Source: an optimization exercise on an open RTL-to-GDS flow (aim: small area). Production flows keep margins and buffers that such runs may drop. Only simulation tests tie the RTL to the original design; equivalence was not proved. Some runs may be left out. An edit can pass the tests and still lose a function that they never use.

### design/flow/constraint.sdc
create_clock -name core_clock -period 14.0 [get_ports {clk}]
set_input_delay 2.8000 -clock core_clock [delete_from_list [all_inputs] [get_ports {clk}]]
set_output_delay 2.8000 -clock core_clock [all_outputs]
set_load 0.01 [all_outputs]
### design/flow/config.mk
export PLATFORM = sky130hd
export DESIGN_NAME = ime_sad_8x8
export DESIGN_NICKNAME = ime_sad_8x8
export VERILOG_FILES = /design/flow/design.v
export SDC_FILE = /design/flow/constraint.sdc
export NUM_CORES = 4
export LEC_CHECK = 0
export CAP_MARGIN = 20
export CORE_MARGIN = 2
export CORE_UTILIZATION = 40
export SLEW_MARGIN = 20
### design/flow/design.v
`timescale 1ns/100ps
module ime_sad_8x8 (
  clk         , rstn        ,
  enable_i    ,
  ori_i       ,
  ref_i       ,
  sad_o
  );
  input                                 clk         ;
  input                                 rstn        ;
  input                                 enable_i    ;
  input      [8*64-1 : 0]    ori_i       ;
  input      [8*64-1 : 0]    ref_i       ;
  output reg [8+6-1  : 0]    sad_o       ;
  wire        [8-1 : 0]    ori_00_w    , ori_10_w    , ori_20_w    , ori_30_w    ;
  wire        [8-1 : 0]    ori_01_w    , ori_11_w    , ori_21_w    , ori_31_w    ;
  wire        [8-1 : 0]    ori_02_w    , ori_12_w    , ori_22_w    , ori_32_w    ;
  wire        [8-1 : 0]    ori_03_w    , ori_13_w    , ori_23_w    , ori_33_w    ;
  wire        [8-1 : 0]    ori_04_w    , ori_14_w    , ori_24_w    , ori_34_w    ;
  wire        [8-1 : 0]    ori_05_w    , ori_15_w    , ori_25_w    , ori_35_w    ;
  wire        [8-1 : 0]    ori_06_w    , ori_16_w    , ori_26_w    , ori_36_w    ;
  wire        [8-1 : 0]    ori_07_w    , ori_17_w    , ori_27_w    , ori_37_w    ;
  wire        [8-1 : 0]    ori_40_w    , ori_50_w    , ori_60_w    , ori_70_w    ;
  wire        [8-1 : 0]    ori_41_w    , ori_51_w    , ori_61_w    , ori_71_w    ;
  wire        [8-1 : 0]    ori_42_w    , ori_52_w    , ori_62_w    , ori_72_w    ;
  wire        [8-1 : 0]    ori_43_w    , ori_53_w    , ori_63_w    , ori_73_w    ;
  wire        [8-1 : 0]    ori_44_w    , ori_54_w    , ori_64_w    , ori_74_w    ;
  wire        [8-1 : 0]    ori_45_w    , ori_55_w    , ori_65_w    , ori_75_w    ;
  wire        [8-1 : 0]    ori_46_w    , ori_56_w    , ori_66_w    , ori_76_w    ;
  wire        [8-1 : 0]    ori_47_w    , ori_57_w    , ori_67_w    , ori_77_w    ;
  wire        [8-1 : 0]    ref_00_w    , ref_10_w    , ref_20_w    , ref_30_w    ;
  wire        [8-1 : 0]    ref_01_w    , ref_11_w    , ref_21_w    , ref_31_w    ;
  wire        [8-1 : 0]    ref_02_w    , ref_12_w    , ref_22_w    , ref_32_w    ;
  wire        [8-1 : 0]    ref_03_w    , ref_13_w    , ref_23_w    , ref_33_w    ;
  wire        [8-1 : 0]    ref_04_w    , ref_14_w    , ref_24_w    , ref_34_w    ;
  wire        [8-1 : 0]    ref_05_w    , ref_15_w    , ref_25_w    , ref_35_w    ;
  wire        [8-1 : 0]    ref_06_w    , ref_16_w    , ref_26_w    , ref_36_w    ;
  wire        [8-1 : 0]    ref_07_w    , ref_17_w    , ref_27_w    , ref_37_w    ;
  wire        [8-1 : 0]    ref_40_w    , ref_50_w    , ref_60_w    , ref_70_w    ;
  wire        [8-1 : 0]    ref_41_w    , ref_51_w    , ref_61_w    , ref_71_w    ;
  wire        [8-1 : 0]    ref_42_w    , ref_52_w    , ref_62_w    , ref_72_w    ;
  wire        [8-1 : 0]    ref_43_w    , ref_53_w    , ref_63_w    , ref_73_w    ;
  wire        [8-1 : 0]    ref_44_w    , ref_54_w    , ref_64_w    , ref_74_w    ;
  wire        [8-1 : 0]    ref_45_w    , ref_55_w    , ref_65_w    , ref_75_w    ;
  wire        [8-1 : 0]    ref_46_w    , ref_56_w    , ref_66_w    , ref_76_w    ;
  wire        [8-1 : 0]    ref_47_w    , ref_57_w    , ref_67_w    , ref_77_w    ;
  wire signed [8   : 0]    p_d_00_w    , p_d_10_w    , p_d_20_w    , p_d_30_w    ;
  wire signed [8   : 0]    p_d_01_w    , p_d_11_w    , p_d_21_w    , p_d_31_w    ;
  wire signed [8   : 0]    p_d_02_w    , p_d_12_w    , p_d_22_w    , p_d_32_w    ;
  wire signed [8   : 0]    p_d_03_w    , p_d_13_w    , p_d_23_w    , p_d_33_w    ;
  wire signed [8   : 0]    p_d_04_w    , p_d_14_w    , p_d_24_w    , p_d_34_w    ;
  wire signed [8   : 0]    p_d_05_w    , p_d_15_w    , p_d_25_w    , p_d_35_w    ;
  wire signed [8   : 0]    p_d_06_w    , p_d_16_w    , p_d_26_w    , p_d_36_w    ;
  wire signed [8   : 0]    p_d_07_w    , p_d_17_w    , p_d_27_w    , p_d_37_w    ;
  wire signed [8   : 0]    p_d_40_w    , p_d_50_w    , p_d_60_w    , p_d_70_w    ;
  wire signed [8   : 0]    p_d_41_w    , p_d_51_w    , p_d_61_w    , p_d_71_w    ;
  wire signed [8   : 0]    p_d_42_w    , p_d_52_w    , p_d_62_w    , p_d_72_w    ;
  wire signed [8   : 0]    p_d_43_w    , p_d_53_w    , p_d_63_w    , p_d_73_w    ;
  wire signed [8   : 0]    p_d_44_w    , p_d_54_w    , p_d_64_w    , p_d_74_w    ;
  wire signed [8   : 0]    p_d_45_w    , p_d_55_w    , p_d_65_w    , p_d_75_w    ;
  wire signed [8   : 0]    p_d_46_w    , p_d_56_w    , p_d_66_w    , p_d_76_w    ;
  wire signed [8   : 0]    p_d_47_w    , p_d_57_w    , p_d_67_w    , p_d_77_w    ;
  wire        [8-1 : 0]    p_ad_00_w   , p_ad_10_w   , p_ad_20_w   , p_ad_30_w   ;
  wire        [8-1 : 0]    p_ad_01_w   , p_ad_11_w   , p_ad_21_w   , p_ad_31_w   ;
  wire        [8-1 : 0]    p_ad_02_w   , p_ad_12_w   , p_ad_22_w   , p_ad_32_w   ;
  wire        [8-1 : 0]    p_ad_03_w   , p_ad_13_w   , p_ad_23_w   , p_ad_33_w   ;
  wire        [8-1 : 0]    p_ad_04_w   , p_ad_14_w   , p_ad_24_w   , p_ad_34_w   ;
  wire        [8-1 : 0]    p_ad_05_w   , p_ad_15_w   , p_ad_25_w   , p_ad_35_w   ;
  wire        [8-1 : 0]    p_ad_06_w   , p_ad_16_w   , p_ad_26_w   , p_ad_36_w   ;
  wire        [8-1 : 0]    p_ad_07_w   , p_ad_17_w   , p_ad_27_w   , p_ad_37_w   ;
  wire        [8-1 : 0]    p_ad_40_w   , p_ad_50_w   , p_ad_60_w   , p_ad_70_w   ;
  wire        [8-1 : 0]    p_ad_41_w   , p_ad_51_w   , p_ad_61_w   , p_ad_71_w   ;
  wire        [8-1 : 0]    p_ad_42_w   , p_ad_52_w   , p_ad_62_w   , p_ad_72_w   ;
  wire        [8-1 : 0]    p_ad_43_w   , p_ad_53_w   , p_ad_63_w   , p_ad_73_w   ;
  wire        [8-1 : 0]    p_ad_44_w   , p_ad_54_w   , p_ad_64_w   , p_ad_74_w   ;
  wire        [8-1 : 0]    p_ad_45_w   , p_ad_55_w   , p_ad_65_w   , p_ad_75_w   ;
  wire        [8-1 : 0]    p_ad_46_w   , p_ad_56_w   , p_ad_66_w   , p_ad_76_w   ;
  wire        [8-1 : 0]    p_ad_47_w   , p_ad_57_w   , p_ad_67_w   , p_ad_77_w   ;
  wire        [8   : 0]    l_2_00_w    , l_2_20_w    , l_2_40_w    , l_2_60_w   ;
  wire        [8   : 0]    l_2_01_w    , l_2_21_w    , l_2_41_w    , l_2_61_w   ;
  wire        [8   : 0]    l_2_02_w    , l_2_22_w    , l_2_42_w    , l_2_62_w   ;
  wire        [8   : 0]    l_2_03_w    , l_2_23_w    , l_2_43_w    , l_2_63_w   ;
  wire        [8   : 0]    l_2_04_w    , l_2_24_w    , l_2_44_w    , l_2_64_w   ;
  wire        [8   : 0]    l_2_05_w    , l_2_25_w    , l_2_45_w    , l_2_65_w   ;
  wire        [8   : 0]    l_2_06_w    , l_2_26_w    , l_2_46_w    , l_2_66_w   ;
  wire        [8   : 0]    l_2_07_w    , l_2_27_w    , l_2_47_w    , l_2_67_w   ;
  wire        [8+1 : 0]    l_3_00_w    , l_3_40_w    ;
  wire        [8+1 : 0]    l_3_01_w    , l_3_41_w    ;
  wire        [8+1 : 0]    l_3_02_w    , l_3_42_w    ;
  wire        [8+1 : 0]    l_3_03_w    , l_3_43_w    ;
  wire        [8+1 : 0]    l_3_04_w    , l_3_44_w    ;
  wire        [8+1 : 0]    l_3_05_w    , l_3_45_w    ;
  wire        [8+1 : 0]    l_3_06_w    , l_3_46_w    ;
  wire        [8+1 : 0]    l_3_07_w    , l_3_47_w    ;
  wire        [8+2 : 0]    l_4_00_w    ;
  wire        [8+2 : 0]    l_4_01_w    ;
  wire        [8+2 : 0]    l_4_02_w    ;
  wire        [8+2 : 0]    l_4_03_w    ;
  wire        [8+2 : 0]    l_4_04_w    ;
  wire        [8+2 : 0]    l_4_05_w    ;
  wire        [8+2 : 0]    l_4_06_w    ;
  wire        [8+2 : 0]    l_4_07_w    ;
  wire        [8+3 : 0]    l_5_00_w    ;
  wire        [8+3 : 0]    l_5_02_w    ;
  wire        [8+3 : 0]    l_5_04_w    ;
  wire        [8+3 : 0]    l_5_06_w    ;
  wire        [8+4 : 0]    l_6_00_w    ;
  wire        [8+4 : 0]    l_6_04_w    ;
  wire        [8+5 : 0]    l_7_00_w    ;
  assign { ori_00_w ,ori_10_w ,ori_20_w ,ori_30_w ,ori_40_w ,ori_50_w ,ori_60_w ,ori_70_w ,
           ori_01_w ,ori_11_w ,ori_21_w ,ori_31_w ,ori_41_w ,ori_51_w ,ori_61_w ,ori_71_w ,
           ori_02_w ,ori_12_w ,ori_22_w ,ori_32_w ,ori_42_w ,ori_52_w ,ori_62_w ,ori_72_w ,
           ori_03_w ,ori_13_w ,ori_23_w ,ori_33_w ,ori_43_w ,ori_53_w ,ori_63_w ,ori_73_w ,
           ori_04_w ,ori_14_w ,ori_24_w ,ori_34_w ,ori_44_w ,ori_54_w ,ori_64_w ,ori_74_w ,
           ori_05_w ,ori_15_w ,ori_25_w ,ori_35_w ,ori_45_w ,ori_55_w ,ori_65_w ,ori_75_w ,
           ori_06_w ,ori_16_w ,ori_26_w ,ori_36_w ,ori_46_w ,ori_56_w ,ori_66_w ,ori_76_w ,
           ori_07_w ,ori_17_w ,ori_27_w ,ori_37_w ,ori_47_w ,ori_57_w ,ori_67_w ,ori_77_w } = ori_i ;
  assign { ref_00_w ,ref_10_w ,ref_20_w ,ref_30_w ,ref_40_w ,ref_50_w ,ref_60_w ,ref_70_w ,
           ref_01_w ,ref_11_w ,ref_21_w ,ref_31_w ,ref_41_w ,ref_51_w ,ref_61_w ,ref_71_w ,
           ref_02_w ,ref_12_w ,ref_22_w ,ref_32_w ,ref_42_w ,ref_52_w ,ref_62_w ,ref_72_w ,
           ref_03_w ,ref_13_w ,ref_23_w ,ref_33_w ,ref_43_w ,ref_53_w ,ref_63_w ,ref_73_w ,
           ref_04_w ,ref_14_w ,ref_24_w ,ref_34_w ,ref_44_w ,ref_54_w ,ref_64_w ,ref_74_w ,
           ref_05_w ,ref_15_w ,ref_25_w ,ref_35_w ,ref_45_w ,ref_55_w ,ref_65_w ,ref_75_w ,
           ref_06_w ,ref_16_w ,ref_26_w ,ref_36_w ,ref_46_w ,ref_56_w ,ref_66_w ,ref_76_w ,
           ref_07_w ,ref_17_w ,ref_27_w ,ref_37_w ,ref_47_w ,ref_57_w ,ref_67_w ,ref_77_w } = ref_i ;
  assign p_d_00_w = ref_00_w - ori_00_w ;    assign p_d_10_w = ref_10_w - ori_10_w ;    assign p_d_20_w = ref_20_w - ori_20_w ;
  assign p_d_01_w = ref_01_w - ori_01_w ;    assign p_d_11_w = ref_11_w - ori_11_w ;    assign p_d_21_w = ref_21_w - ori_21_w ;
  assign p_d_02_w = ref_02_w - ori_02_w ;    assign p_d_12_w = ref_12_w - ori_12_w ;    assign p_d_22_w = ref_22_w - ori_22_w ;
  assign p_d_03_w = ref_03_w - ori_03_w ;    assign p_d_13_w = ref_13_w - ori_13_w ;    assign p_d_23_w = ref_23_w - ori_23_w ;
  assign p_d_04_w = ref_04_w - ori_04_w ;    assign p_d_14_w = ref_14_w - ori_14_w ;    assign p_d_24_w = ref_24_w - ori_24_w ;
  assign p_d_05_w = ref_05_w - ori_05_w ;    assign p_d_15_w = ref_15_w - ori_15_w ;    assign p_d_25_w = ref_25_w - ori_25_w ;
  assign p_d_06_w = ref_06_w - ori_06_w ;    assign p_d_16_w = ref_16_w - ori_16_w ;    assign p_d_26_w = ref_26_w - ori_26_w ;
  assign p_d_07_w = ref_07_w - ori_07_w ;    assign p_d_17_w = ref_17_w - ori_17_w ;    assign p_d_27_w = ref_27_w - ori_27_w ;
  assign p_d_30_w = ref_30_w - ori_30_w ;    assign p_d_40_w = ref_40_w - ori_40_w ;    assign p_d_50_w = ref_50_w - ori_50_w ;
  assign p_d_31_w = ref_31_w - ori_31_w ;    assign p_d_41_w = ref_41_w - ori_41_w ;    assign p_d_51_w = ref_51_w - ori_51_w ;
  assign p_d_32_w = ref_32_w - ori_32_w ;    assign p_d_42_w = ref_42_w - ori_42_w ;    assign p_d_52_w = ref_52_w - ori_52_w ;
  assign p_d_33_w = ref_33_w - ori_33_w ;    assign p_d_43_w = ref_43_w - ori_43_w ;    assign p_d_53_w = ref_53_w - ori_53_w ;
  assign p_d_34_w = ref_34_w - ori_34_w ;    assign p_d_44_w = ref_44_w - ori_44_w ;    assign p_d_54_w = ref_54_w - ori_54_w ;
  assign p_d_35_w = ref_35_w - ori_35_w ;    assign p_d_45_w = ref_45_w - ori_45_w ;    assign p_d_55_w = ref_55_w - ori_55_w ;
  assign p_d_36_w = ref_36_w - ori_36_w ;    assign p_d_46_w = ref_46_w - ori_46_w ;    assign p_d_56_w = ref_56_w - ori_56_w ;
  assign p_d_37_w = ref_37_w - ori_37_w ;    assign p_d_47_w = ref_47_w - ori_47_w ;    assign p_d_57_w = ref_57_w - ori_57_w ;
  assign p_d_60_w = ref_60_w - ori_60_w ;    assign p_d_70_w = ref_70_w - ori_70_w ;
  assign p_d_61_w = ref_61_w - ori_61_w ;    assign p_d_71_w = ref_71_w - ori_71_w ;
  assign p_d_62_w = ref_62_w - ori_62_w ;    assign p_d_72_w = ref_72_w - ori_72_w ;
  assign p_d_63_w = ref_63_w - ori_63_w ;    assign p_d_73_w = ref_73_w - ori_73_w ;
  assign p_d_64_w = ref_64_w - ori_64_w ;    assign p_d_74_w = ref_74_w - ori_74_w ;
  assign p_d_65_w = ref_65_w - ori_65_w ;    assign p_d_75_w = ref_75_w - ori_75_w ;
  assign p_d_66_w = ref_66_w - ori_66_w ;    assign p_d_76_w = ref_76_w - ori_76_w ;
  assign p_d_67_w = ref_67_w - ori_67_w ;    assign p_d_77_w = ref_77_w - ori_77_w ;
  abs #( .INPUT_BITS ( 8+1 ) ) abs00 ( .a_i ( p_d_00_w ), .b_o ( p_ad_00_w ) );
  abs #( .INPUT_BITS ( 8+1 ) ) abs01 ( .a_i ( p_d_01_w ), .b_o ( p_ad_01_w ) );
  abs #( .INPUT_BITS ( 8+1 ) ) abs02 ( .a_i ( p_d_02_w ), .b_o ( p_ad_02_w ) );
  abs #( .INPUT_BITS ( 8+1 ) ) abs03 ( .a_i ( p_d_03_w ), .b_o ( p_ad_03_w ) );
  abs #( .INPUT_BITS ( 8+1 ) ) abs04 ( .a_i ( p_d_04_w ), .b_o ( p_ad_04_w ) );
  abs #( .INPUT_BITS ( 8+1 ) ) abs05 ( .a_i ( p_d_05_w ), .b_o ( p_ad_05_w ) );
  abs #( .INPUT_BITS ( 8+1 ) ) abs06 ( .a_i ( p_d_06_w ), .b_o ( p_ad_06_w ) );
  abs #( .INPUT_BITS ( 8+1 ) ) abs07 ( .a_i ( p_d_07_w ), .b_o ( p_ad_07_w ) );
  abs #( .INPUT_BITS ( 8+1 ) ) abs10 ( .a_i ( p_d_10_w ), .b_o ( p_ad_10_w ) );
  abs #( .INPUT_BITS ( 8+1 ) ) abs11 ( .a_i ( p_d_11_w ), .b_o ( p_ad_11_w ) );
  abs #( .INPUT_BITS ( 8+1 ) ) abs12 ( .a_i ( p_d_12_w ), .b_o ( p_ad_12_w ) );
  abs #( .INPUT_BITS ( 8+1 ) ) abs13 ( .a_i ( p_d_13_w ), .b_o ( p_ad_13_w ) );
  abs #( .INPUT_BITS ( 8+1 ) ) abs14 ( .a_i ( p_d_14_w ), .b_o ( p_ad_14_w ) );
  abs #( .INPUT_BITS ( 8+1 ) ) abs15 ( .a_i ( p_d_15_w ), .b_o ( p_ad_15_w ) );
  abs #( .INPUT_BITS ( 8+1 ) ) abs16 ( .a_i ( p_d_16_w ), .b_o ( p_ad_16_w ) );
  abs #( .INPUT_BITS ( 8+1 ) ) abs17 ( .a_i ( p_d_17_w ), .b_o ( p_ad_17_w ) );
  abs #( .INPUT_BITS ( 8+1 ) ) abs20 ( .a_i ( p_d_20_w ), .b_o ( p_ad_20_w ) );
  abs #( .INPUT_BITS ( 8+1 ) ) abs21 ( .a_i ( p_d_21_w ), .b_o ( p_ad_21_w ) );
  abs #( .INPUT_BITS ( 8+1 ) ) abs22 ( .a_i ( p_d_22_w ), .b_o ( p_ad_22_w ) );
  abs #( .INPUT_BITS ( 8+1 ) ) abs23 ( .a_i ( p_d_23_w ), .b_o ( p_ad_23_w ) );
  abs #( .INPUT_BITS ( 8+1 ) ) abs24 ( .a_i ( p_d_24_w ), .b_o ( p_ad_24_w ) );
  abs #( .INPUT_BITS ( 8+1 ) ) abs25 ( .a_i ( p_d_25_w ), .b_o ( p_ad_25_w ) );
  abs #( .INPUT_BITS ( 8+1 ) ) abs26 ( .a_i ( p_d_26_w ), .b_o ( p_ad_26_w ) );
  abs #( .INPUT_BITS ( 8+1 ) ) abs27 ( .a_i ( p_d_27_w ), .b_o ( p_ad_27_w ) );
  abs #( .INPUT_BITS ( 8+1 ) ) abs30 ( .a_i ( p_d_30_w ), .b_o ( p_ad_30_w ) );
  abs #( .INPUT_BITS ( 8+1 ) ) abs31 ( .a_i ( p_d_31_w ), .b_o ( p_ad_31_w ) );
  abs #( .INPUT_BITS ( 8+1 ) ) abs32 ( .a_i ( p_d_32_w ), .b_o ( p_ad_32_w ) );
  abs #( .INPUT_BITS ( 8+1 ) ) abs33 ( .a_i ( p_d_33_w ), .b_o ( p_ad_33_w ) );
  abs #( .INPUT_BITS ( 8+1 ) ) abs34 ( .a_i ( p_d_34_w ), .b_o ( p_ad_34_w ) );
  abs #( .INPUT_BITS ( 8+1 ) ) abs35 ( .a_i ( p_d_35_w ), .b_o ( p_ad_35_w ) );
  abs #( .INPUT_BITS ( 8+1 ) ) abs36 ( .a_i ( p_d_36_w ), .b_o ( p_ad_36_w ) );
  abs #( .INPUT_BITS ( 8+1 ) ) abs37 ( .a_i ( p_d_37_w ), .b_o ( p_ad_37_w ) );
  abs #( .INPUT_BITS ( 8+1 ) ) abs40 ( .a_i ( p_d_40_w ), .b_o ( p_ad_40_w ) );
  abs #( .INPUT_BITS ( 8+1 ) ) abs41 ( .a_i ( p_d_41_w ), .b_o ( p_ad_41_w ) );
  abs #( .INPUT_BITS ( 8+1 ) ) abs42 ( .a_i ( p_d_42_w ), .b_o ( p_ad_42_w ) );
  abs #( .INPUT_BITS ( 8+1 ) ) abs43 ( .a_i ( p_d_43_w ), .b_o ( p_ad_43_w ) );
  abs #( .INPUT_BITS ( 8+1 ) ) abs44 ( .a_i ( p_d_44_w ), .b_o ( p_ad_44_w ) );
  abs #( .INPUT_BITS ( 8+1 ) ) abs45 ( .a_i ( p_d_45_w ), .b_o ( p_ad_45_w ) );
  abs #( .INPUT_BITS ( 8+1 ) ) abs46 ( .a_i ( p_d_46_w ), .b_o ( p_ad_46_w ) );
  abs #( .INPUT_BITS ( 8+1 ) ) abs47 ( .a_i ( p_d_47_w ), .b_o ( p_ad_47_w ) );
  abs #( .INPUT_BITS ( 8+1 ) ) abs50 ( .a_i ( p_d_50_w ), .b_o ( p_ad_50_w ) );
  abs #( .INPUT_BITS ( 8+1 ) ) abs51 ( .a_i ( p_d_51_w ), .b_o ( p_ad_51_w ) );
  abs #( .INPUT_BITS ( 8+1 ) ) abs52 ( .a_i ( p_d_52_w ), .b_o ( p_ad_52_w ) );
  abs #( .INPUT_BITS ( 8+1 ) ) abs53 ( .a_i ( p_d_53_w ), .b_o ( p_ad_53_w ) );
  abs #( .INPUT_BITS ( 8+1 ) ) abs54 ( .a_i ( p_d_54_w ), .b_o ( p_ad_54_w ) );
  abs #( .INPUT_BITS ( 8+1 ) ) abs55 ( .a_i ( p_d_55_w ), .b_o ( p_ad_55_w ) );
  abs #( .INPUT_BITS ( 8+1 ) ) abs56 ( .a_i ( p_d_56_w ), .b_o ( p_ad_56_w ) );
  abs #( .INPUT_BITS ( 8+1 ) ) abs57 ( .a_i ( p_d_57_w ), .b_o ( p_ad_57_w ) );
  abs #( .INPUT_BITS ( 8+1 ) ) abs60 ( .a_i ( p_d_60_w ), .b_o ( p_ad_60_w ) );
  abs #( .INPUT_BITS ( 8+1 ) ) abs61 ( .a_i ( p_d_61_w ), .b_o ( p_ad_61_w ) );
  abs #( .INPUT_BITS ( 8+1 ) ) abs62 ( .a_i ( p_d_62_w ), .b_o ( p_ad_62_w ) );
  abs #( .INPUT_BITS ( 8+1 ) ) abs63 ( .a_i ( p_d_63_w ), .b_o ( p_ad_63_w ) );
  abs #( .INPUT_BITS ( 8+1 ) ) abs64 ( .a_i ( p_d_64_w ), .b_o ( p_ad_64_w ) );
  abs #( .INPUT_BITS ( 8+1 ) ) abs65 ( .a_i ( p_d_65_w ), .b_o ( p_ad_65_w ) );
  abs #( .INPUT_BITS ( 8+1 ) ) abs66 ( .a_i ( p_d_66_w ), .b_o ( p_ad_66_w ) );
  abs #( .INPUT_BITS ( 8+1 ) ) abs67 ( .a_i ( p_d_67_w ), .b_o ( p_ad_67_w ) );
  abs #( .INPUT_BITS ( 8+1 ) ) abs70 ( .a_i ( p_d_70_w ), .b_o ( p_ad_70_w ) );
  abs #( .INPUT_BITS ( 8+1 ) ) abs71 ( .a_i ( p_d_71_w ), .b_o ( p_ad_71_w ) );
  abs #( .INPUT_BITS ( 8+1 ) ) abs72 ( .a_i ( p_d_72_w ), .b_o ( p_ad_72_w ) );
  abs #( .INPUT_BITS ( 8+1 ) ) abs73 ( .a_i ( p_d_73_w ), .b_o ( p_ad_73_w ) );
  abs #( .INPUT_BITS ( 8+1 ) ) abs74 ( .a_i ( p_d_74_w ), .b_o ( p_ad_74_w ) );
  abs #( .INPUT_BITS ( 8+1 ) ) abs75 ( .a_i ( p_d_75_w ), .b_o ( p_ad_75_w ) );
  abs #( .INPUT_BITS ( 8+1 ) ) abs76 ( .a_i ( p_d_76_w ), .b_o ( p_ad_76_w ) );
  abs #( .INPUT_BITS ( 8+1 ) ) abs77 ( .a_i ( p_d_77_w ), .b_o ( p_ad_77_w ) );
  assign l_2_00_w = p_ad_00_w + p_ad_10_w ;    assign l_2_20_w = p_ad_20_w + p_ad_30_w ;
  assign l_2_01_w = p_ad_01_w + p_ad_11_w ;    assign l_2_21_w = p_ad_21_w + p_ad_31_w ;
  assign l_2_02_w = p_ad_02_w + p_ad_12_w ;    assign l_2_22_w = p_ad_22_w + p_ad_32_w ;
  assign l_2_03_w = p_ad_03_w + p_ad_13_w ;    assign l_2_23_w = p_ad_23_w + p_ad_33_w ;
  assign l_2_04_w = p_ad_04_w + p_ad_14_w ;    assign l_2_24_w = p_ad_24_w + p_ad_34_w ;
  assign l_2_05_w = p_ad_05_w + p_ad_15_w ;    assign l_2_25_w = p_ad_25_w + p_ad_35_w ;
  assign l_2_06_w = p_ad_06_w + p_ad_16_w ;    assign l_2_26_w = p_ad_26_w + p_ad_36_w ;
  assign l_2_07_w = p_ad_07_w + p_ad_17_w ;    assign l_2_27_w = p_ad_27_w + p_ad_37_w ;
  assign l_2_40_w = p_ad_40_w + p_ad_50_w ;    assign l_2_60_w = p_ad_60_w + p_ad_70_w ;
  assign l_2_41_w = p_ad_41_w + p_ad_51_w ;    assign l_2_61_w = p_ad_61_w + p_ad_71_w ;
  assign l_2_42_w = p_ad_42_w + p_ad_52_w ;    assign l_2_62_w = p_ad_62_w + p_ad_72_w ;
  assign l_2_43_w = p_ad_43_w + p_ad_53_w ;    assign l_2_63_w = p_ad_63_w + p_ad_73_w ;
  assign l_2_44_w = p_ad_44_w + p_ad_54_w ;    assign l_2_64_w = p_ad_64_w + p_ad_74_w ;
  assign l_2_45_w = p_ad_45_w + p_ad_55_w ;    assign l_2_65_w = p_ad_65_w + p_ad_75_w ;
  assign l_2_46_w = p_ad_46_w + p_ad_56_w ;    assign l_2_66_w = p_ad_66_w + p_ad_76_w ;
  assign l_2_47_w = p_ad_47_w + p_ad_57_w ;    assign l_2_67_w = p_ad_67_w + p_ad_77_w ;
  assign l_3_00_w = l_2_00_w + l_2_20_w ;    assign l_3_40_w = l_2_40_w + l_2_60_w ;
  assign l_3_01_w = l_2_01_w + l_2_21_w ;    assign l_3_41_w = l_2_41_w + l_2_61_w ;
  assign l_3_02_w = l_2_02_w + l_2_22_w ;    assign l_3_42_w = l_2_42_w + l_2_62_w ;
  assign l_3_03_w = l_2_03_w + l_2_23_w ;    assign l_3_43_w = l_2_43_w + l_2_63_w ;
  assign l_3_04_w = l_2_04_w + l_2_24_w ;    assign l_3_44_w = l_2_44_w + l_2_64_w ;
  assign l_3_05_w = l_2_05_w + l_2_25_w ;    assign l_3_45_w = l_2_45_w + l_2_65_w ;
  assign l_3_06_w = l_2_06_w + l_2_26_w ;    assign l_3_46_w = l_2_46_w + l_2_66_w ;
  assign l_3_07_w = l_2_07_w + l_2_27_w ;    assign l_3_47_w = l_2_47_w + l_2_67_w ;
  assign l_4_00_w = l_3_00_w + l_3_40_w ;
  assign l_4_01_w = l_3_01_w + l_3_41_w ;
  assign l_4_02_w = l_3_02_w + l_3_42_w ;
  assign l_4_03_w = l_3_03_w + l_3_43_w ;
  assign l_4_04_w = l_3_04_w + l_3_44_w ;
  assign l_4_05_w = l_3_05_w + l_3_45_w ;
  assign l_4_06_w = l_3_06_w + l_3_46_w ;
  assign l_4_07_w = l_3_07_w + l_3_47_w ;
  assign l_5_00_w = l_4_00_w + l_4_01_w ;
  assign l_5_02_w = l_4_02_w + l_4_03_w ;
  assign l_5_04_w = l_4_04_w + l_4_05_w ;
  assign l_5_06_w = l_4_06_w + l_4_07_w ;
  assign l_6_00_w = l_5_00_w + l_5_02_w ;
  assign l_6_04_w = l_5_04_w + l_5_06_w ;
  assign l_7_00_w = l_6_00_w + l_6_04_w ;
  always @(posedge clk or negedge rstn ) begin
    if( !rstn )
      sad_o <= 'd0 ;
    else if( enable_i ) begin
      sad_o <= l_7_00_w ;
    end
  end
endmodule
module abs (                                       
  a_i   ,
  b_o
  );
  parameter INPUT_BITS = 8 ;
  input  [INPUT_BITS-1 : 0] a_i   ;
  output [INPUT_BITS-2 : 0] b_o   ;
  wire   [INPUT_BITS-1 : 0] b_o_w ;
  assign b_o_w = ({(INPUT_BITS-1){a_i[INPUT_BITS-1]}} ^ {a_i[INPUT_BITS-2:0]}) + {{(INPUT_BITS-1){1'b0}},a_i[INPUT_BITS-1]};
  assign b_o   = b_o_w[INPUT_BITS-2:0];
endmodule
### design/flow/run.sh
#!/bin/bash
# synth_recipe.tcl (not shown) runs the flow's synth.tcl, then flattens the netlist and writes it again
# the make line also repeats each setting of config.mk as NAME=value (left out here)
make -C /OpenROAD-flow-scripts/flow DESIGN_CONFIG=/design/flow/config.mk WORK_HOME=/design/flow/orfs CLKGATE_MAP_FILE= SYNTH_SCRIPT=/design/flow/synth_recipe.tcl finish
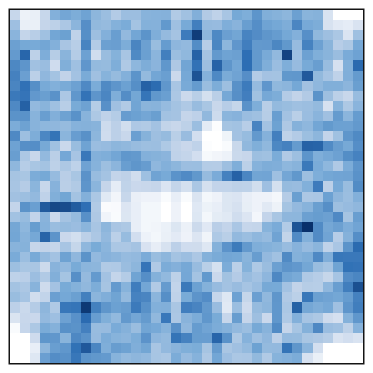
*Wire density map, run 1*
Scale: 1 px per um. 35 x 35 tiles, from white (low) to dark blue (high), scaled to the fullest tile. Values are wire area over tile area, all layers added.
tiles over half the peak: 32%
emptiest ninth of the die: centre
mean over tiles: 0.22
fullest tile: 0.53

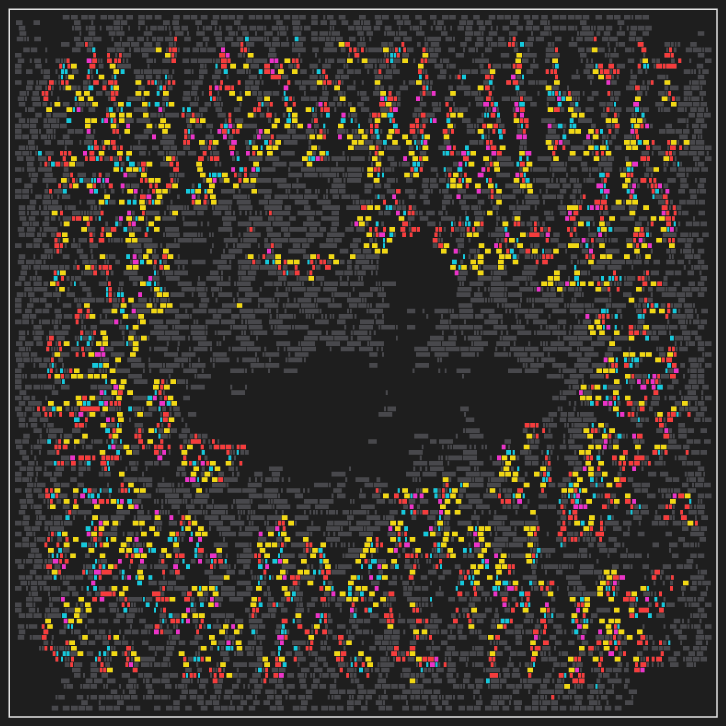
*Selected gate families, run 1*
Scale: 2 px per um.
[AND and OR gates] magenta | cells: 237 | most used: and2_1 | where: all over the die
[NAND gates] cyan | cells: 533 | most used: nand2_1 | where: all over the die
[inverting AOI/OAI gates] red | cells: 962 | most used: a21oi_1 | where: all over the die
[XOR/XNOR gates] yellow | cells: 818 | most used: xnor2_1 | where: all over the die

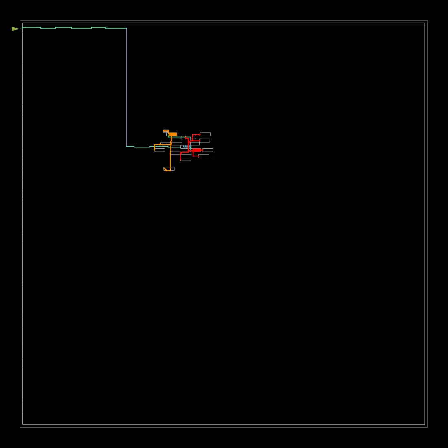
*The clock tree on the layout, run 1*
FF+latch count: 14
clock sink count: 14
number of H-tree levels: 1

==> run notes, run 1 <==
Tapcells=1625; Critical Path RT=14.13 ns; Ys Warns=1; gr ovfl total=0; M1 GR Usage=0.329; Compound-Gate Fraction of Synth Area=0.165; Worst Setup Start Kind=input port; biggest regs=sad_o (14); length of routed met3 wiring=7780 um; crit path capture type=register; layout cells sized above 1=0.0177; WL met1=72500 um; Most used DFF post-synth=dfrtp_1; Max-slew headroom=0.269; status=complete, no violations; CP Launch Point=ori_i[368]; initial DRC count=2465; ANT cells=29; Tmin final=13.50 ns; final wirelength=176000 um; fillers=12000; multi-input combinational area share=0.708; largest net degree at the start of global routing=18; Synth Register Bits=14; Total Routing Usage GR=0.274; TritonCTS buffer count=3; CP most frequent cell=fa_1; crit path capture=sad_o[12]; Post-CTS Setup Bufs=0; Site Rows=128; placed inst area=61300 um2; highest routing layer actually used=met5; Seq area share=0.00570; drt wl/cell=19.5 um; io pins=1041; DRT Pass-1 Iters=6; fin nets=9576; Cells after Synth=6319; first-pass GRT wire length=268000 um; Core Util, Final=0.506
run 1: how the worst min path moves through the flow:
stage	startpoint	endpoint	slack [ns]	cells past startpoint
2_1_floorplan	sad_o[0]	sad_o[0]	0.55	1
3_3_place_gp	sad_o[9]	sad_o[9]	0.49	1
6_report	sad_o[5]	sad_o[5]	0.50	1
5_1_grt	sad_o[5]	sad_o[5]	0.52	1
3_5_place_dp	sad_o[5]	sad_o[5]	0.49	1
4_1_cts	sad_o[5]	sad_o[5]	0.50	1
run 1: cells in the final DEF (no fill, tap or decap), types with 21 or more instances in the layout:
master and count:
or3_1 49, o21ai_0 286, o31ai_1 26, fa_1 550, or4_1 24, a21o_1 130, buf_4 38, a211oi_1 55
nand3b_1 35, and3_1 29, mux2_2 22, inv_1 1249, mux2i_1 62, xnor2_1 502, nand2b_1 96, xor2_1 314
ha_1 646, nand3_1 99, and2_1 87, o21a_1 79, nor2b_1 110, nand2_1 257, a21oi_1 384, a31oi_1 27
nor4_1 33, nor2_1 517, or2_2 21, diode_2 29, clkdlybuf4s50_1 1040, nand4_1 36, nor3_1 189
## Run 2: large edit since run 1, in outline
design/flow/design.v: 271 -> 1713 lines; modules unchanged: 0
  ime_sad_8x8: edited, 259 -> 1686 lines
  sad_fa: new, 10 lines
  sad_xor: new, 7 lines
  sad_ha: new, 9 lines
  removed: abs
==> module sad_fa as of run 2 <==
module sad_fa (
  input  a  ,
  input  b  ,
  input  ci ,
  output s  ,
  output co
  );
  assign s  = a ^ b ^ ci;
  assign co = (a & b) | (a & ci) | (b & ci);
endmodule
==> module sad_xor as of run 2 <==
module sad_xor (
  input  a  ,
  input  b  ,
  output s
  );
  assign s  = a ^ b;
endmodule
==> module sad_ha as of run 2 <==
module sad_ha (
  input  a  ,
  input  b  ,
  output s  ,
  output co
  );
  assign s  = a ^ b;
  assign co = a & b;
endmodule
--- a/design/flow/config.mk
+++ b/design/flow/config.mk
@@ -7,5 +7,7 @@
 export LEC_CHECK = 0
 export CAP_MARGIN = 20
-export CORE_MARGIN = 2
-export CORE_UTILIZATION = 40
+export CORE_AREA = 5 5 355 355
+export DIE_AREA = 0 0 360 360
 export SLEW_MARGIN = 20
+export SYNTH_HIERARCHICAL = 1
+export SYNTH_MINIMUM_KEEP_SIZE = 0
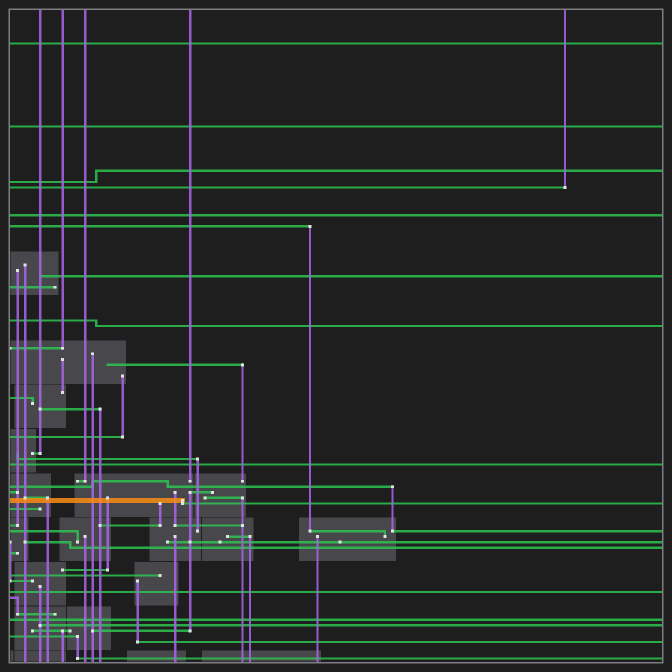
*Close-up of the layout, run 2*
Region (250, 70) to (290, 110) um. Cells in grey, sequential cells in the stronger grey; small squares are vias.
[metal 2] purple
[metal 1] green
[metal 3] orange
sequential cells in the window: 0
cells with their middle in the window: 14
most frequent: xnor2_1 (8), fa_1 (2), buf_4 (2)

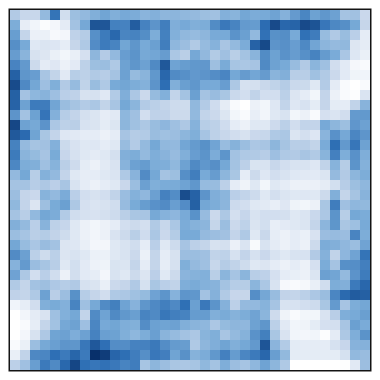
*Wire density map, run 2*
Scale: 1 px per um. 36 x 36 tiles, from white (low) to dark blue (high), scaled to the fullest tile. Values are wire area over tile area, all layers added.
tiles over half the peak: 27%
fullest tile: 0.48
mean over tiles: 0.18
nearly empty tiles: 1.0%

==> run 2 against run 1 <==
  * Still clean
  * Global-route usage down 4.3 points
  * Area after synthesis shrank 43%
  * Utilization shrank 15 points
  * Sequential cell count did not move
  * First-iteration DRC count shrank 63%
  * Fmax decreased by 2.1%
  * Cell area decreased by 29%
  * Critical path depth is 8 lower
  * Worst hold slack better by 0.0028 ns
  * Cell count down 43%
  * Die area rose by 3.9%
  * Highest routed layer unchanged
==> run notes, run 2 <==
CP Class=in -> reg; Tapcells=1625; clock network area share=0.00172; Ys Warns=7; placed inst area=42500 um2; Total Routing Usage GR=0.231; clock sink count=14; Core Util, Final=0.359; io pins=1041; count of input and output buffers=1040; layout cells sized above 1=0.173; largest class=multi-input gates; max incr delay on CP=0.55 ns; routability-driven placement congestion ratio=0.977; DRT Pass-1 Iters=4; CTS tree=yes; Most used DFF post-synth=dfrtp_1; Site Rows=128; first-pass GRT wire length=204000 um; die boundary width=360 um; fin nets=5550; largest family of logic cells by synthesized area=adder cells; Synth Register Bits=14; FF+latch count=14; fraction of area in non-clock buffers=0.295; Core Footprint=122000 um2; Seq area share=0.00802; starting density of the core=0.230; Cells after Synth=2203; gr ovfl total=0; via count=20400; worst-margin pin slew=0.761 ns; CP max FO=6; commonest cells after routing, fill and taps aside=clkdlybuf4s50_1 (1035), fa_1 (796), inv_1 (448), xnor2_1 (400), buf_4 (309); multi-input combinational area share=0.610; CP most frequent cell=fa_1; Root Buffer=clkbuf_16; most common cell in the synthesized netlist=fa_1; Synth top cells by count=fa_1 (1009), inv_1 (448), xnor2_1 (448); final wirelength=151000 um; Synth area leader=fa_1; hold endpoint=sad_o[11]; M3 GR Usage=0.0328; initial antenna violation count=20; biggest regs=sad_o (14); Worst Skew=0 ns; crit path capture type=register; ANT cells=8; Hold Buf Count CTS=0; length of routed met3 wiring=6890 um; Max-slew headroom=0.491; drt wl/cell=29.4 um; vias in the first global route=25200; TritonCTS buffer count=3; Post-Place Cells=5108; setup TNS=0 ns; number of H-tree levels=1; RSZ-0062 raised after global routing=yes; WL met1=62900 um; Worst Reg-to-Reg Cells=1; fillers=12000; CP Launch Point=ref_i[89]; status=complete, no violations; Vias/cell=3.98; M1 GR Usage=0.304; Post-synth EDFFs=0; worst setup margin=0.212 ns; met2 WL=79800 um; Worst-Skew Late Latency=0.25 ns; initial DRC count=922; worst hold path depth=1; most common cell after layout, fill and taps aside=clkdlybuf4s50_1; Tmin final=13.79 ns; Finished Cell Area=43700 um2; Synth Area in Simple Gates=0.0229; HP Start=sad_o[11]; Top Usage Layer GRT=met2; Synth Area per Inst=12.7 um2; Critical Path RT=14.14 ns; Worst Setup Start Kind=input port; highest routing layer actually used=met5; number of flip-flops in the largest register=14; largest net degree at the start of global routing=15; Compound-Gate Fraction of Synth Area=0
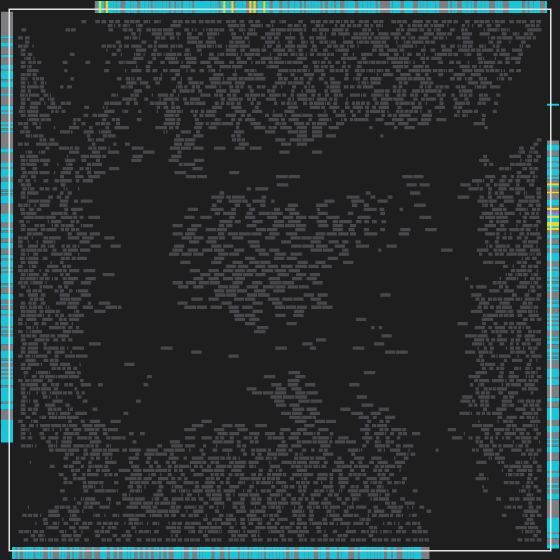
*Pin placement, run 2*
Scale: 1.5 px per um. Pins as bars across the die edge, other pins in grey.
[`ref_i`] cyan | pins: 512 | direction: input | edge: 168 north, 138 south, 109 west, 97 east
[`sad_o`] yellow | pins: 14 | direction: output | edge: 7 east, 7 north
[`rstn`] purple | pins: 1 | direction: input | edge: east
all pins by edge: 327 north, 302 south, 211 west, 201 east

## run 2: cell types whose count changed after synthesis, moves of 189 or more
cell and delta:
inv_1 -801, ha_1 -633, fa_1 +459, nor2_1 -453
a21oi_1 -384, o21ai_0 -286, nand2_1 -257, xor2_1 -250
nor3_1 -189
## run 2: modules after synthesis (local to each module, per instance)
module       copies in the design  cells inside  area, um2
ime_sad_8x8                     1          1117       7090
sad_fa                       1009             1       20.0
sad_ha                         13             1       12.5
sad_xor                        64             1       8.76
## run 2: worst max-delay path by stage
stage	slack, ns	endpoint	cells after the start
after floorplan	0.50	sad_o[13]	29
after global placement	-0.87	sad_o[13]	29
after detailed placement	-0.92	sad_o[13]	29
after CTS	0.002	sad_o[13]	30
after global routing	-0.03	sad_o[13]	29
final	0.21	sad_o[13]	30
## run 2: timing repair
action	CTS	global route
setup buffers	5	8
gates resized for setup	173	110
setup endpoints to repair	3	2
pin swaps	40	44
==> run 3: changes to the inputs <==
--- a/design/flow/config.mk
+++ b/design/flow/config.mk
@@ -7,6 +7,6 @@
 export LEC_CHECK = 0
 export CAP_MARGIN = 20
-export CORE_AREA = 5 5 355 355
-export DIE_AREA = 0 0 360 360
+export CORE_MARGIN = 2
+export CORE_UTILIZATION = 40
 export SLEW_MARGIN = 20
 export SYNTH_HIERARCHICAL = 1
==> run 3 against run 2 <==
  * Synthesized cell count did not move
  * The flow now stops in 3_2_place_iop
  * Area after synthesis stayed put
==> run notes, run 3 <==
status=stopped before the end; Stop stage=3_2_place_iop; stop err=[ERROR PPL-0024] Number of IO pins (1041) exceeds maximum number of available positions (968). Increase the die perimeter from 1074.46um to 1415.76um.; Synth Area per Inst=12.7 um2; Seq/Total Area, Yosys=0.0125; Die H=269 um; synth unique cells=11; most common cell in the synthesized netlist=fa_1; Site Rows=97; Most used DFF post-synth=dfrtp_1; die boundary width=269 um; Syn Std Cell Area=28000 um2; Synth top cells by count=fa_1 (1009), inv_1 (448), xnor2_1 (448); starting density of the core=0.402; Synth Register Bits=14; Synth area leader=fa_1; Syn Nets=4252; Synth top area share=0.721; ys async rst share=1.00; Post-synth EDFFs=0; Cells after Synth=2203; top post-synthesis cells by area=fa_1 (72%), xnor2_1 (14%), inv_1 (6.0%); Ys Warns=7
==> run 3: per-module statistics from Yosys (local to each module, per instance) <==
| module | times used | cells | flops+latches | area, um2 |
|---|---|---|---|---|
| ime_sad_8x8 | 1 | 1117 | 14 | 7090 |
| sad_fa | 1009 | 1 | 0 | 20.0 |
| sad_xor | 64 | 1 | 0 | 8.76 |
| sad_ha | 13 | 1 | 0 | 12.5 |
==> run 3: cells by family after synthesis <==
family / share of synthesized area
buffers and inverters: 0.0719
muxes: 0.00563
DFF: 0.0125
and+or+nand+nor: 0.0229
xor gates and xnor gates: 0.160
adders and majority gates: 0.727
==> run 4: changes to the inputs <==
==> design/flow/flow/run.sh (new file) <==
#!/bin/bash
# The standard layout, except that the input and output ports are buffered
# with the smallest buffer (buf_1) instead of the one buffer_ports picks.
set -euo pipefail
export BUFFER_PORTS_ARGS="-buffer_cell sky130_fd_sc_hd__buf_1"
bash standard.sh > standard.log 2>&1
==> design/flow/standard.sh (new file) <==
#!/bin/bash
# synth_recipe.tcl (not shown) runs the flow's synth.tcl, then flattens the netlist and writes it again
# the make line also repeats each setting of config.mk as NAME=value (left out here)
make -C /OpenROAD-flow-scripts/flow DESIGN_CONFIG=/design/flow/config.mk WORK_HOME=/design/flow/orfs CLKGATE_MAP_FILE= SYNTH_SCRIPT=/design/flow/synth_recipe.tcl "${@:-finish}"
--- a/design/flow/config.mk
+++ b/design/flow/config.mk
@@ -7,6 +7,7 @@
 export LEC_CHECK = 0
 export CAP_MARGIN = 20
-export CORE_MARGIN = 2
-export CORE_UTILIZATION = 40
+export CORE_AREA = 5 5 355 355
+export DIE_AREA = 0 0 360 360
+export GPL_TIMING_DRIVEN = 0
 export SLEW_MARGIN = 20
 export SYNTH_HIERARCHICAL = 1
removed: design/flow/run.sh
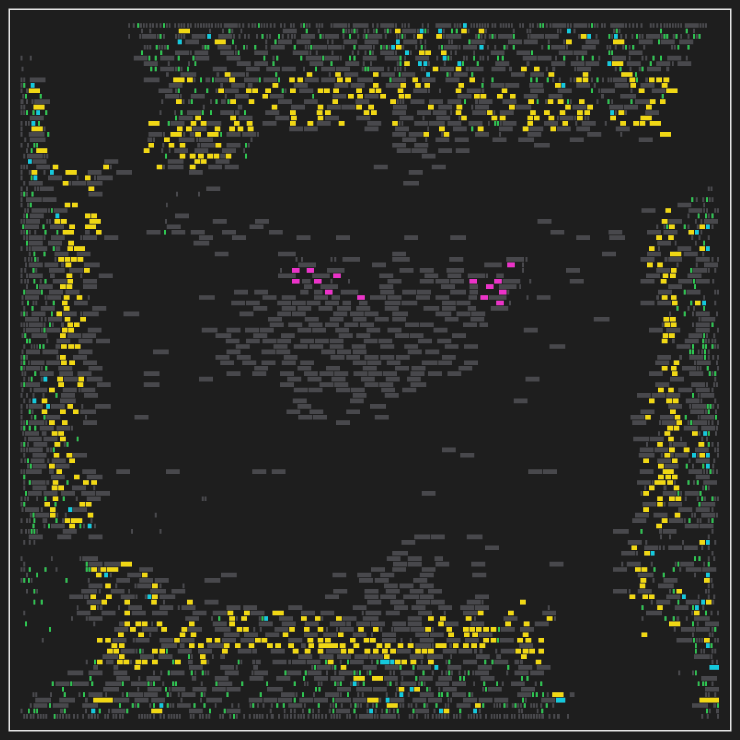
*Selected gate families, run 4*
Scale: 2 px per um.
[multiplexers] magenta | cells: 14 | most used: mux2_2
[inverters] green | cells: 448 | most used: inv_1 | where: all over the die
[XOR/XNOR gates] yellow | cells: 512 | most used: xnor2_1 | where: all over the die
[NAND gates] cyan | cells: 64 | most used: nand2b_1 | where: all over the die

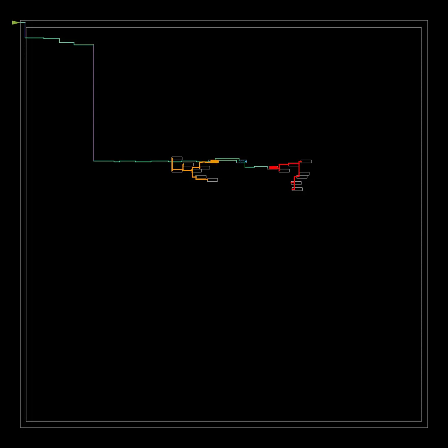
*The clock tree on the layout, run 4*
TritonCTS buffer count: 3
Root Buffer: clkbuf_16

==> run 4 against run 3 <==
  * The run now finishes clean
  * Area after synthesis did not move
  * Synthesized cell count did not move
==> run notes, run 4 <==
Total Routing Usage GR=0.216; Synth Register Bits=14; fin nets=5300; Synth Area in Simple Gates=0.0229; hold slack=0.502 ns; Top Usage Layer GRT=met2; CP Class=in -> reg; Ys Warns=7; gr ovfl total=0; commonest cells after routing, fill and taps aside=buf_1 (1028), fa_1 (893), inv_1 (448), xnor2_1 (427), fa_2 (116); Hold Violations, Final=0; CTS tree=yes; number of flip-flops in the largest register=14; synth unique cells=11; Max-slew headroom=0.410; initial antenna violation count=43; Tmin final=13.77 ns; Die H=360 um; Hold Buf Count CTS=0; Reg clk slew, reported paths=0.05 ns; most common cell in the synthesized netlist=fa_1; Most used DFF post-synth=dfrtp_1; DRT Pass-1 Iters=5; CP max FO=8; biggest regs=sad_o (14); crit path capture=sad_o[13]; adder-cell share of the synthesized area=0.727; mux contribution to synthesized area=0.00563; Post-Synth XOR/XNOR Area=0.160; worst hold path depth=1; RSZ-0062 raised after global routing=no; routability-driven placement congestion ratio=0.961; final period utilization=0.983; layout cells sized above 1=0.0788; routing usage on met2=0.391; CP most frequent cell=fa_1; largest family of logic cells by synthesized area=adder cells; Post-CTS Setup Bufs=1; HP Start=sad_o[2]; max incr delay on CP=0.75 ns; status=complete, no violations; WL met1=58400 um; ys async rst share=1.00; Post-Place Cells=4868; die boundary width=360 um; length of routed met3 wiring=7990 um; worst setup margin=0.233 ns; Synth Area per Inst=12.7 um2; post-cts resize count=39; io pins=1041; highest routing layer actually used=met5; Finished Cell Area=34800 um2; Critical Path RT=14.13 ns; CP Launch Point=ori_i[264]; setup TNS=0 ns; first-pass GRT wire length=190000 um; hold endpoint=sad_o[2]; Synth top area share=0.721; count of input and output buffers=1040; Site Rows=128; Synth top cells by count=fa_1 (1009), inv_1 (448), xnor2_1 (448); most common cell after layout, fill and taps aside=buf_1; Synth area leader=fa_1; Worst Setup Start Kind=input port; placed inst area=33900 um2; largest net degree at the start of global routing=15; Seq/Total Area, Yosys=0.0125; worst-margin pin slew=0.884 ns; starting density of the core=0.230; Cells after Synth=2203; via count=19600; Syn Std Cell Area=28000 um2; Core Util, Final=0.286; drt wl/cell=29.0 um; crit path capture type=register; clock sink count=14; M3 GR Usage=0.0363; top post-synthesis cells by area=fa_1 (72%), xnor2_1 (14%), inv_1 (6.0%); Core Footprint=122000 um2; critical path depth in cells=29; fmax=0.0726 GHz; Worst Reg-to-Reg Cells=1; M1 GR Usage=0.283; Syn Nets=4252; initial DRC count=1036; Worst-Skew Late Latency=0.24 ns; number of H-tree levels=1; Compound-Gate Fraction of Synth Area=0; final wirelength=142000 um; vias in the first global route=23800; Worst Skew=0 ns; Post-synth EDFFs=0; met2 WL=73900 um
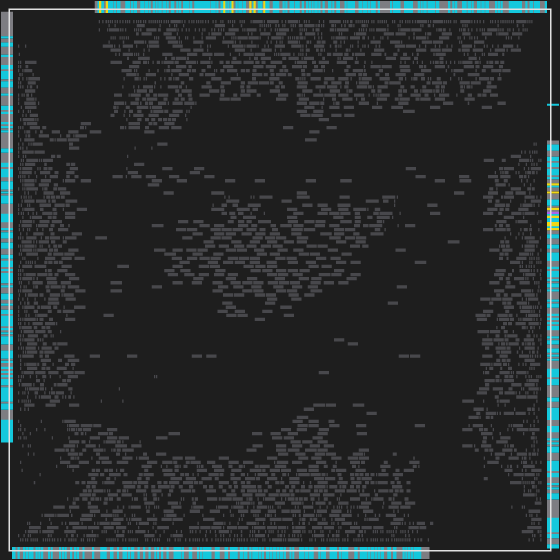
*Pin placement, run 4*
Scale: 1.5 px per um. Pins as bars across the die edge, other pins in grey.
[`sad_o`] yellow | pins: 14 | direction: output | edge: 7 east, 7 north
[`rstn`] purple | pins: 1 | direction: input | edge: east
[`ref_i`] cyan | pins: 512 | direction: input | edge: 168 north, 138 south, 109 west, 97 east

==> run 4: cell counts after synthesis <==
Identical to the previous run, type by type.
==> run 4: cell families after synthesis <==
logic type,Yosys count
mux,14
flops,14
simple gates,128
xor+xnor,512
buf+inv,513
fa+ha+maj,1022
==> run 4: per-module statistics from Yosys, one instance, submodules excluded <==
module,cells,copies in the design,flip-flops and latches
ime_sad_8x8,1117,1,14
sad_fa,1,1009,0
sad_ha,1,13,0
sad_xor,1,64,0
==> run 4: area by class of cell <==
| cell class | count | area, um2 |
|---|---|---|
| repair buffers | 1043 | 3950 |
| multi-input cells | 1676 | 26300 |
| diodes | 11 | 27.5 |
| fillers | 12900 | 86900 |
| plain buffers | 65 | 410 |
| well taps | 1625 | 2030 |
| inverters | 448 | 1680 |
| clock buffers | 3 | 75.1 |
| flip-flops and latches | 14 | 350 |
==> run 5: changes to the inputs <==
--- a/design/flow/config.mk
+++ b/design/flow/config.mk
@@ -9,5 +9,4 @@
 export CORE_AREA = 5 5 355 355
 export DIE_AREA = 0 0 360 360
-export GPL_TIMING_DRIVEN = 0
 export SLEW_MARGIN = 20
 export SYNTH_HIERARCHICAL = 1
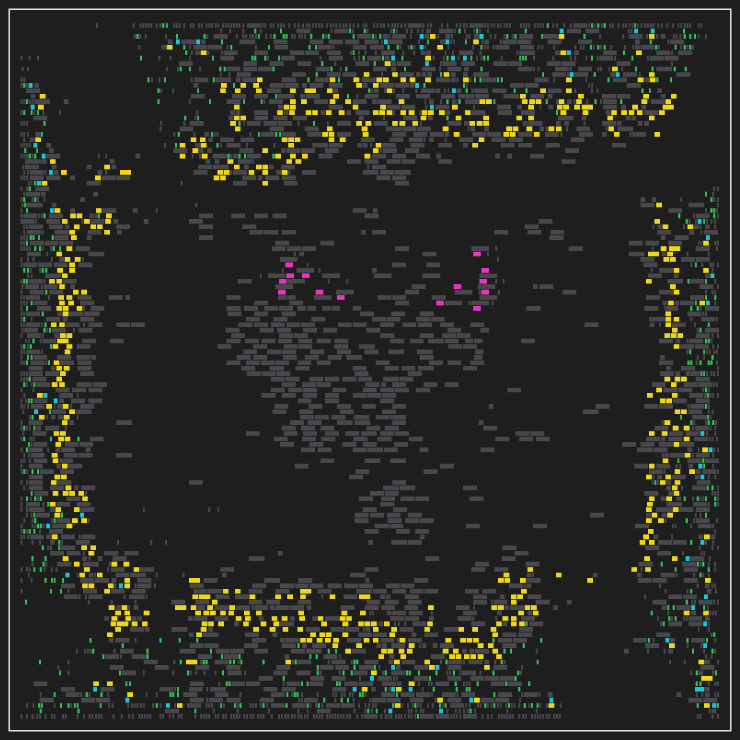
*Selected gate families, run 5*
Scale: 2 px per um.
[NAND gates] cyan | cells: 64 | most used: nand2b_1 | where: all over the die
[multiplexers] magenta | cells: 14 | most used: mux2_2
[XOR/XNOR gates] yellow | cells: 512 | most used: xnor2_1 | where: all over the die
[inverters] green | cells: 448 | most used: inv_1 | where: all over the die

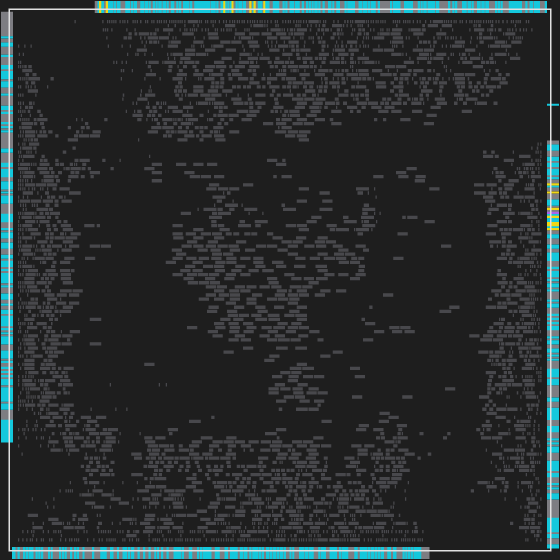
*Pin placement, run 5*
Scale: 1.5 px per um. Pins as bars across the die edge, other pins in grey.
[`sad_o`] yellow | pins: 14 | direction: output | edge: 7 east, 7 north
[`rstn`] purple | pins: 1 | direction: input | edge: east
[`ref_i`] cyan | pins: 512 | direction: input | edge: 168 north, 138 south, 109 west, 97 east
all pins by edge: 327 north, 302 south, 211 west, 201 east

==> run 5 against run 4 <==
  * Still clean on timing, DRC and antenna
  * Cell count rose by 4.1%
  * Area after synthesis unchanged
  * Die area is the same
  * Utilization up 1.1 points
  * Largest cell class unchanged
==> run notes, run 5 <==
fillers=12800; Synth Register Bits=14; max incr delay on CP=0.61 ns; status=complete, no violations; final wirelength=148000 um; final period utilization=0.987; Worst Skew=0 ns; Worst-Skew Late Latency=0.24 ns; post-cts resize count=17; Post-CTS Setup Bufs=0; ANT cells=9; hold endpoint=sad_o[5]; Hold Violations, Final=0; CP most frequent cell=fa_1; CTS tree=yes; Post-synth EDFFs=0; clock sink count=14; vias in the first global route=24900; largest class=multi-input gates; Core Util, Final=0.297; worst-margin pin slew=0.888 ns; hold slack=0.503 ns; Top Usage Layer GRT=met2; Synth top cells by count=fa_1 (1009), inv_1 (448), xnor2_1 (448); FF+latch count=14; layout cells sized above 1=0.107; Syn Nets=4252; Seq/Total Area, Yosys=0.0125; clkbuf count=3; most common cell in the synthesized netlist=fa_1; Core Footprint=122000 um2; Max-slew headroom=0.408; die boundary width=360 um; DRT Pass-1 Iters=4; Post-Synth XOR/XNOR Area=0.160; M3 GR Usage=0.0394; CP Class=in -> reg; Post-Place Cells=5074; most common cell after layout, fill and taps aside=buf_1; CP max FO=7; mux contribution to synthesized area=0.00563; Signal inverters=448; drt wl/cell=29.0 um; multi-input combinational area share=0.718; number of H-tree levels=1; Critical Path RT=14.13 ns; HP Start=sad_o[5]; Reg clk slew, reported paths=0.05 ns; largest family of logic cells by synthesized area=adder cells; starting density of the core=0.230; worst setup margin=0.186 ns; commonest cells after routing, fill and taps aside=buf_1 (1040), fa_1 (945), inv_1 (448), xnor2_1 (434), buf_4 (262); Syn Std Cell Area=28000 um2; routing usage on met2=0.406; largest net degree at the start of global routing=15; first-pass GRT wire length=198000 um; TritonCTS buffer count=3; Synth top area share=0.721; top post-synthesis cells by area=fa_1 (72%), xnor2_1 (14%), inv_1 (6.0%); adder-cell share of the synthesized area=0.727; multi-input gates=1676; Root Buffer=clkbuf_16; Cells after Synth=2203; Worst Setup Start Kind=input port; via count=20400; fmax=0.0724 GHz; Total Routing Usage GR=0.224; area of the multi-input gates=25900 um2; Finished Cell Area=36100 um2; ys async rst share=1.00; crit path capture type=register; Vias/cell=4.02; fraction of area in non-clock buffers=0.167; number of flip-flops in the largest register=14; Register Area=350 um2
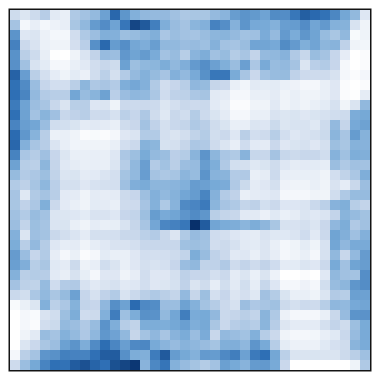
*Wire density map, run 5*
Scale: 1 px per um. 36 x 36 tiles, from white (low) to dark blue (high), scaled to the fullest tile. Values are wire area over tile area, all layers added.
tiles over half the peak: 15%
fullest tile: 0.57
mean over tiles: 0.18

run 5: changes by cell type in the layout (fill, tap and decap cells not counted), sizes merged:
cell | before | now
diode | 11 | 9
buf | 1087 | 1311
clkbuf | 24 | 3
run 5: how the worst max path moves through the flow:
stage          startpoint         to  slack (ns)  depth (start not counted)
6_report       ori_i[504]  sad_o[13]        0.19                         29
5_1_grt        ref_i[392]  sad_o[13]    -0.00004                         29
4_1_cts        ref_i[392]  sad_o[13]       0.002                         29
3_5_place_dp   ori_i[392]  sad_o[13]       -0.48                         30
3_3_place_gp   ori_i[392]  sad_o[13]       -0.42                         30
2_1_floorplan  ori_i[392]  sad_o[13]        0.50                         29
run 5: layer usage:
| metal | routed length [um] | up-vias |
|---|---|---|
| met2 | 76900 | 789 |
| met4 | 1480 | 24 |
| li1 | - | 8638 |
| met1 | 61000 | 10900 |
| met5 | 156 | - |
| met3 | 7990 | 88 |
run 5: modules after synthesis (local to each module, per instance):
| module | cell area [um2] | flip-flops and latches |
|---|---|---|
| sad_ha | 12.5 | 0 |
| sad_xor | 8.76 | 0 |
| sad_fa | 20.0 | 0 |
| ime_sad_8x8 | 7090 | 14 |
==> run 6: changes to the inputs <==
==> design/flow/flow/run.sh (replaced) <==
#!/bin/bash
# The standard layout, except that:
# - the input and output ports are buffered with the smallest buffer (buf_1)
#   instead of the one buffer_ports picks;
# - each pixel's input pins are placed together (flow/io.tcl).
set -euo pipefail
export BUFFER_PORTS_ARGS="-buffer_cell sky130_fd_sc_hd__buf_1"
export IO_CONSTRAINTS="$PWD/flow/io.tcl"
bash standard.sh > standard.log 2>&1
==> design/flow/flow/io.tcl (new file) <==
# Keep each pixel's 16 input pins together, bit by bit, so that its
# subtractor chain sits in one place by the die's edge.
set_io_pin_constraint -group -order -pin_names {ori_i[0] ref_i[0] ori_i[1] ref_i[1] ori_i[2] ref_i[2] ori_i[3] ref_i[3] ori_i[4] ref_i[4] ori_i[5] ref_i[5] ori_i[6] ref_i[6] ori_i[7] ref_i[7]}
set_io_pin_constraint -group -order -pin_names {ori_i[8] ref_i[8] ori_i[9] ref_i[9] ori_i[10] ref_i[10] ori_i[11] ref_i[11] ori_i[12] ref_i[12] ori_i[13] ref_i[13] ori_i[14] ref_i[14] ori_i[15] ref_i[15]}
set_io_pin_constraint -group -order -pin_names {ori_i[16] ref_i[16] ori_i[17] ref_i[17] ori_i[18] ref_i[18] ori_i[19] ref_i[19] ori_i[20] ref_i[20] ori_i[21] ref_i[21] ori_i[22] ref_i[22] ori_i[23] ref_i[23]}
set_io_pin_constraint -group -order -pin_names {ori_i[24] ref_i[24] ori_i[25] ref_i[25] ori_i[26] ref_i[26] ori_i[27] ref_i[27] ori_i[28] ref_i[28] ori_i[29] ref_i[29] ori_i[30] ref_i[30] ori_i[31] ref_i[31]}
set_io_pin_constraint -group -order -pin_names {ori_i[32] ref_i[32] ori_i[33] ref_i[33] ori_i[34] ref_i[34] ori_i[35] ref_i[35] ori_i[36] ref_i[36] ori_i[37] ref_i[37] ori_i[38] ref_i[38] ori_i[39] ref_i[39]}
set_io_pin_constraint -group -order -pin_names {ori_i[40] ref_i[40] ori_i[41] ref_i[41] ori_i[42] ref_i[42] ori_i[43] ref_i[43] ori_i[44] ref_i[44] ori_i[45] ref_i[45] ori_i[46] ref_i[46] ori_i[47] ref_i[47]}
set_io_pin_constraint -group -order -pin_names {ori_i[48] ref_i[48] ori_i[49] ref_i[49] ori_i[50] ref_i[50] ori_i[51] ref_i[51] ori_i[52] ref_i[52] ori_i[53] ref_i[53] ori_i[54] ref_i[54] ori_i[55] ref_i[55]}
set_io_pin_constraint -group -order -pin_names {ori_i[56] ref_i[56] ori_i[57] ref_i[57] ori_i[58] ref_i[58] ori_i[59] ref_i[59] ori_i[60] ref_i[60] ori_i[61] ref_i[61] ori_i[62] ref_i[62] ori_i[63] ref_i[63]}
set_io_pin_constraint -group -order -pin_names {ori_i[64] ref_i[64] ori_i[65] ref_i[65] ori_i[66] ref_i[66] ori_i[67] ref_i[67] ori_i[68] ref_i[68] ori_i[69] ref_i[69] ori_i[70] ref_i[70] ori_i[71] ref_i[71]}
set_io_pin_constraint -group -order -pin_names {ori_i[72] ref_i[72] ori_i[73] ref_i[73] ori_i[74] ref_i[74] ori_i[75] ref_i[75] ori_i[76] ref_i[76] ori_i[77] ref_i[77] ori_i[78] ref_i[78] ori_i[79] ref_i[79]}
set_io_pin_constraint -group -order -pin_names {ori_i[80] ref_i[80] ori_i[81] ref_i[81] ori_i[82] ref_i[82] ori_i[83] ref_i[83] ori_i[84] ref_i[84] ori_i[85] ref_i[85] ori_i[86] ref_i[86] ori_i[87] ref_i[87]}
set_io_pin_constraint -group -order -pin_names {ori_i[88] ref_i[88] ori_i[89] ref_i[89] ori_i[90] ref_i[90] ori_i[91] ref_i[91] ori_i[92] ref_i[92] ori_i[93] ref_i[93] ori_i[94] ref_i[94] ori_i[95] ref_i[95]}
set_io_pin_constraint -group -order -pin_names {ori_i[96] ref_i[96] ori_i[97] ref_i[97] ori_i[98] ref_i[98] ori_i[99] ref_i[99] ori_i[100] ref_i[100] ori_i[101] ref_i[101] ori_i[102] ref_i[102] ori_i[103] ref_i[103]}
set_io_pin_constraint -group -order -pin_names {ori_i[104] ref_i[104] ori_i[105] ref_i[105] ori_i[106] ref_i[106] ori_i[107] ref_i[107] ori_i[108] ref_i[108] ori_i[109] ref_i[109] ori_i[110] ref_i[110] ori_i[111] ref_i[111]}
set_io_pin_constraint -group -order -pin_names {ori_i[112] ref_i[112] ori_i[113] ref_i[113] ori_i[114] ref_i[114] ori_i[115] ref_i[115] ori_i[116] ref_i[116] ori_i[117] ref_i[117] ori_i[118] ref_i[118] ori_i[119] ref_i[119]}
set_io_pin_constraint -group -order -pin_names {ori_i[120] ref_i[120] ori_i[121] ref_i[121] ori_i[122] ref_i[122] ori_i[123] ref_i[123] ori_i[124] ref_i[124] ori_i[125] ref_i[125] ori_i[126] ref_i[126] ori_i[127] ref_i[127]}
set_io_pin_constraint -group -order -pin_names {ori_i[128] ref_i[128] ori_i[129] ref_i[129] ori_i[130] ref_i[130] ori_i[131] ref_i[131] ori_i[132] ref_i[132] ori_i[133] ref_i[133] ori_i[134] ref_i[134] ori_i[135] ref_i[135]}
set_io_pin_constraint -group -order -pin_names {ori_i[136] ref_i[136] ori_i[137] ref_i[137] ori_i[138] ref_i[138] ori_i[139] ref_i[139] ori_i[140] ref_i[140] ori_i[141] ref_i[141] ori_i[142] ref_i[142] ori_i[143] ref_i[143]}
set_io_pin_constraint -group -order -pin_names {ori_i[144] ref_i[144] ori_i[145] ref_i[145] ori_i[146] ref_i[146] ori_i[147] ref_i[147] ori_i[148] ref_i[148] ori_i[149] ref_i[149] ori_i[150] ref_i[150] ori_i[151] ref_i[151]}
set_io_pin_constraint -group -order -pin_names {ori_i[152] ref_i[152] ori_i[153] ref_i[153] ori_i[154] ref_i[154] ori_i[155] ref_i[155] ori_i[156] ref_i[156] ori_i[157] ref_i[157] ori_i[158] ref_i[158] ori_i[159] ref_i[159]}
set_io_pin_constraint -group -order -pin_names {ori_i[160] ref_i[160] ori_i[161] ref_i[161] ori_i[162] ref_i[162] ori_i[163] ref_i[163] ori_i[164] ref_i[164] ori_i[165] ref_i[165] ori_i[166] ref_i[166] ori_i[167] ref_i[167]}
set_io_pin_constraint -group -order -pin_names {ori_i[168] ref_i[168] ori_i[169] ref_i[169] ori_i[170] ref_i[170] ori_i[171] ref_i[171] ori_i[172] ref_i[172] ori_i[173] ref_i[173] ori_i[174] ref_i[174] ori_i[175] ref_i[175]}
set_io_pin_constraint -group -order -pin_names {ori_i[176] ref_i[176] ori_i[177] ref_i[177] ori_i[178] ref_i[178] ori_i[179] ref_i[179] ori_i[180] ref_i[180] ori_i[181] ref_i[181] ori_i[182] ref_i[182] ori_i[183] ref_i[183]}
set_io_pin_constraint -group -order -pin_names {ori_i[184] ref_i[184] ori_i[185] ref_i[185] ori_i[186] ref_i[186] ori_i[187] ref_i[187] ori_i[188] ref_i[188] ori_i[189] ref_i[189] ori_i[190] ref_i[190] ori_i[191] ref_i[191]}
set_io_pin_constraint -group -order -pin_names {ori_i[192] ref_i[192] ori_i[193] ref_i[193] ori_i[194] ref_i[194] ori_i[195] ref_i[195] ori_i[196] ref_i[196] ori_i[197] ref_i[197] ori_i[198] ref_i[198] ori_i[199] ref_i[199]}
set_io_pin_constraint -group -order -pin_names {ori_i[200] ref_i[200] ori_i[201] ref_i[201] ori_i[202] ref_i[202] ori_i[203] ref_i[203] ori_i[204] ref_i[204] ori_i[205] ref_i[205] ori_i[206] ref_i[206] ori_i[207] ref_i[207]}
set_io_pin_constraint -group -order -pin_names {ori_i[208] ref_i[208] ori_i[209] ref_i[209] ori_i[210] ref_i[210] ori_i[211] ref_i[211] ori_i[212] ref_i[212] ori_i[213] ref_i[213] ori_i[214] ref_i[214] ori_i[215] ref_i[215]}
set_io_pin_constraint -group -order -pin_names {ori_i[216] ref_i[216] ori_i[217] ref_i[217] ori_i[218] ref_i[218] ori_i[219] ref_i[219] ori_i[220] ref_i[220] ori_i[221] ref_i[221] ori_i[222] ref_i[222] ori_i[223] ref_i[223]}
set_io_pin_constraint -group -order -pin_names {ori_i[224] ref_i[224] ori_i[225] ref_i[225] ori_i[226] ref_i[226] ori_i[227] ref_i[227] ori_i[228] ref_i[228] ori_i[229] ref_i[229] ori_i[230] ref_i[230] ori_i[231] ref_i[231]}
set_io_pin_constraint -group -order -pin_names {ori_i[232] ref_i[232] ori_i[233] ref_i[233] ori_i[234] ref_i[234] ori_i[235] ref_i[235] ori_i[236] ref_i[236] ori_i[237] ref_i[237] ori_i[238] ref_i[238] ori_i[239] ref_i[239]}
set_io_pin_constraint -group -order -pin_names {ori_i[240] ref_i[240] ori_i[241] ref_i[241] ori_i[242] ref_i[242] ori_i[243] ref_i[243] ori_i[244] ref_i[244] ori_i[245] ref_i[245] ori_i[246] ref_i[246] ori_i[247] ref_i[247]}
set_io_pin_constraint -group -order -pin_names {ori_i[248] ref_i[248] ori_i[249] ref_i[249] ori_i[250] ref_i[250] ori_i[251] ref_i[251] ori_i[252] ref_i[252] ori_i[253] ref_i[253] ori_i[254] ref_i[254] ori_i[255] ref_i[255]}
set_io_pin_constraint -group -order -pin_names {ori_i[256] ref_i[256] ori_i[257] ref_i[257] ori_i[258] ref_i[258] ori_i[259] ref_i[259] ori_i[260] ref_i[260] ori_i[261] ref_i[261] ori_i[262] ref_i[262] ori_i[263] ref_i[263]}
set_io_pin_constraint -group -order -pin_names {ori_i[264] ref_i[264] ori_i[265] ref_i[265] ori_i[266] ref_i[266] ori_i[267] ref_i[267] ori_i[268] ref_i[268] ori_i[269] ref_i[269] ori_i[270] ref_i[270] ori_i[271] ref_i[271]}
set_io_pin_constraint -group -order -pin_names {ori_i[272] ref_i[272] ori_i[273] ref_i[273] ori_i[274] ref_i[274] ori_i[275] ref_i[275] ori_i[276] ref_i[276] ori_i[277] ref_i[277] ori_i[278] ref_i[278] ori_i[279] ref_i[279]}
set_io_pin_constraint -group -order -pin_names {ori_i[280] ref_i[280] ori_i[281] ref_i[281] ori_i[282] ref_i[282] ori_i[283] ref_i[283] ori_i[284] ref_i[284] ori_i[285] ref_i[285] ori_i[286] ref_i[286] ori_i[287] ref_i[287]}
set_io_pin_constraint -group -order -pin_names {ori_i[288] ref_i[288] ori_i[289] ref_i[289] ori_i[290] ref_i[290] ori_i[291] ref_i[291] ori_i[292] ref_i[292] ori_i[293] ref_i[293] ori_i[294] ref_i[294] ori_i[295] ref_i[295]}
set_io_pin_constraint -group -order -pin_names {ori_i[296] ref_i[296] ori_i[297] ref_i[297] ori_i[298] ref_i[298] ori_i[299] ref_i[299] ori_i[300] ref_i[300] ori_i[301] ref_i[301] ori_i[302] ref_i[302] ori_i[303] ref_i[303]}
set_io_pin_constraint -group -order -pin_names {ori_i[304] ref_i[304] ori_i[305] ref_i[305] ori_i[306] ref_i[306] ori_i[307] ref_i[307] ori_i[308] ref_i[308] ori_i[309] ref_i[309] ori_i[310] ref_i[310] ori_i[311] ref_i[311]}
set_io_pin_constraint -group -order -pin_names {ori_i[312] ref_i[312] ori_i[313] ref_i[313] ori_i[314] ref_i[314] ori_i[315] ref_i[315] ori_i[316] ref_i[316] ori_i[317] ref_i[317] ori_i[318] ref_i[318] ori_i[319] ref_i[319]}
set_io_pin_constraint -group -order -pin_names {ori_i[320] ref_i[320] ori_i[321] ref_i[321] ori_i[322] ref_i[322] ori_i[323] ref_i[323] ori_i[324] ref_i[324] ori_i[325] ref_i[325] ori_i[326] ref_i[326] ori_i[327] ref_i[327]}
set_io_pin_constraint -group -order -pin_names {ori_i[328] ref_i[328] ori_i[329] ref_i[329] ori_i[330] ref_i[330] ori_i[331] ref_i[331] ori_i[332] ref_i[332] ori_i[333] ref_i[333] ori_i[334] ref_i[334] ori_i[335] ref_i[335]}
set_io_pin_constraint -group -order -pin_names {ori_i[336] ref_i[336] ori_i[337] ref_i[337] ori_i[338] ref_i[338] ori_i[339] ref_i[339] ori_i[340] ref_i[340] ori_i[341] ref_i[341] ori_i[342] ref_i[342] ori_i[343] ref_i[343]}
set_io_pin_constraint -group -order -pin_names {ori_i[344] ref_i[344] ori_i[345] ref_i[345] ori_i[346] ref_i[346] ori_i[347] ref_i[347] ori_i[348] ref_i[348] ori_i[349] ref_i[349] ori_i[350] ref_i[350] ori_i[351] ref_i[351]}
set_io_pin_constraint -group -order -pin_names {ori_i[352] ref_i[352] ori_i[353] ref_i[353] ori_i[354] ref_i[354] ori_i[355] ref_i[355] ori_i[356] ref_i[356] ori_i[357] ref_i[357] ori_i[358] ref_i[358] ori_i[359] ref_i[359]}
set_io_pin_constraint -group -order -pin_names {ori_i[360] ref_i[360] ori_i[361] ref_i[361] ori_i[362] ref_i[362] ori_i[363] ref_i[363] ori_i[364] ref_i[364] ori_i[365] ref_i[365] ori_i[366] ref_i[366] ori_i[367] ref_i[367]}
set_io_pin_constraint -group -order -pin_names {ori_i[368] ref_i[368] ori_i[369] ref_i[369] ori_i[370] ref_i[370] ori_i[371] ref_i[371] ori_i[372] ref_i[372] ori_i[373] ref_i[373] ori_i[374] ref_i[374] ori_i[375] ref_i[375]}
set_io_pin_constraint -group -order -pin_names {ori_i[376] ref_i[376] ori_i[377] ref_i[377] ori_i[378] ref_i[378] ori_i[379] ref_i[379] ori_i[380] ref_i[380] ori_i[381] ref_i[381] ori_i[382] ref_i[382] ori_i[383] ref_i[383]}
set_io_pin_constraint -group -order -pin_names {ori_i[384] ref_i[384] ori_i[385] ref_i[385] ori_i[386] ref_i[386] ori_i[387] ref_i[387] ori_i[388] ref_i[388] ori_i[389] ref_i[389] ori_i[390] ref_i[390] ori_i[391] ref_i[391]}
set_io_pin_constraint -group -order -pin_names {ori_i[392] ref_i[392] ori_i[393] ref_i[393] ori_i[394] ref_i[394] ori_i[395] ref_i[395] ori_i[396] ref_i[396] ori_i[397] ref_i[397] ori_i[398] ref_i[398] ori_i[399] ref_i[399]}
set_io_pin_constraint -group -order -pin_names {ori_i[400] ref_i[400] ori_i[401] ref_i[401] ori_i[402] ref_i[402] ori_i[403] ref_i[403] ori_i[404] ref_i[404] ori_i[405] ref_i[405] ori_i[406] ref_i[406] ori_i[407] ref_i[407]}
set_io_pin_constraint -group -order -pin_names {ori_i[408] ref_i[408] ori_i[409] ref_i[409] ori_i[410] ref_i[410] ori_i[411] ref_i[411] ori_i[412] ref_i[412] ori_i[413] ref_i[413] ori_i[414] ref_i[414] ori_i[415] ref_i[415]}
set_io_pin_constraint -group -order -pin_names {ori_i[416] ref_i[416] ori_i[417] ref_i[417] ori_i[418] ref_i[418] ori_i[419] ref_i[419] ori_i[420] ref_i[420] ori_i[421] ref_i[421] ori_i[422] ref_i[422] ori_i[423] ref_i[423]}
set_io_pin_constraint -group -order -pin_names {ori_i[424] ref_i[424] ori_i[425] ref_i[425] ori_i[426] ref_i[426] ori_i[427] ref_i[427] ori_i[428] ref_i[428] ori_i[429] ref_i[429] ori_i[430] ref_i[430] ori_i[431] ref_i[431]}
set_io_pin_constraint -group -order -pin_names {ori_i[432] ref_i[432] ori_i[433] ref_i[433] ori_i[434] ref_i[434] ori_i[435] ref_i[435] ori_i[436] ref_i[436] ori_i[437] ref_i[437] ori_i[438] ref_i[438] ori_i[439] ref_i[439]}
set_io_pin_constraint -group -order -pin_names {ori_i[440] ref_i[440] ori_i[441] ref_i[441] ori_i[442] ref_i[442] ori_i[443] ref_i[443] ori_i[444] ref_i[444] ori_i[445] ref_i[445] ori_i[446] ref_i[446] ori_i[447] ref_i[447]}
set_io_pin_constraint -group -order -pin_names {ori_i[448] ref_i[448] ori_i[449] ref_i[449] ori_i[450] ref_i[450] ori_i[451] ref_i[451] ori_i[452] ref_i[452] ori_i[453] ref_i[453] ori_i[454] ref_i[454] ori_i[455] ref_i[455]}
set_io_pin_constraint -group -order -pin_names {ori_i[456] ref_i[456] ori_i[457] ref_i[457] ori_i[458] ref_i[458] ori_i[459] ref_i[459] ori_i[460] ref_i[460] ori_i[461] ref_i[461] ori_i[462] ref_i[462] ori_i[463] ref_i[463]}
set_io_pin_constraint -group -order -pin_names {ori_i[464] ref_i[464] ori_i[465] ref_i[465] ori_i[466] ref_i[466] ori_i[467] ref_i[467] ori_i[468] ref_i[468] ori_i[469] ref_i[469] ori_i[470] ref_i[470] ori_i[471] ref_i[471]}
set_io_pin_constraint -group -order -pin_names {ori_i[472] ref_i[472] ori_i[473] ref_i[473] ori_i[474] ref_i[474] ori_i[475] ref_i[475] ori_i[476] ref_i[476] ori_i[477] ref_i[477] ori_i[478] ref_i[478] ori_i[479] ref_i[479]}
set_io_pin_constraint -group -order -pin_names {ori_i[480] ref_i[480] ori_i[481] ref_i[481] ori_i[482] ref_i[482] ori_i[483] ref_i[483] ori_i[484] ref_i[484] ori_i[485] ref_i[485] ori_i[486] ref_i[486] ori_i[487] ref_i[487]}
set_io_pin_constraint -group -order -pin_names {ori_i[488] ref_i[488] ori_i[489] ref_i[489] ori_i[490] ref_i[490] ori_i[491] ref_i[491] ori_i[492] ref_i[492] ori_i[493] ref_i[493] ori_i[494] ref_i[494] ori_i[495] ref_i[495]}
set_io_pin_constraint -group -order -pin_names {ori_i[496] ref_i[496] ori_i[497] ref_i[497] ori_i[498] ref_i[498] ori_i[499] ref_i[499] ori_i[500] ref_i[500] ori_i[501] ref_i[501] ori_i[502] ref_i[502] ori_i[503] ref_i[503]}
set_io_pin_constraint -group -order -pin_names {ori_i[504] ref_i[504] ori_i[505] ref_i[505] ori_i[506] ref_i[506] ori_i[507] ref_i[507] ori_i[508] ref_i[508] ori_i[509] ref_i[509] ori_i[510] ref_i[510] ori_i[511] ref_i[511]}
--- a/design/flow/config.mk
+++ b/design/flow/config.mk
@@ -9,4 +9,5 @@
 export CORE_AREA = 5 5 355 355
 export DIE_AREA = 0 0 360 360
+export GPL_TIMING_DRIVEN = 0
 export SLEW_MARGIN = 20
 export SYNTH_HIERARCHICAL = 1
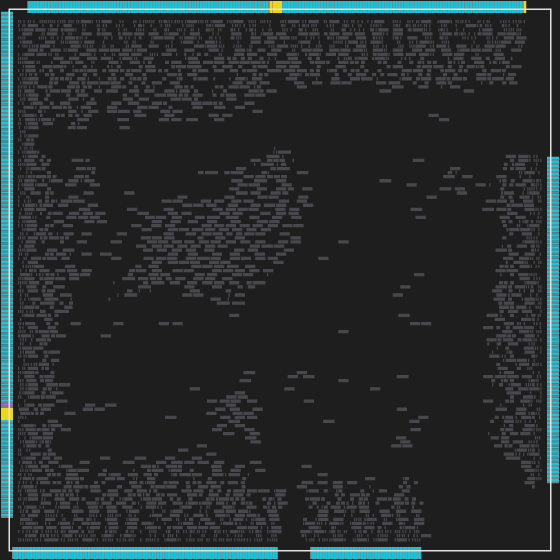
*Pin placement, run 6*
Scale: 1.5 px per um. Pins as bars across the die edge, other pins in grey.
[`ref_i`] cyan | pins: 512 | direction: input | edge: 176 north, 136 south, 120 west, 80 east
[`rstn`] purple | pins: 1 | direction: input | edge: west
[`sad_o`] yellow | pins: 14 | direction: output | edge: 8 north, 6 west

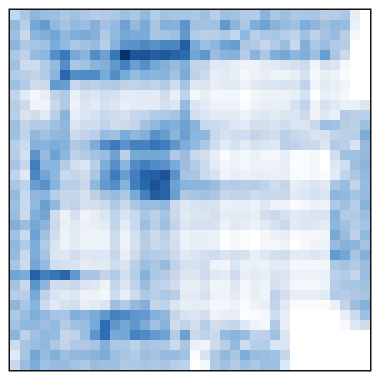
*Wire density map, run 6*
Scale: 1 px per um. 36 x 36 tiles, from white (low) to dark blue (high), scaled to the fullest tile. Values are wire area over tile area, all layers added.
emptiest ninth of the die: south-east
tiles over half the peak: 10%
fullest tile: 0.53
mean over tiles: 0.15

==> run 6 against run 5 <==
  * Critical endpoint unchanged
  * Global-route usage down 3.8 points
  * Utilization shrank 0.84 points
  * Die area stayed put
  * Cell count is 4.1% lower
  * Critical path type unchanged
  * Synthesized cell count stayed put
  * Area after synthesis unchanged
==> run notes, run 6 <==
max incr delay on CP=0.58 ns; hold endpoint=sad_o[3]; Cells after Synth=2203; Total Routing Usage GR=0.187; Top Usage Layer GRT=met2; mux contribution to synthesized area=0.00563; TritonCTS buffer count=3; length of routed met3 wiring=5850 um; Synth Area per Inst=12.7 um2; ys async rst share=1.00; Worst Reg-to-Reg Cells=1; Synth Area in Simple Gates=0.0229; Worst-Skew Late Latency=0.26 ns; Seq/Total Area, Yosys=0.0125; initial antenna violation count=2; routability-driven placement congestion ratio=0.936; clock network area share=0.00214; CP max FO=8; Syn Nets=4252; final wirelength=123000 um; highest routing layer actually used=met5; Synth top cells by count=fa_1 (1009), inv_1 (448), xnor2_1 (448); Worst Skew=0 ns; Synth top area share=0.721; adder-cell share of the synthesized area=0.727; M1 GR Usage=0.234; first-pass GRT wire length=166000 um; biggest regs=sad_o (14); Site Rows=128; number of flip-flops in the largest register=14; HP Start=sad_o[3]; Syn Std Cell Area=28000 um2; gr ovfl total=0; Hold Violations, Final=0; multi-input combinational area share=0.758; WL met1=48100 um; Post-Place Cells=4868; via count=18800; number of H-tree levels=1; die boundary width=360 um; post-cts resize count=50; clkbuf count=3; Reg clk slew, reported paths=0.06 ns; drt wl/cell=25.3 um; vias in the first global route=22600; Finished Cell Area=35100 um2; Vias/cell=3.86; status=complete, no violations; M3 GR Usage=0.0223; worst hold path depth=1; routing usage on met2=0.353; Root Buffer=clkbuf_16; fillers=12800; Most used DFF post-synth=dfrtp_1; CP Launch Point=ori_i[88]; Synth area leader=fa_1; ANT cells=0; CTS tree=yes; FF+latch count=14; Core Footprint=122000 um2; largest class=multi-input gates; Post-CTS Setup Bufs=1; Tapcells=1625; Synth Register Bits=14; Tmin final=13.82 ns; io pins=1041; placed inst area=33900 um2; layout cells sized above 1=0.0840; fmax=0.0723 GHz; initial DRC count=828; largest net degree at the start of global routing=15; Post-Synth XOR/XNOR Area=0.160; most common cell after layout, fill and taps aside=buf_1; Worst Setup Start Kind=input port; crit path capture=sad_o[13]; DRT Pass-1 Iters=7; Compound-Gate Fraction of Synth Area=0; clock sink count=14; top post-synthesis cells by area=fa_1 (72%), xnor2_1 (14%), inv_1 (6.0%); multi-input gates=1676; Max-slew headroom=0.610; final period utilization=0.987; Post-synth EDFFs=0; largest family of logic cells by synthesized area=adder cells; Buffers, non-clock=1110; Hold Buf Count CTS=0; setup TNS=0 ns; CP most frequent cell=fa_1; area of the multi-input gates=26600 um2; count of input and output buffers=1040; met2 WL=67400 um; worst-margin pin slew=0.581 ns; Critical Path RT=14.14 ns
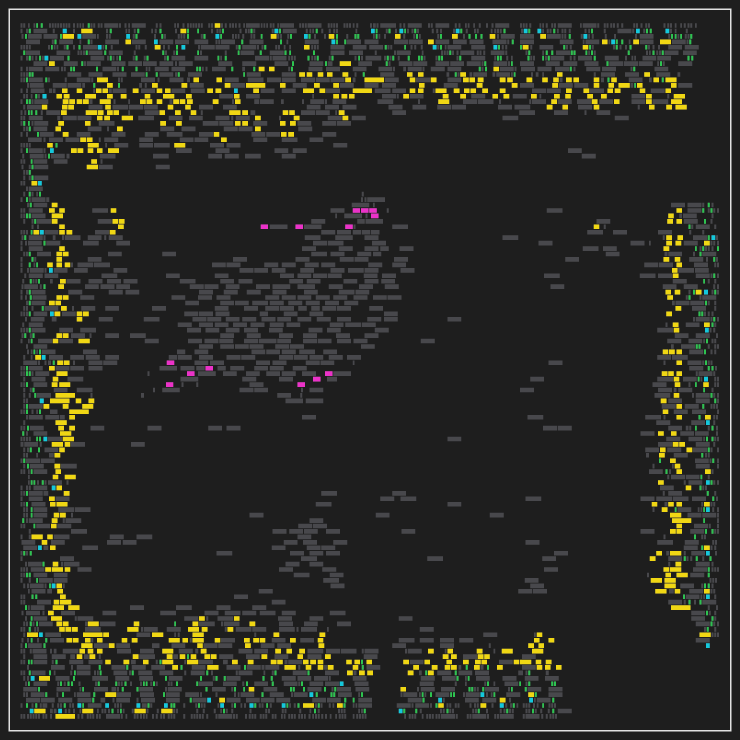
*Selected gate families, run 6*
Scale: 2 px per um.
[multiplexers] magenta | cells: 14 | most used: mux2_2 | where: centre
[NAND gates] cyan | cells: 64 | most used: nand2b_1 | where: all over the die
[inverters] green | cells: 448 | most used: inv_1 | where: all over the die
[XOR/XNOR gates] yellow | cells: 512 | most used: xnor2_1 | where: all over the die

-- run 6: worst max-delay path: cells and delay by family --
kind | cells | cell delay [ns]
and+or+nand+nor | 1 | 0.16
muxes | 1 | 0.26
xor gates and xnor gates | 1 | 0.47
adders and majority gates | 24 | 9.97
buffers and inverters | 2 | 0.29
-- run 6: per-stage QoR --
stage               hold WS (ns)  setup slack [ns]
CTS                        0.510          0.000203
finish                     0.510             0.177
global route               0.519           -0.0328
global placement           0.494            -0.662
detailed placement         0.498            -0.711
floorplan                  0.551             0.495
-- run 6: cell families after synthesis --
family                   after synthesis
multiplexers                          14
flip-flops                            14
adder cells (fa/ha/maj)             1022
XOR/XNOR                             512
AND/OR/NAND/NOR                      128
buffers and inverters                513
==> run 7: changes to the inputs <==
==> design/flow/flow/run.sh (replaced) <==
#!/bin/bash
# The standard layout, except that:
# - the input and output ports are buffered with the smallest buffer (buf_1)
#   instead of the one buffer_ports picks;
# - pins may sit one routing track apart, so that a smaller die holds them;
# - each pixel's input pins are placed together (flow/io.tcl).
set -euo pipefail
export BUFFER_PORTS_ARGS="-buffer_cell sky130_fd_sc_hd__buf_1"
export PLACE_PINS_ARGS="-min_distance 1 -min_distance_in_tracks"
export IO_CONSTRAINTS="$PWD/flow/io.tcl"
bash standard.sh > standard.log 2>&1
--- a/design/flow/config.mk
+++ b/design/flow/config.mk
@@ -7,6 +7,7 @@
 export LEC_CHECK = 0
 export CAP_MARGIN = 20
-export CORE_AREA = 5 5 355 355
-export DIE_AREA = 0 0 360 360
+export CORE_AREA = 5 5 255 255
+export CTS_BUF_LIST = sky130_fd_sc_hd__clkbuf_4
+export DIE_AREA = 0 0 260 260
 export GPL_TIMING_DRIVEN = 0
 export SLEW_MARGIN = 20
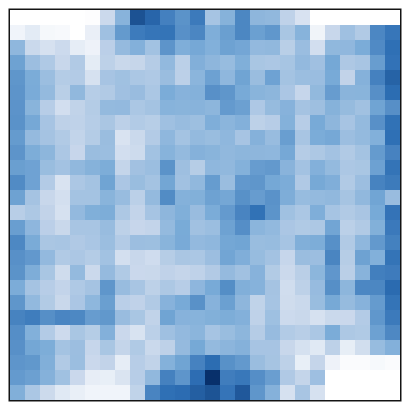
*Wire density map, run 7*
Scale: 1.5 px per um. 26 x 26 tiles, from white (low) to dark blue (high), scaled to the fullest tile. Values are wire area over tile area, all layers added.
tiles over half the peak: 25%
nearly empty tiles: 3.4%
mean over tiles: 0.25

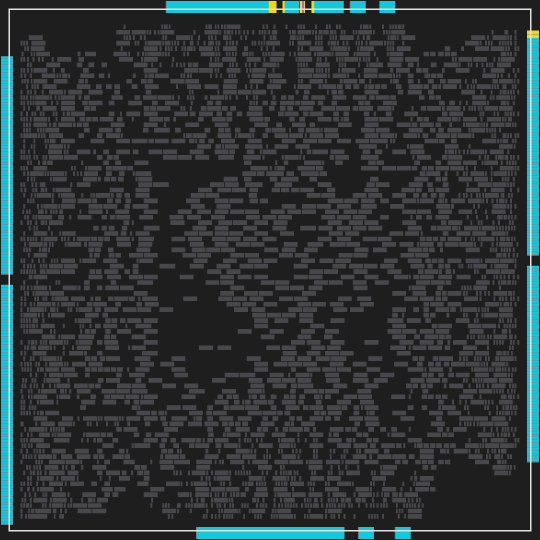
*Pin placement, run 7*
Scale: 2 px per um. Pins as bars across the die edge, other pins in grey.
[`sad_o`] yellow | pins: 14 | direction: output | edge: 10 north, 4 east
[`ref_i`] cyan | pins: 512 | direction: input | edge: 168 west, 152 east, 96 north, 96 south
[`rstn`] purple | pins: 1 | direction: input | edge: north
all pins by edge: 336 west, 309 east, 204 north, 192 south

==> run 7 against run 6 <==
  * Synthesized cell count unchanged
  * Cell count down 16%
  * Register-to-register slack improved by 0.02 ns
  * Cell area down 5.1%
  * Highest routed layer unchanged
  * First-iteration DRC count is 55% higher
  * Largest cell class unchanged
  * Worst setup slack improved by 0.084 ns
==> run notes, run 7 <==
status=complete, no violations; Core Footprint=61800 um2; Hold Violations, Final=0; drt wl/cell=24.9 um; routing usage on met2=0.481; Reg clk slew, reported paths=0.08 ns; worst setup margin=0.261 ns; Synth Area in Simple Gates=0.0229; Post-Synth XOR/XNOR Area=0.160; Core Util, Final=0.539; initial antenna violation count=3; largest net degree at the start of global routing=15; Finished Cell Area=33300 um2; Synth area leader=fa_1; Post-Place Cells=4080; top post-synthesis cells by area=fa_1 (72%), xnor2_1 (14%), inv_1 (6.0%); clock sink count=14; worst hold path depth=1; Seq/Total Area, Yosys=0.0125; M1 GR Usage=0.430; commonest cells after routing, fill and taps aside=buf_1 (1036), fa_1 (964), inv_1 (448), xnor2_1 (438); final period utilization=0.981; Bufs and invs on worst path=2; WL met1=42000 um; fmax=0.0728 GHz; Max-slew headroom=0.473; starting density of the core=0.453; fillers=5599; final wirelength=102000 um; Synth top cells by count=fa_1 (1009), inv_1 (448), xnor2_1 (448); Synth Register Bits=14; length of routed met3 wiring=10300 um; top cell family by delay on the critical path=adder cells; CP Launch Point=ori_i[128]; Critical Path RT=14.17 ns; mux contribution to synthesized area=0.00563; crit path capture type=register; Tmin final=13.74 ns; Most used DFF post-synth=dfrtp_1; Worst Skew=0 ns; max incr delay on CP=0.55 ns; Root Buffer=clkbuf_4; Post-synth EDFFs=0; hold endpoint=sad_o[13]; most common cell in the synthesized netlist=fa_1; number of H-tree levels=1; Register Area=350 um2; Cells after Synth=2203; CP most frequent cell=fa_1; M3 GR Usage=0.0689; Site Rows=91; largest family of logic cells by synthesized area=adder cells; Synth top area share=0.721; synth unique cells=11; pre-CTS setup slack=-0.352 ns; DRT Pass-1 Iters=27; via count=19700; number of flip-flops in the largest register=14; crit path capture=sad_o[13]; Post-CTS Setup Bufs=0; area of the multi-input gates=25900 um2; CP Class=in -> reg; Top Usage Layer GRT=met2; die boundary width=260 um; CTS tree=yes; fin nets=5299; Worst-Skew Late Latency=0.28 ns; Compound-Gate Fraction of Synth Area=0; first-pass GRT wire length=149000 um; io pins=1041; TritonCTS buffer count=3; most common cell after layout, fill and taps aside=buf_1; count of input and output buffers=1040; Die H=260 um; initial DRC count=1282; highest routing layer actually used=met5
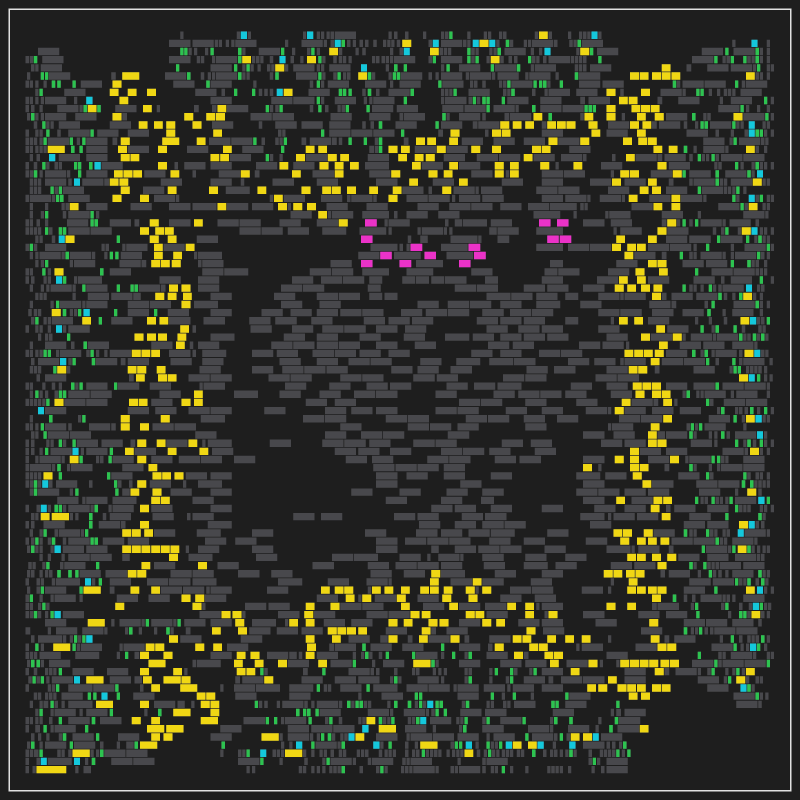
*Selected gate families, run 7*
Scale: 3 px per um.
[inverters] green | cells: 448 | most used: inv_1 | where: all over the die
[multiplexers] magenta | cells: 14 | most used: mux2_2
[XOR/XNOR gates] yellow | cells: 512 | most used: xnor2_1 | where: all over the die
[NAND gates] cyan | cells: 64 | most used: nand2b_1 | where: all over the die

==> run 7: logic make-up after synthesis <==
logic type    count (synthesis)
buf+inv                     513
mux                          14
fa+ha+maj                  1022
simple gates                128
flops                        14
xor+xnor                    512
==> run 7: layout make-up <==
type / instances / area share
Sequential cell: 14 / 0.0105
Buffer: 65 / 0.0106
Clock buffer: 3 / 0.000676
Antenna cell: 1 / 0.0000751
Multi-Input combinational cell: 1676 / 0.779
Tap cell: 837 / 0.0314
Inverter: 448 / 0.0505
Timing Repair Buffer: 1042 / 0.118
==> run 8: changes to the inputs <==
--- a/design/flow/config.mk
+++ b/design/flow/config.mk
@@ -8,5 +8,4 @@
 export CAP_MARGIN = 20
 export CORE_AREA = 5 5 255 255
-export CTS_BUF_LIST = sky130_fd_sc_hd__clkbuf_4
 export DIE_AREA = 0 0 260 260
 export GPL_TIMING_DRIVEN = 0
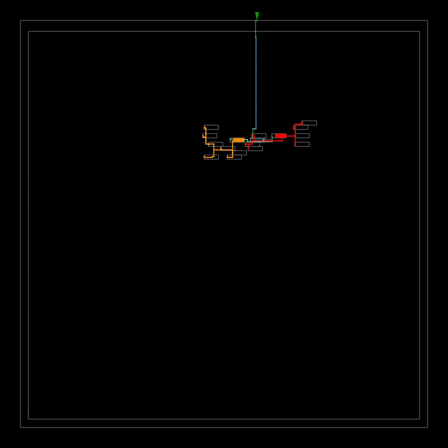
*The clock tree on the layout, run 8*

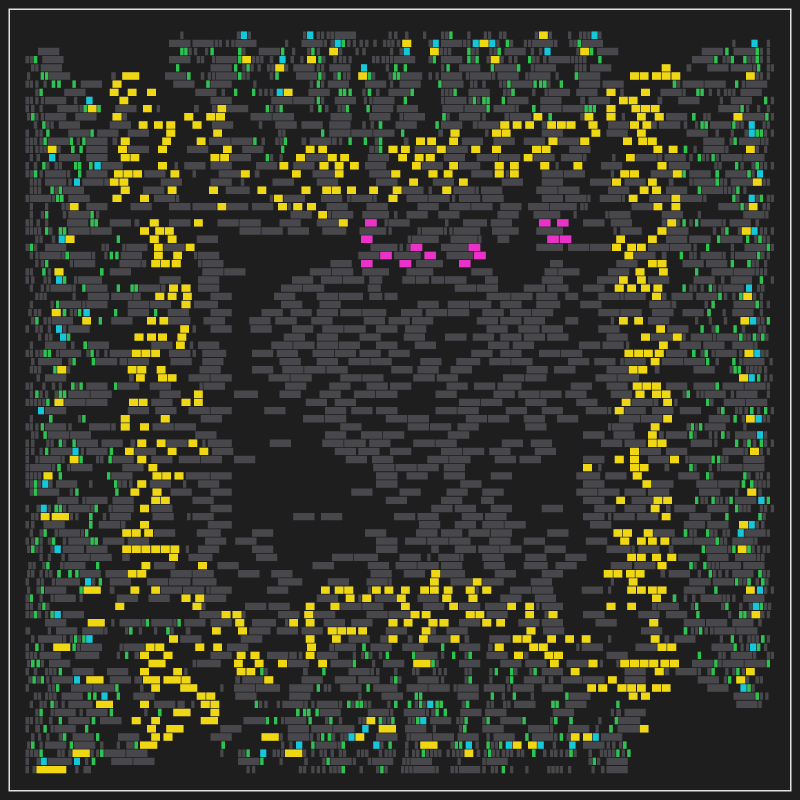
*Selected gate families, run 8*
Scale: 3 px per um.
[multiplexers] magenta | cells: 14 | most used: mux2_2
[XOR/XNOR gates] yellow | cells: 512 | most used: xnor2_1 | where: all over the die
[inverters] green | cells: 448 | most used: inv_1 | where: all over the die
[NAND gates] cyan | cells: 64 | most used: nand2b_1 | where: all over the die

==> run 8 against run 7 <==
  * Global-route usage about the same
  * Still clean
  * Fmax down 0.14%
  * Area after synthesis unchanged
  * Worst hold slack worse by 0.0070 ns
  * Worst setup slack worse by 0.019 ns
==> run notes, run 8 <==
status=complete, no violations; largest class=multi-input gates; fraction of area in non-clock buffers=0.128; Synth Register Bits=14; ANT cells=0; drt wl/cell=24.9 um; first-pass GRT wire length=149000 um; count of input and output buffers=1040; placed inst area=33000 um2; Post-synth EDFFs=0; crit path capture=sad_o[13]; post-cts resize count=9; Site Rows=91; routability-driven placement congestion ratio=0.987; Finished Cell Area=33300 um2; Root Buffer=clkbuf_16; fin nets=5299; CP Class=in -> reg; Tmin final=13.76 ns; via count=19700; crit path capture type=register; initial DRC count=1284; worst-margin pin slew=0.806 ns; top post-synthesis cells by area=fa_1 (72%), xnor2_1 (14%), inv_1 (6.0%); clkbuf count=3; HP Start=sad_o[13]; hold slack=0.504 ns; FF+latch count=14; Signal inverters=448; Tapcells=837; CP most frequent cell=fa_1; DRT Pass-1 Iters=25; initial antenna violation count=2; final wirelength=102000 um; layout cells sized above 1=0.0450; Cells after Synth=2203; Worst Skew=0 ns; Seq/Total Area, Yosys=0.0125; clock network area share=0.00225; CTS tree=yes; Synth Area per Inst=12.7 um2; commonest cells after routing, fill and taps aside=buf_1 (1037), fa_1 (972), inv_1 (448), xnor2_1 (439); Post-CTS Setup Bufs=0; CP max FO=8; Synth area leader=fa_1; io pins=1041; CP Launch Point=ori_i[408]; Post-Place Cells=4080; area of the multi-input gates=25900 um2; Critical Path RT=14.13 ns; Worst Reg-to-Reg Cells=1; number of H-tree levels=1; Die H=260 um; biggest regs=sad_o (14); fmax=0.0727 GHz; Ys Warns=7; number of flip-flops in the largest register=14; multi-input combinational area share=0.777; Syn Nets=4252; TritonCTS buffer count=3; max incr delay on CP=0.55 ns; synth unique cells=11; Core Footprint=61800 um2; Syn Std Cell Area=28000 um2; final period utilization=0.983; clock sink count=14; Hold Violations, Final=0; Worst Setup Start Kind=input port; Most used DFF post-synth=dfrtp_1; die boundary width=260 um; gr ovfl total=0; multi-input gates=1676; Reg clk slew, reported paths=0.05 ns; Synth top area share=0.721; RSZ-0062 raised after global routing=no; starting density of the core=0.453; Buffers, non-clock=1107; hold endpoint=sad_o[13]; Synth top cells by count=fa_1 (1009), inv_1 (448), xnor2_1 (448); Seq area share=0.0105; worst hold path depth=1; ys async rst share=1.00; Max-slew headroom=0.463; Total Routing Usage GR=0.302; vias in the first global route=23800; most common cell in the synthesized netlist=fa_1; Hold Buf Count CTS=0; fillers=5600; Vias/cell=4.82
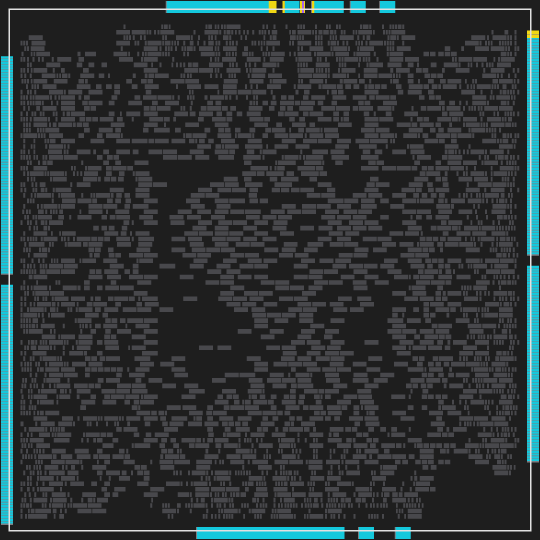
*Pin placement, run 8*
Scale: 2 px per um. Pins as bars across the die edge, other pins in grey.
[`sad_o`] yellow | pins: 14 | direction: output | edge: 10 north, 4 east
[`ref_i`] cyan | pins: 512 | direction: input | edge: 168 west, 152 east, 96 north, 96 south
[`rstn`] purple | pins: 1 | direction: input | edge: north
all pins by edge: 336 west, 309 east, 204 north, 192 south

## run 8: metal layers
layer,track usage,vias to the layer above,wire length (um)
li1,-,8211,-
met1,0.429,10000,42100
met2,0.481,1268,46200
met3,0.0709,200,10200
met4,0.0653,4,3160
met5,0,-,27
## run 8: through the flow
stage	util	worst slack, ns
2_1_floorplan	-	0.495
3_5_place_dp	0.533	-0.352
4_1_cts	0.535	0.00256
6_report	0.539	0.242
3_3_place_gp	0.533	-0.278
5_1_grt	0.539	0.00949
## run 8: cell families (layout without fill, tap and decap cells)
group | after synthesis | count (layout) | synth area share
buf+inv | 513 | 1558 | 0.0719
xor+xnor | 512 | 512 | 0.160
simple gates | 128 | 128 | 0.0229
mux | 14 | 14 | 0.00563
flops | 14 | 14 | 0.0125
fa+ha+maj | 1022 | 1022 | 0.727
## run 8: critical path: cells and delay by family
family / cells / cell delay, ns
mux: 1 / 0.26
buf+inv: 2 / 0.33
simple gates: 1 / 0.17
fa+ha+maj: 24 / 9.98
xor+xnor: 1 / 0.34
==> run 9: changes to the inputs <==
--- a/design/flow/flow/run.sh
+++ b/design/flow/flow/run.sh
@@ -4,8 +4,11 @@
 #   instead of the one buffer_ports picks;
 # - pins may sit one routing track apart, so that a smaller die holds them;
+# - gates off the critical paths are downsized after global routing
+#   (RECOVER_POWER);
 # - each pixel's input pins are placed together (flow/io.tcl).
 set -euo pipefail
 export BUFFER_PORTS_ARGS="-buffer_cell sky130_fd_sc_hd__buf_1"
 export PLACE_PINS_ARGS="-min_distance 1 -min_distance_in_tracks"
+export RECOVER_POWER=100
 export IO_CONSTRAINTS="$PWD/flow/io.tcl"
 bash standard.sh > standard.log 2>&1
--- a/design/flow/config.mk
+++ b/design/flow/config.mk
@@ -8,4 +8,5 @@
 export CAP_MARGIN = 20
 export CORE_AREA = 5 5 255 255
+export CTS_BUF_LIST = sky130_fd_sc_hd__clkbuf_4
 export DIE_AREA = 0 0 260 260
 export GPL_TIMING_DRIVEN = 0
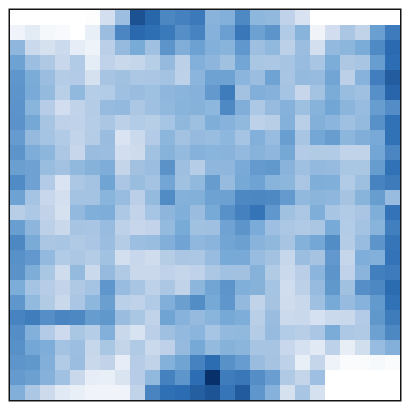
*Wire density map, run 9*
Scale: 1.5 px per um. 26 x 26 tiles, from white (low) to dark blue (high), scaled to the fullest tile. Values are wire area over tile area, all layers added.
nearly empty tiles: 3.4%
mean over tiles: 0.25
fullest tile: 0.62

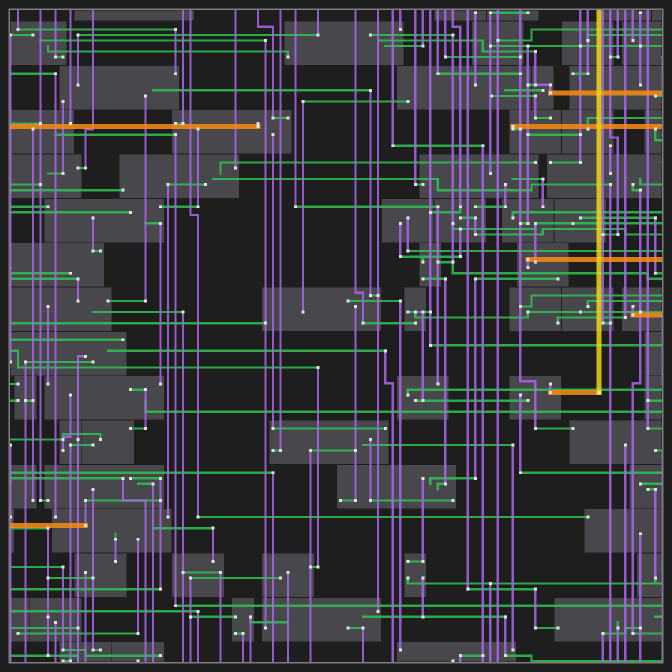
*Close-up of the layout, run 9*
Region (175, 45) to (215, 85) um. Cells in grey, sequential cells in the stronger grey; small squares are vias.
[metal 2] purple
[metal 4] yellow
[metal 1] green
[metal 3] orange
cells with their middle in the window: 53
sequential cells in the window: 0
most frequent: fa_1 (22), xnor2_1 (21), nor2_1 (7)

==> run 9 against run 8 <==
  * Routed wire length barely moved
  * Non-clock buffer count unchanged
  * Worst setup slack better by 0.023 ns
  * Worst hold slack gained 0.0073 ns
  * Cell area about the same
  * Via count increased by 0.16%
  * Sequential cell count stayed put
  * Area after synthesis stayed put
  * First-iteration DRC count increased by 1.9%
  * Critical path depth up 1
  * Highest routed layer unchanged
==> run notes, run 9 <==
CP most frequent cell=fa_1; Worst Setup Start Kind=input port; vias in the first global route=23800; Hold Buf Count CTS=0; fin nets=5299; pre-CTS setup slack=-0.352 ns; commonest cells after routing, fill and taps aside=buf_1 (1031), fa_1 (964), inv_1 (448), xnor2_1 (438); Core Footprint=61800 um2; DRT Pass-1 Iters=26; status=complete, no violations; Die H=260 um; crit path capture=sad_o[13]; FF+latch count=14; final wirelength=102000 um; Worst Reg-to-Reg Cells=1; Synth Area per Inst=12.7 um2; Synth area leader=fa_1; Signal inverters=448; multi-input gates=1676; via count=19700; Buffers, non-clock=1107; CP Launch Point=ori_i[128]; Synth top area share=0.721; drt wl/cell=24.9 um; CTS tree=yes; count of input and output buffers=1040; Seq/Total Area, Yosys=0.0125; hold slack=0.511 ns; setup TNS=0 ns; Worst Skew=0 ns; initial DRC count=1309; number of H-tree levels=1; synth unique cells=11; area of the multi-input gates=25900 um2; crit path capture type=register; Bufs and invs on worst path=2; largest class=multi-input gates; Vias/cell=4.83; multi-input combinational area share=0.779; Tmin final=13.73 ns
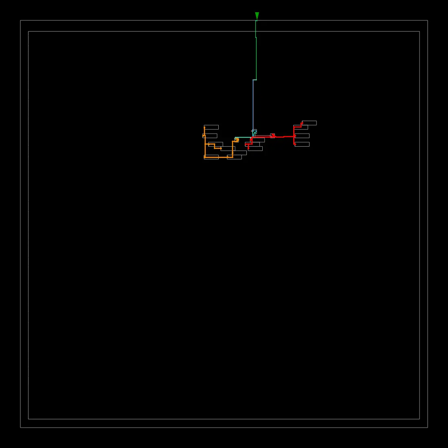
*The clock tree on the layout, run 9*
Root Buffer: clkbuf_4

## run 9: cell count changes in the layout (fill, tap and decap cells not counted), moves of 3 or more
cell       change
buf_1          -6
buf_4          +3
clkbuf_1       +5
clkbuf_16      -3
fa_1           -8
fa_2           +8
## run 9: layer usage
layer / vias to the layer above / wire [um] / GRT usage
met5: - / 27 / 0
met4: 4 / 2960 / 0.0633
met3: 200 / 10300 / 0.0689
met2: 1251 / 46500 / 0.481
met1: 10100 / 42000 / 0.430
li1: 8210 / - / -
## run 9: timing repair
item                                    CTS  global route
buffers inserted                          0             2
endpoints found under the setup margin    1             2
pin swaps                                 1            22
gates resized for setup                   4            85
## run 9: logic make-up (layout without fill, tap and decap cells)
logic type / count (synthesis) / count (layout) / share of synthesized area
buffers and inverters: 513 / 1558 / 0.0719
flip-flops: 14 / 14 / 0.0125
XOR/XNOR: 512 / 512 / 0.160
multiplexers: 14 / 14 / 0.00563
adder cells (fa/ha/maj): 1022 / 1022 / 0.727
AND/OR/NAND/NOR: 128 / 128 / 0.0229
other: 0 / 1 / 0
==> run 10: changes to the inputs <==
--- a/design/flow/config.mk
+++ b/design/flow/config.mk
@@ -7,7 +7,7 @@
 export LEC_CHECK = 0
 export CAP_MARGIN = 20
-export CORE_AREA = 5 5 255 255
+export CORE_AREA = 5 5 225 225
 export CTS_BUF_LIST = sky130_fd_sc_hd__clkbuf_4
-export DIE_AREA = 0 0 260 260
+export DIE_AREA = 0 0 230 230
 export GPL_TIMING_DRIVEN = 0
 export SLEW_MARGIN = 20
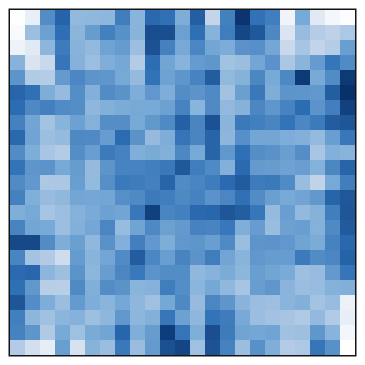
*Wire density map, run 10*
Scale: 1.5 px per um. 23 x 23 tiles, from white (low) to dark blue (high), scaled to the fullest tile. Values are wire area over tile area, all layers added.
mean over tiles: 0.30
nearly empty tiles: 0.60%
fullest tile: 0.54
densest ninth of the die: centre
tiles over half the peak: 62%

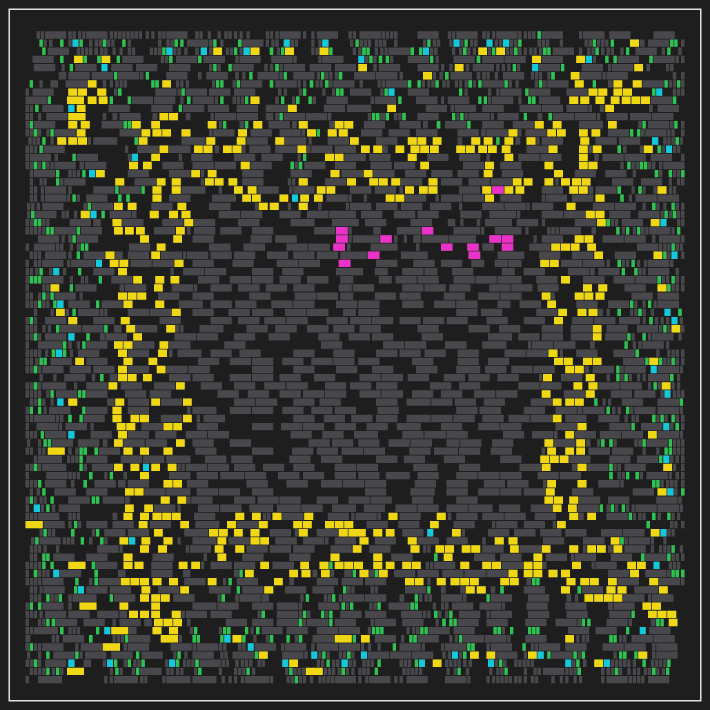
*Selected gate families, run 10*
Scale: 3 px per um.
[multiplexers] magenta | cells: 14 | most used: mux2_2
[NAND gates] cyan | cells: 64 | most used: nand2b_1 | where: all over the die
[XOR/XNOR gates] yellow | cells: 512 | most used: xnor2_1 | where: all over the die
[inverters] green | cells: 448 | most used: inv_1 | where: all over the die

==> run 10 against run 9 <==
  * Synthesized cell count is the same
  * Routed wire length shrank 8.1%
  * Critical path type unchanged
  * Sequential cell count is the same
  * Global-route usage grew 5.7 points
  * Sequential share of layout area is essentially flat
  * Cell count shrank 5.4%
  * Register-to-register slack is essentially flat
==> run notes, run 10 <==
CTS tree=yes; vias in the first global route=24500; final period utilization=0.984; Worst Reg-to-Reg Cells=1; most common cell after layout, fill and taps aside=buf_1; Vias/cell=5.20; Synth top area share=0.721; multi-input combinational area share=0.784; starting density of the core=0.585; critical path depth in cells=27; gr ovfl total=0; ANT cells=3; top post-synthesis cells by area=fa_1 (72%), xnor2_1 (14%), inv_1 (6.0%); Die H=230 um; Tmin final=13.78 ns; top cell family by delay on the critical path=adder cells; Max-slew headroom=0.485; largest class=multi-input gates; DRT Pass-1 Iters=21; count of input and output buffers=1040; commonest cells after routing, fill and taps aside=buf_1 (1032), fa_1 (961), inv_1 (448), xnor2_1 (445); fin nets=5298; number of H-tree levels=1; clkbuf count=3; CP Launch Point=ref_i[384]; status=complete, no violations; fmax=0.0726 GHz; FF+latch count=14; Post-CTS Setup Bufs=0; Worst-Skew Late Latency=0.27 ns; Core Footprint=47800 um2; HP Start=sad_o[12]; layout cells sized above 1=0.0447; TritonCTS buffer count=3; Worst Setup Start Kind=input port; Syn Std Cell Area=28000 um2; biggest regs=sad_o (14); Seq area share=0.0106; Seq/Total Area, Yosys=0.0125; io pins=1041; Finished Cell Area=33000 um2; worst-margin pin slew=0.772 ns; CP Class=in -> reg; worst hold path depth=1; most common cell in the synthesized netlist=fa_1; via count=20100; fillers=3711
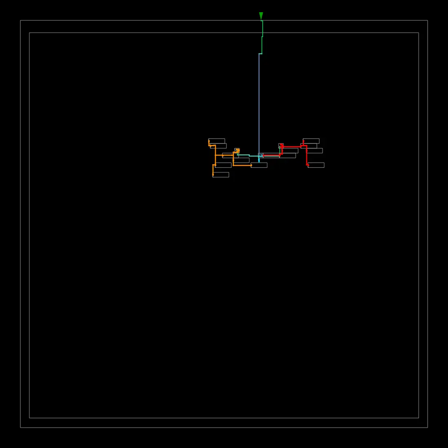
*The clock tree on the layout, run 10*

-- run 10: cell counts after synthesis --
Identical to the previous run, type by type.
-- run 10: cells by family (layout without fill, tap and decap cells) --
logic type / count (synthesis) / count (layout) / share of synthesized area
XOR/XNOR: 512 / 512 / 0.160
buffers and inverters: 513 / 1557 / 0.0719
flip-flops: 14 / 14 / 0.0125
other: 0 / 3 / 0
adder cells (fa/ha/maj): 1022 / 1022 / 0.727
AND/OR/NAND/NOR: 128 / 128 / 0.0229
multiplexers: 14 / 14 / 0.00563
-- run 10: modules after synthesis (local to each module, per instance) --
module | flip-flops and latches | copies in the design | cells inside
sad_ha | 0 | 13 | 1
ime_sad_8x8 | 14 | 1 | 1117
sad_fa | 0 | 1009 | 1
sad_xor | 0 | 64 | 1
-- run 10: routing by layer --
metal,part of all wire,up-vias,global-route usage
li1,-,8210,-
met1,0.37,10300,0.465
met2,0.49,1260,0.599
met3,0.095,278,0.0898
met4,0.046,2,0.123
met5,0.00014,-,0

==> gallery <==
The clock tree on the layout.
image #1
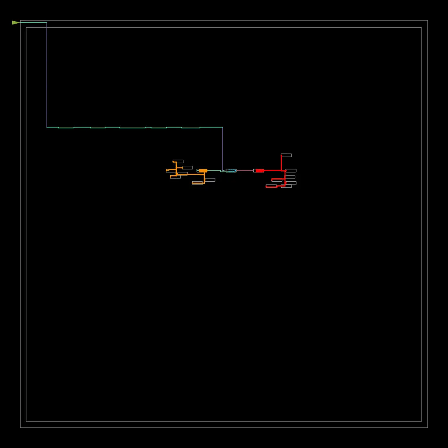
image #2
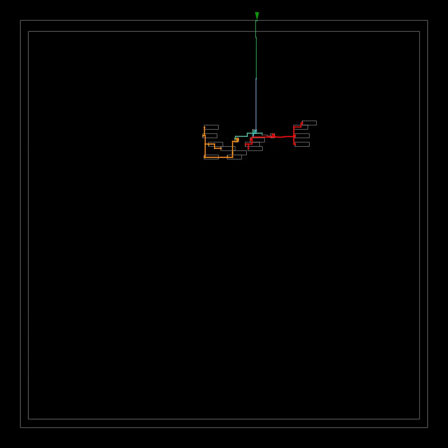
image #3
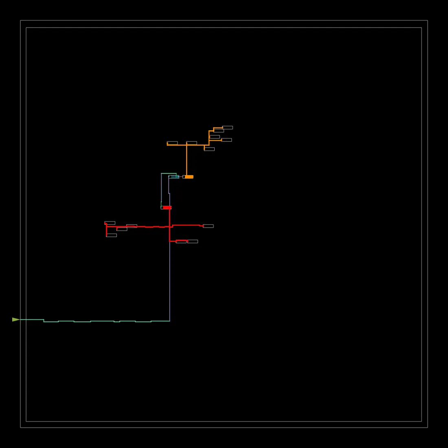
run 7: image #2
run 6: image #3
run 5: image #1

-- separate check: timing with driven ports --
The flow's constraints put no driver on any port. The routed layouts listed below were extracted and timed again, unchanged, in two steps.
Step 1, drivers: a clkbuf_16 drives clk and a buf_2 each remaining input, both assumed.
Step 2 times the ports against the registers' clock, not the clock port: input delays grow and output delays shrink by t, the midpoint of the rising clock arrivals with the driver on.
Three values: no drivers, after step 1, after step 2; two values: the first two.
run	t (ns)	setup WS [ns]	hold WS [ns]	clock arrival spread, ns	worst slew at a driven data input, ns
run 1	0.310	0.500 / 0.541 / 0.231	0.503 / 0.503 / 0.503	0.002 / 0.002	0.20
run 2	0.322	0.212 / 0.057 / -0.265	0.506 / 0.506 / 0.506	0.003 / 0.003	0.26
run 4	0.312	0.233 / 0.166 / -0.147	0.502 / 0.502 / 0.502	0.006 / 0.005	0.24
run 5	0.311	0.186 / 0.151 / -0.160	0.503 / 0.503 / 0.503	0.002 / 0.002	0.25
run 6	0.320	0.177 / 0.217 / -0.102	0.510 / 0.510 / 0.510	0.004 / 0.005	0.11
run 7	0.304	0.261 / 0.262 / -0.043	0.511 / 0.511 / 0.511	0.001 / 0.001	0.11
run 8	0.278	0.242 / 0.253 / -0.025	0.504 / 0.504 / 0.504	0.001 / 0.001	0.11
run 9	0.301	0.265 / 0.268 / -0.034	0.511 / 0.511 / 0.511	0.001 / 0.001	0.11
run 10	0.305	0.220 / 0.218 / -0.087	0.516 / 0.516 / 0.516	0.003 / 0.004	0.10
Met with ideal ports but missed after step 2: setup timing in 8 of these runs. The setup slack of run 2, which loses most, moves by -0.155 ns with the drivers and by -0.477 ns with both steps.
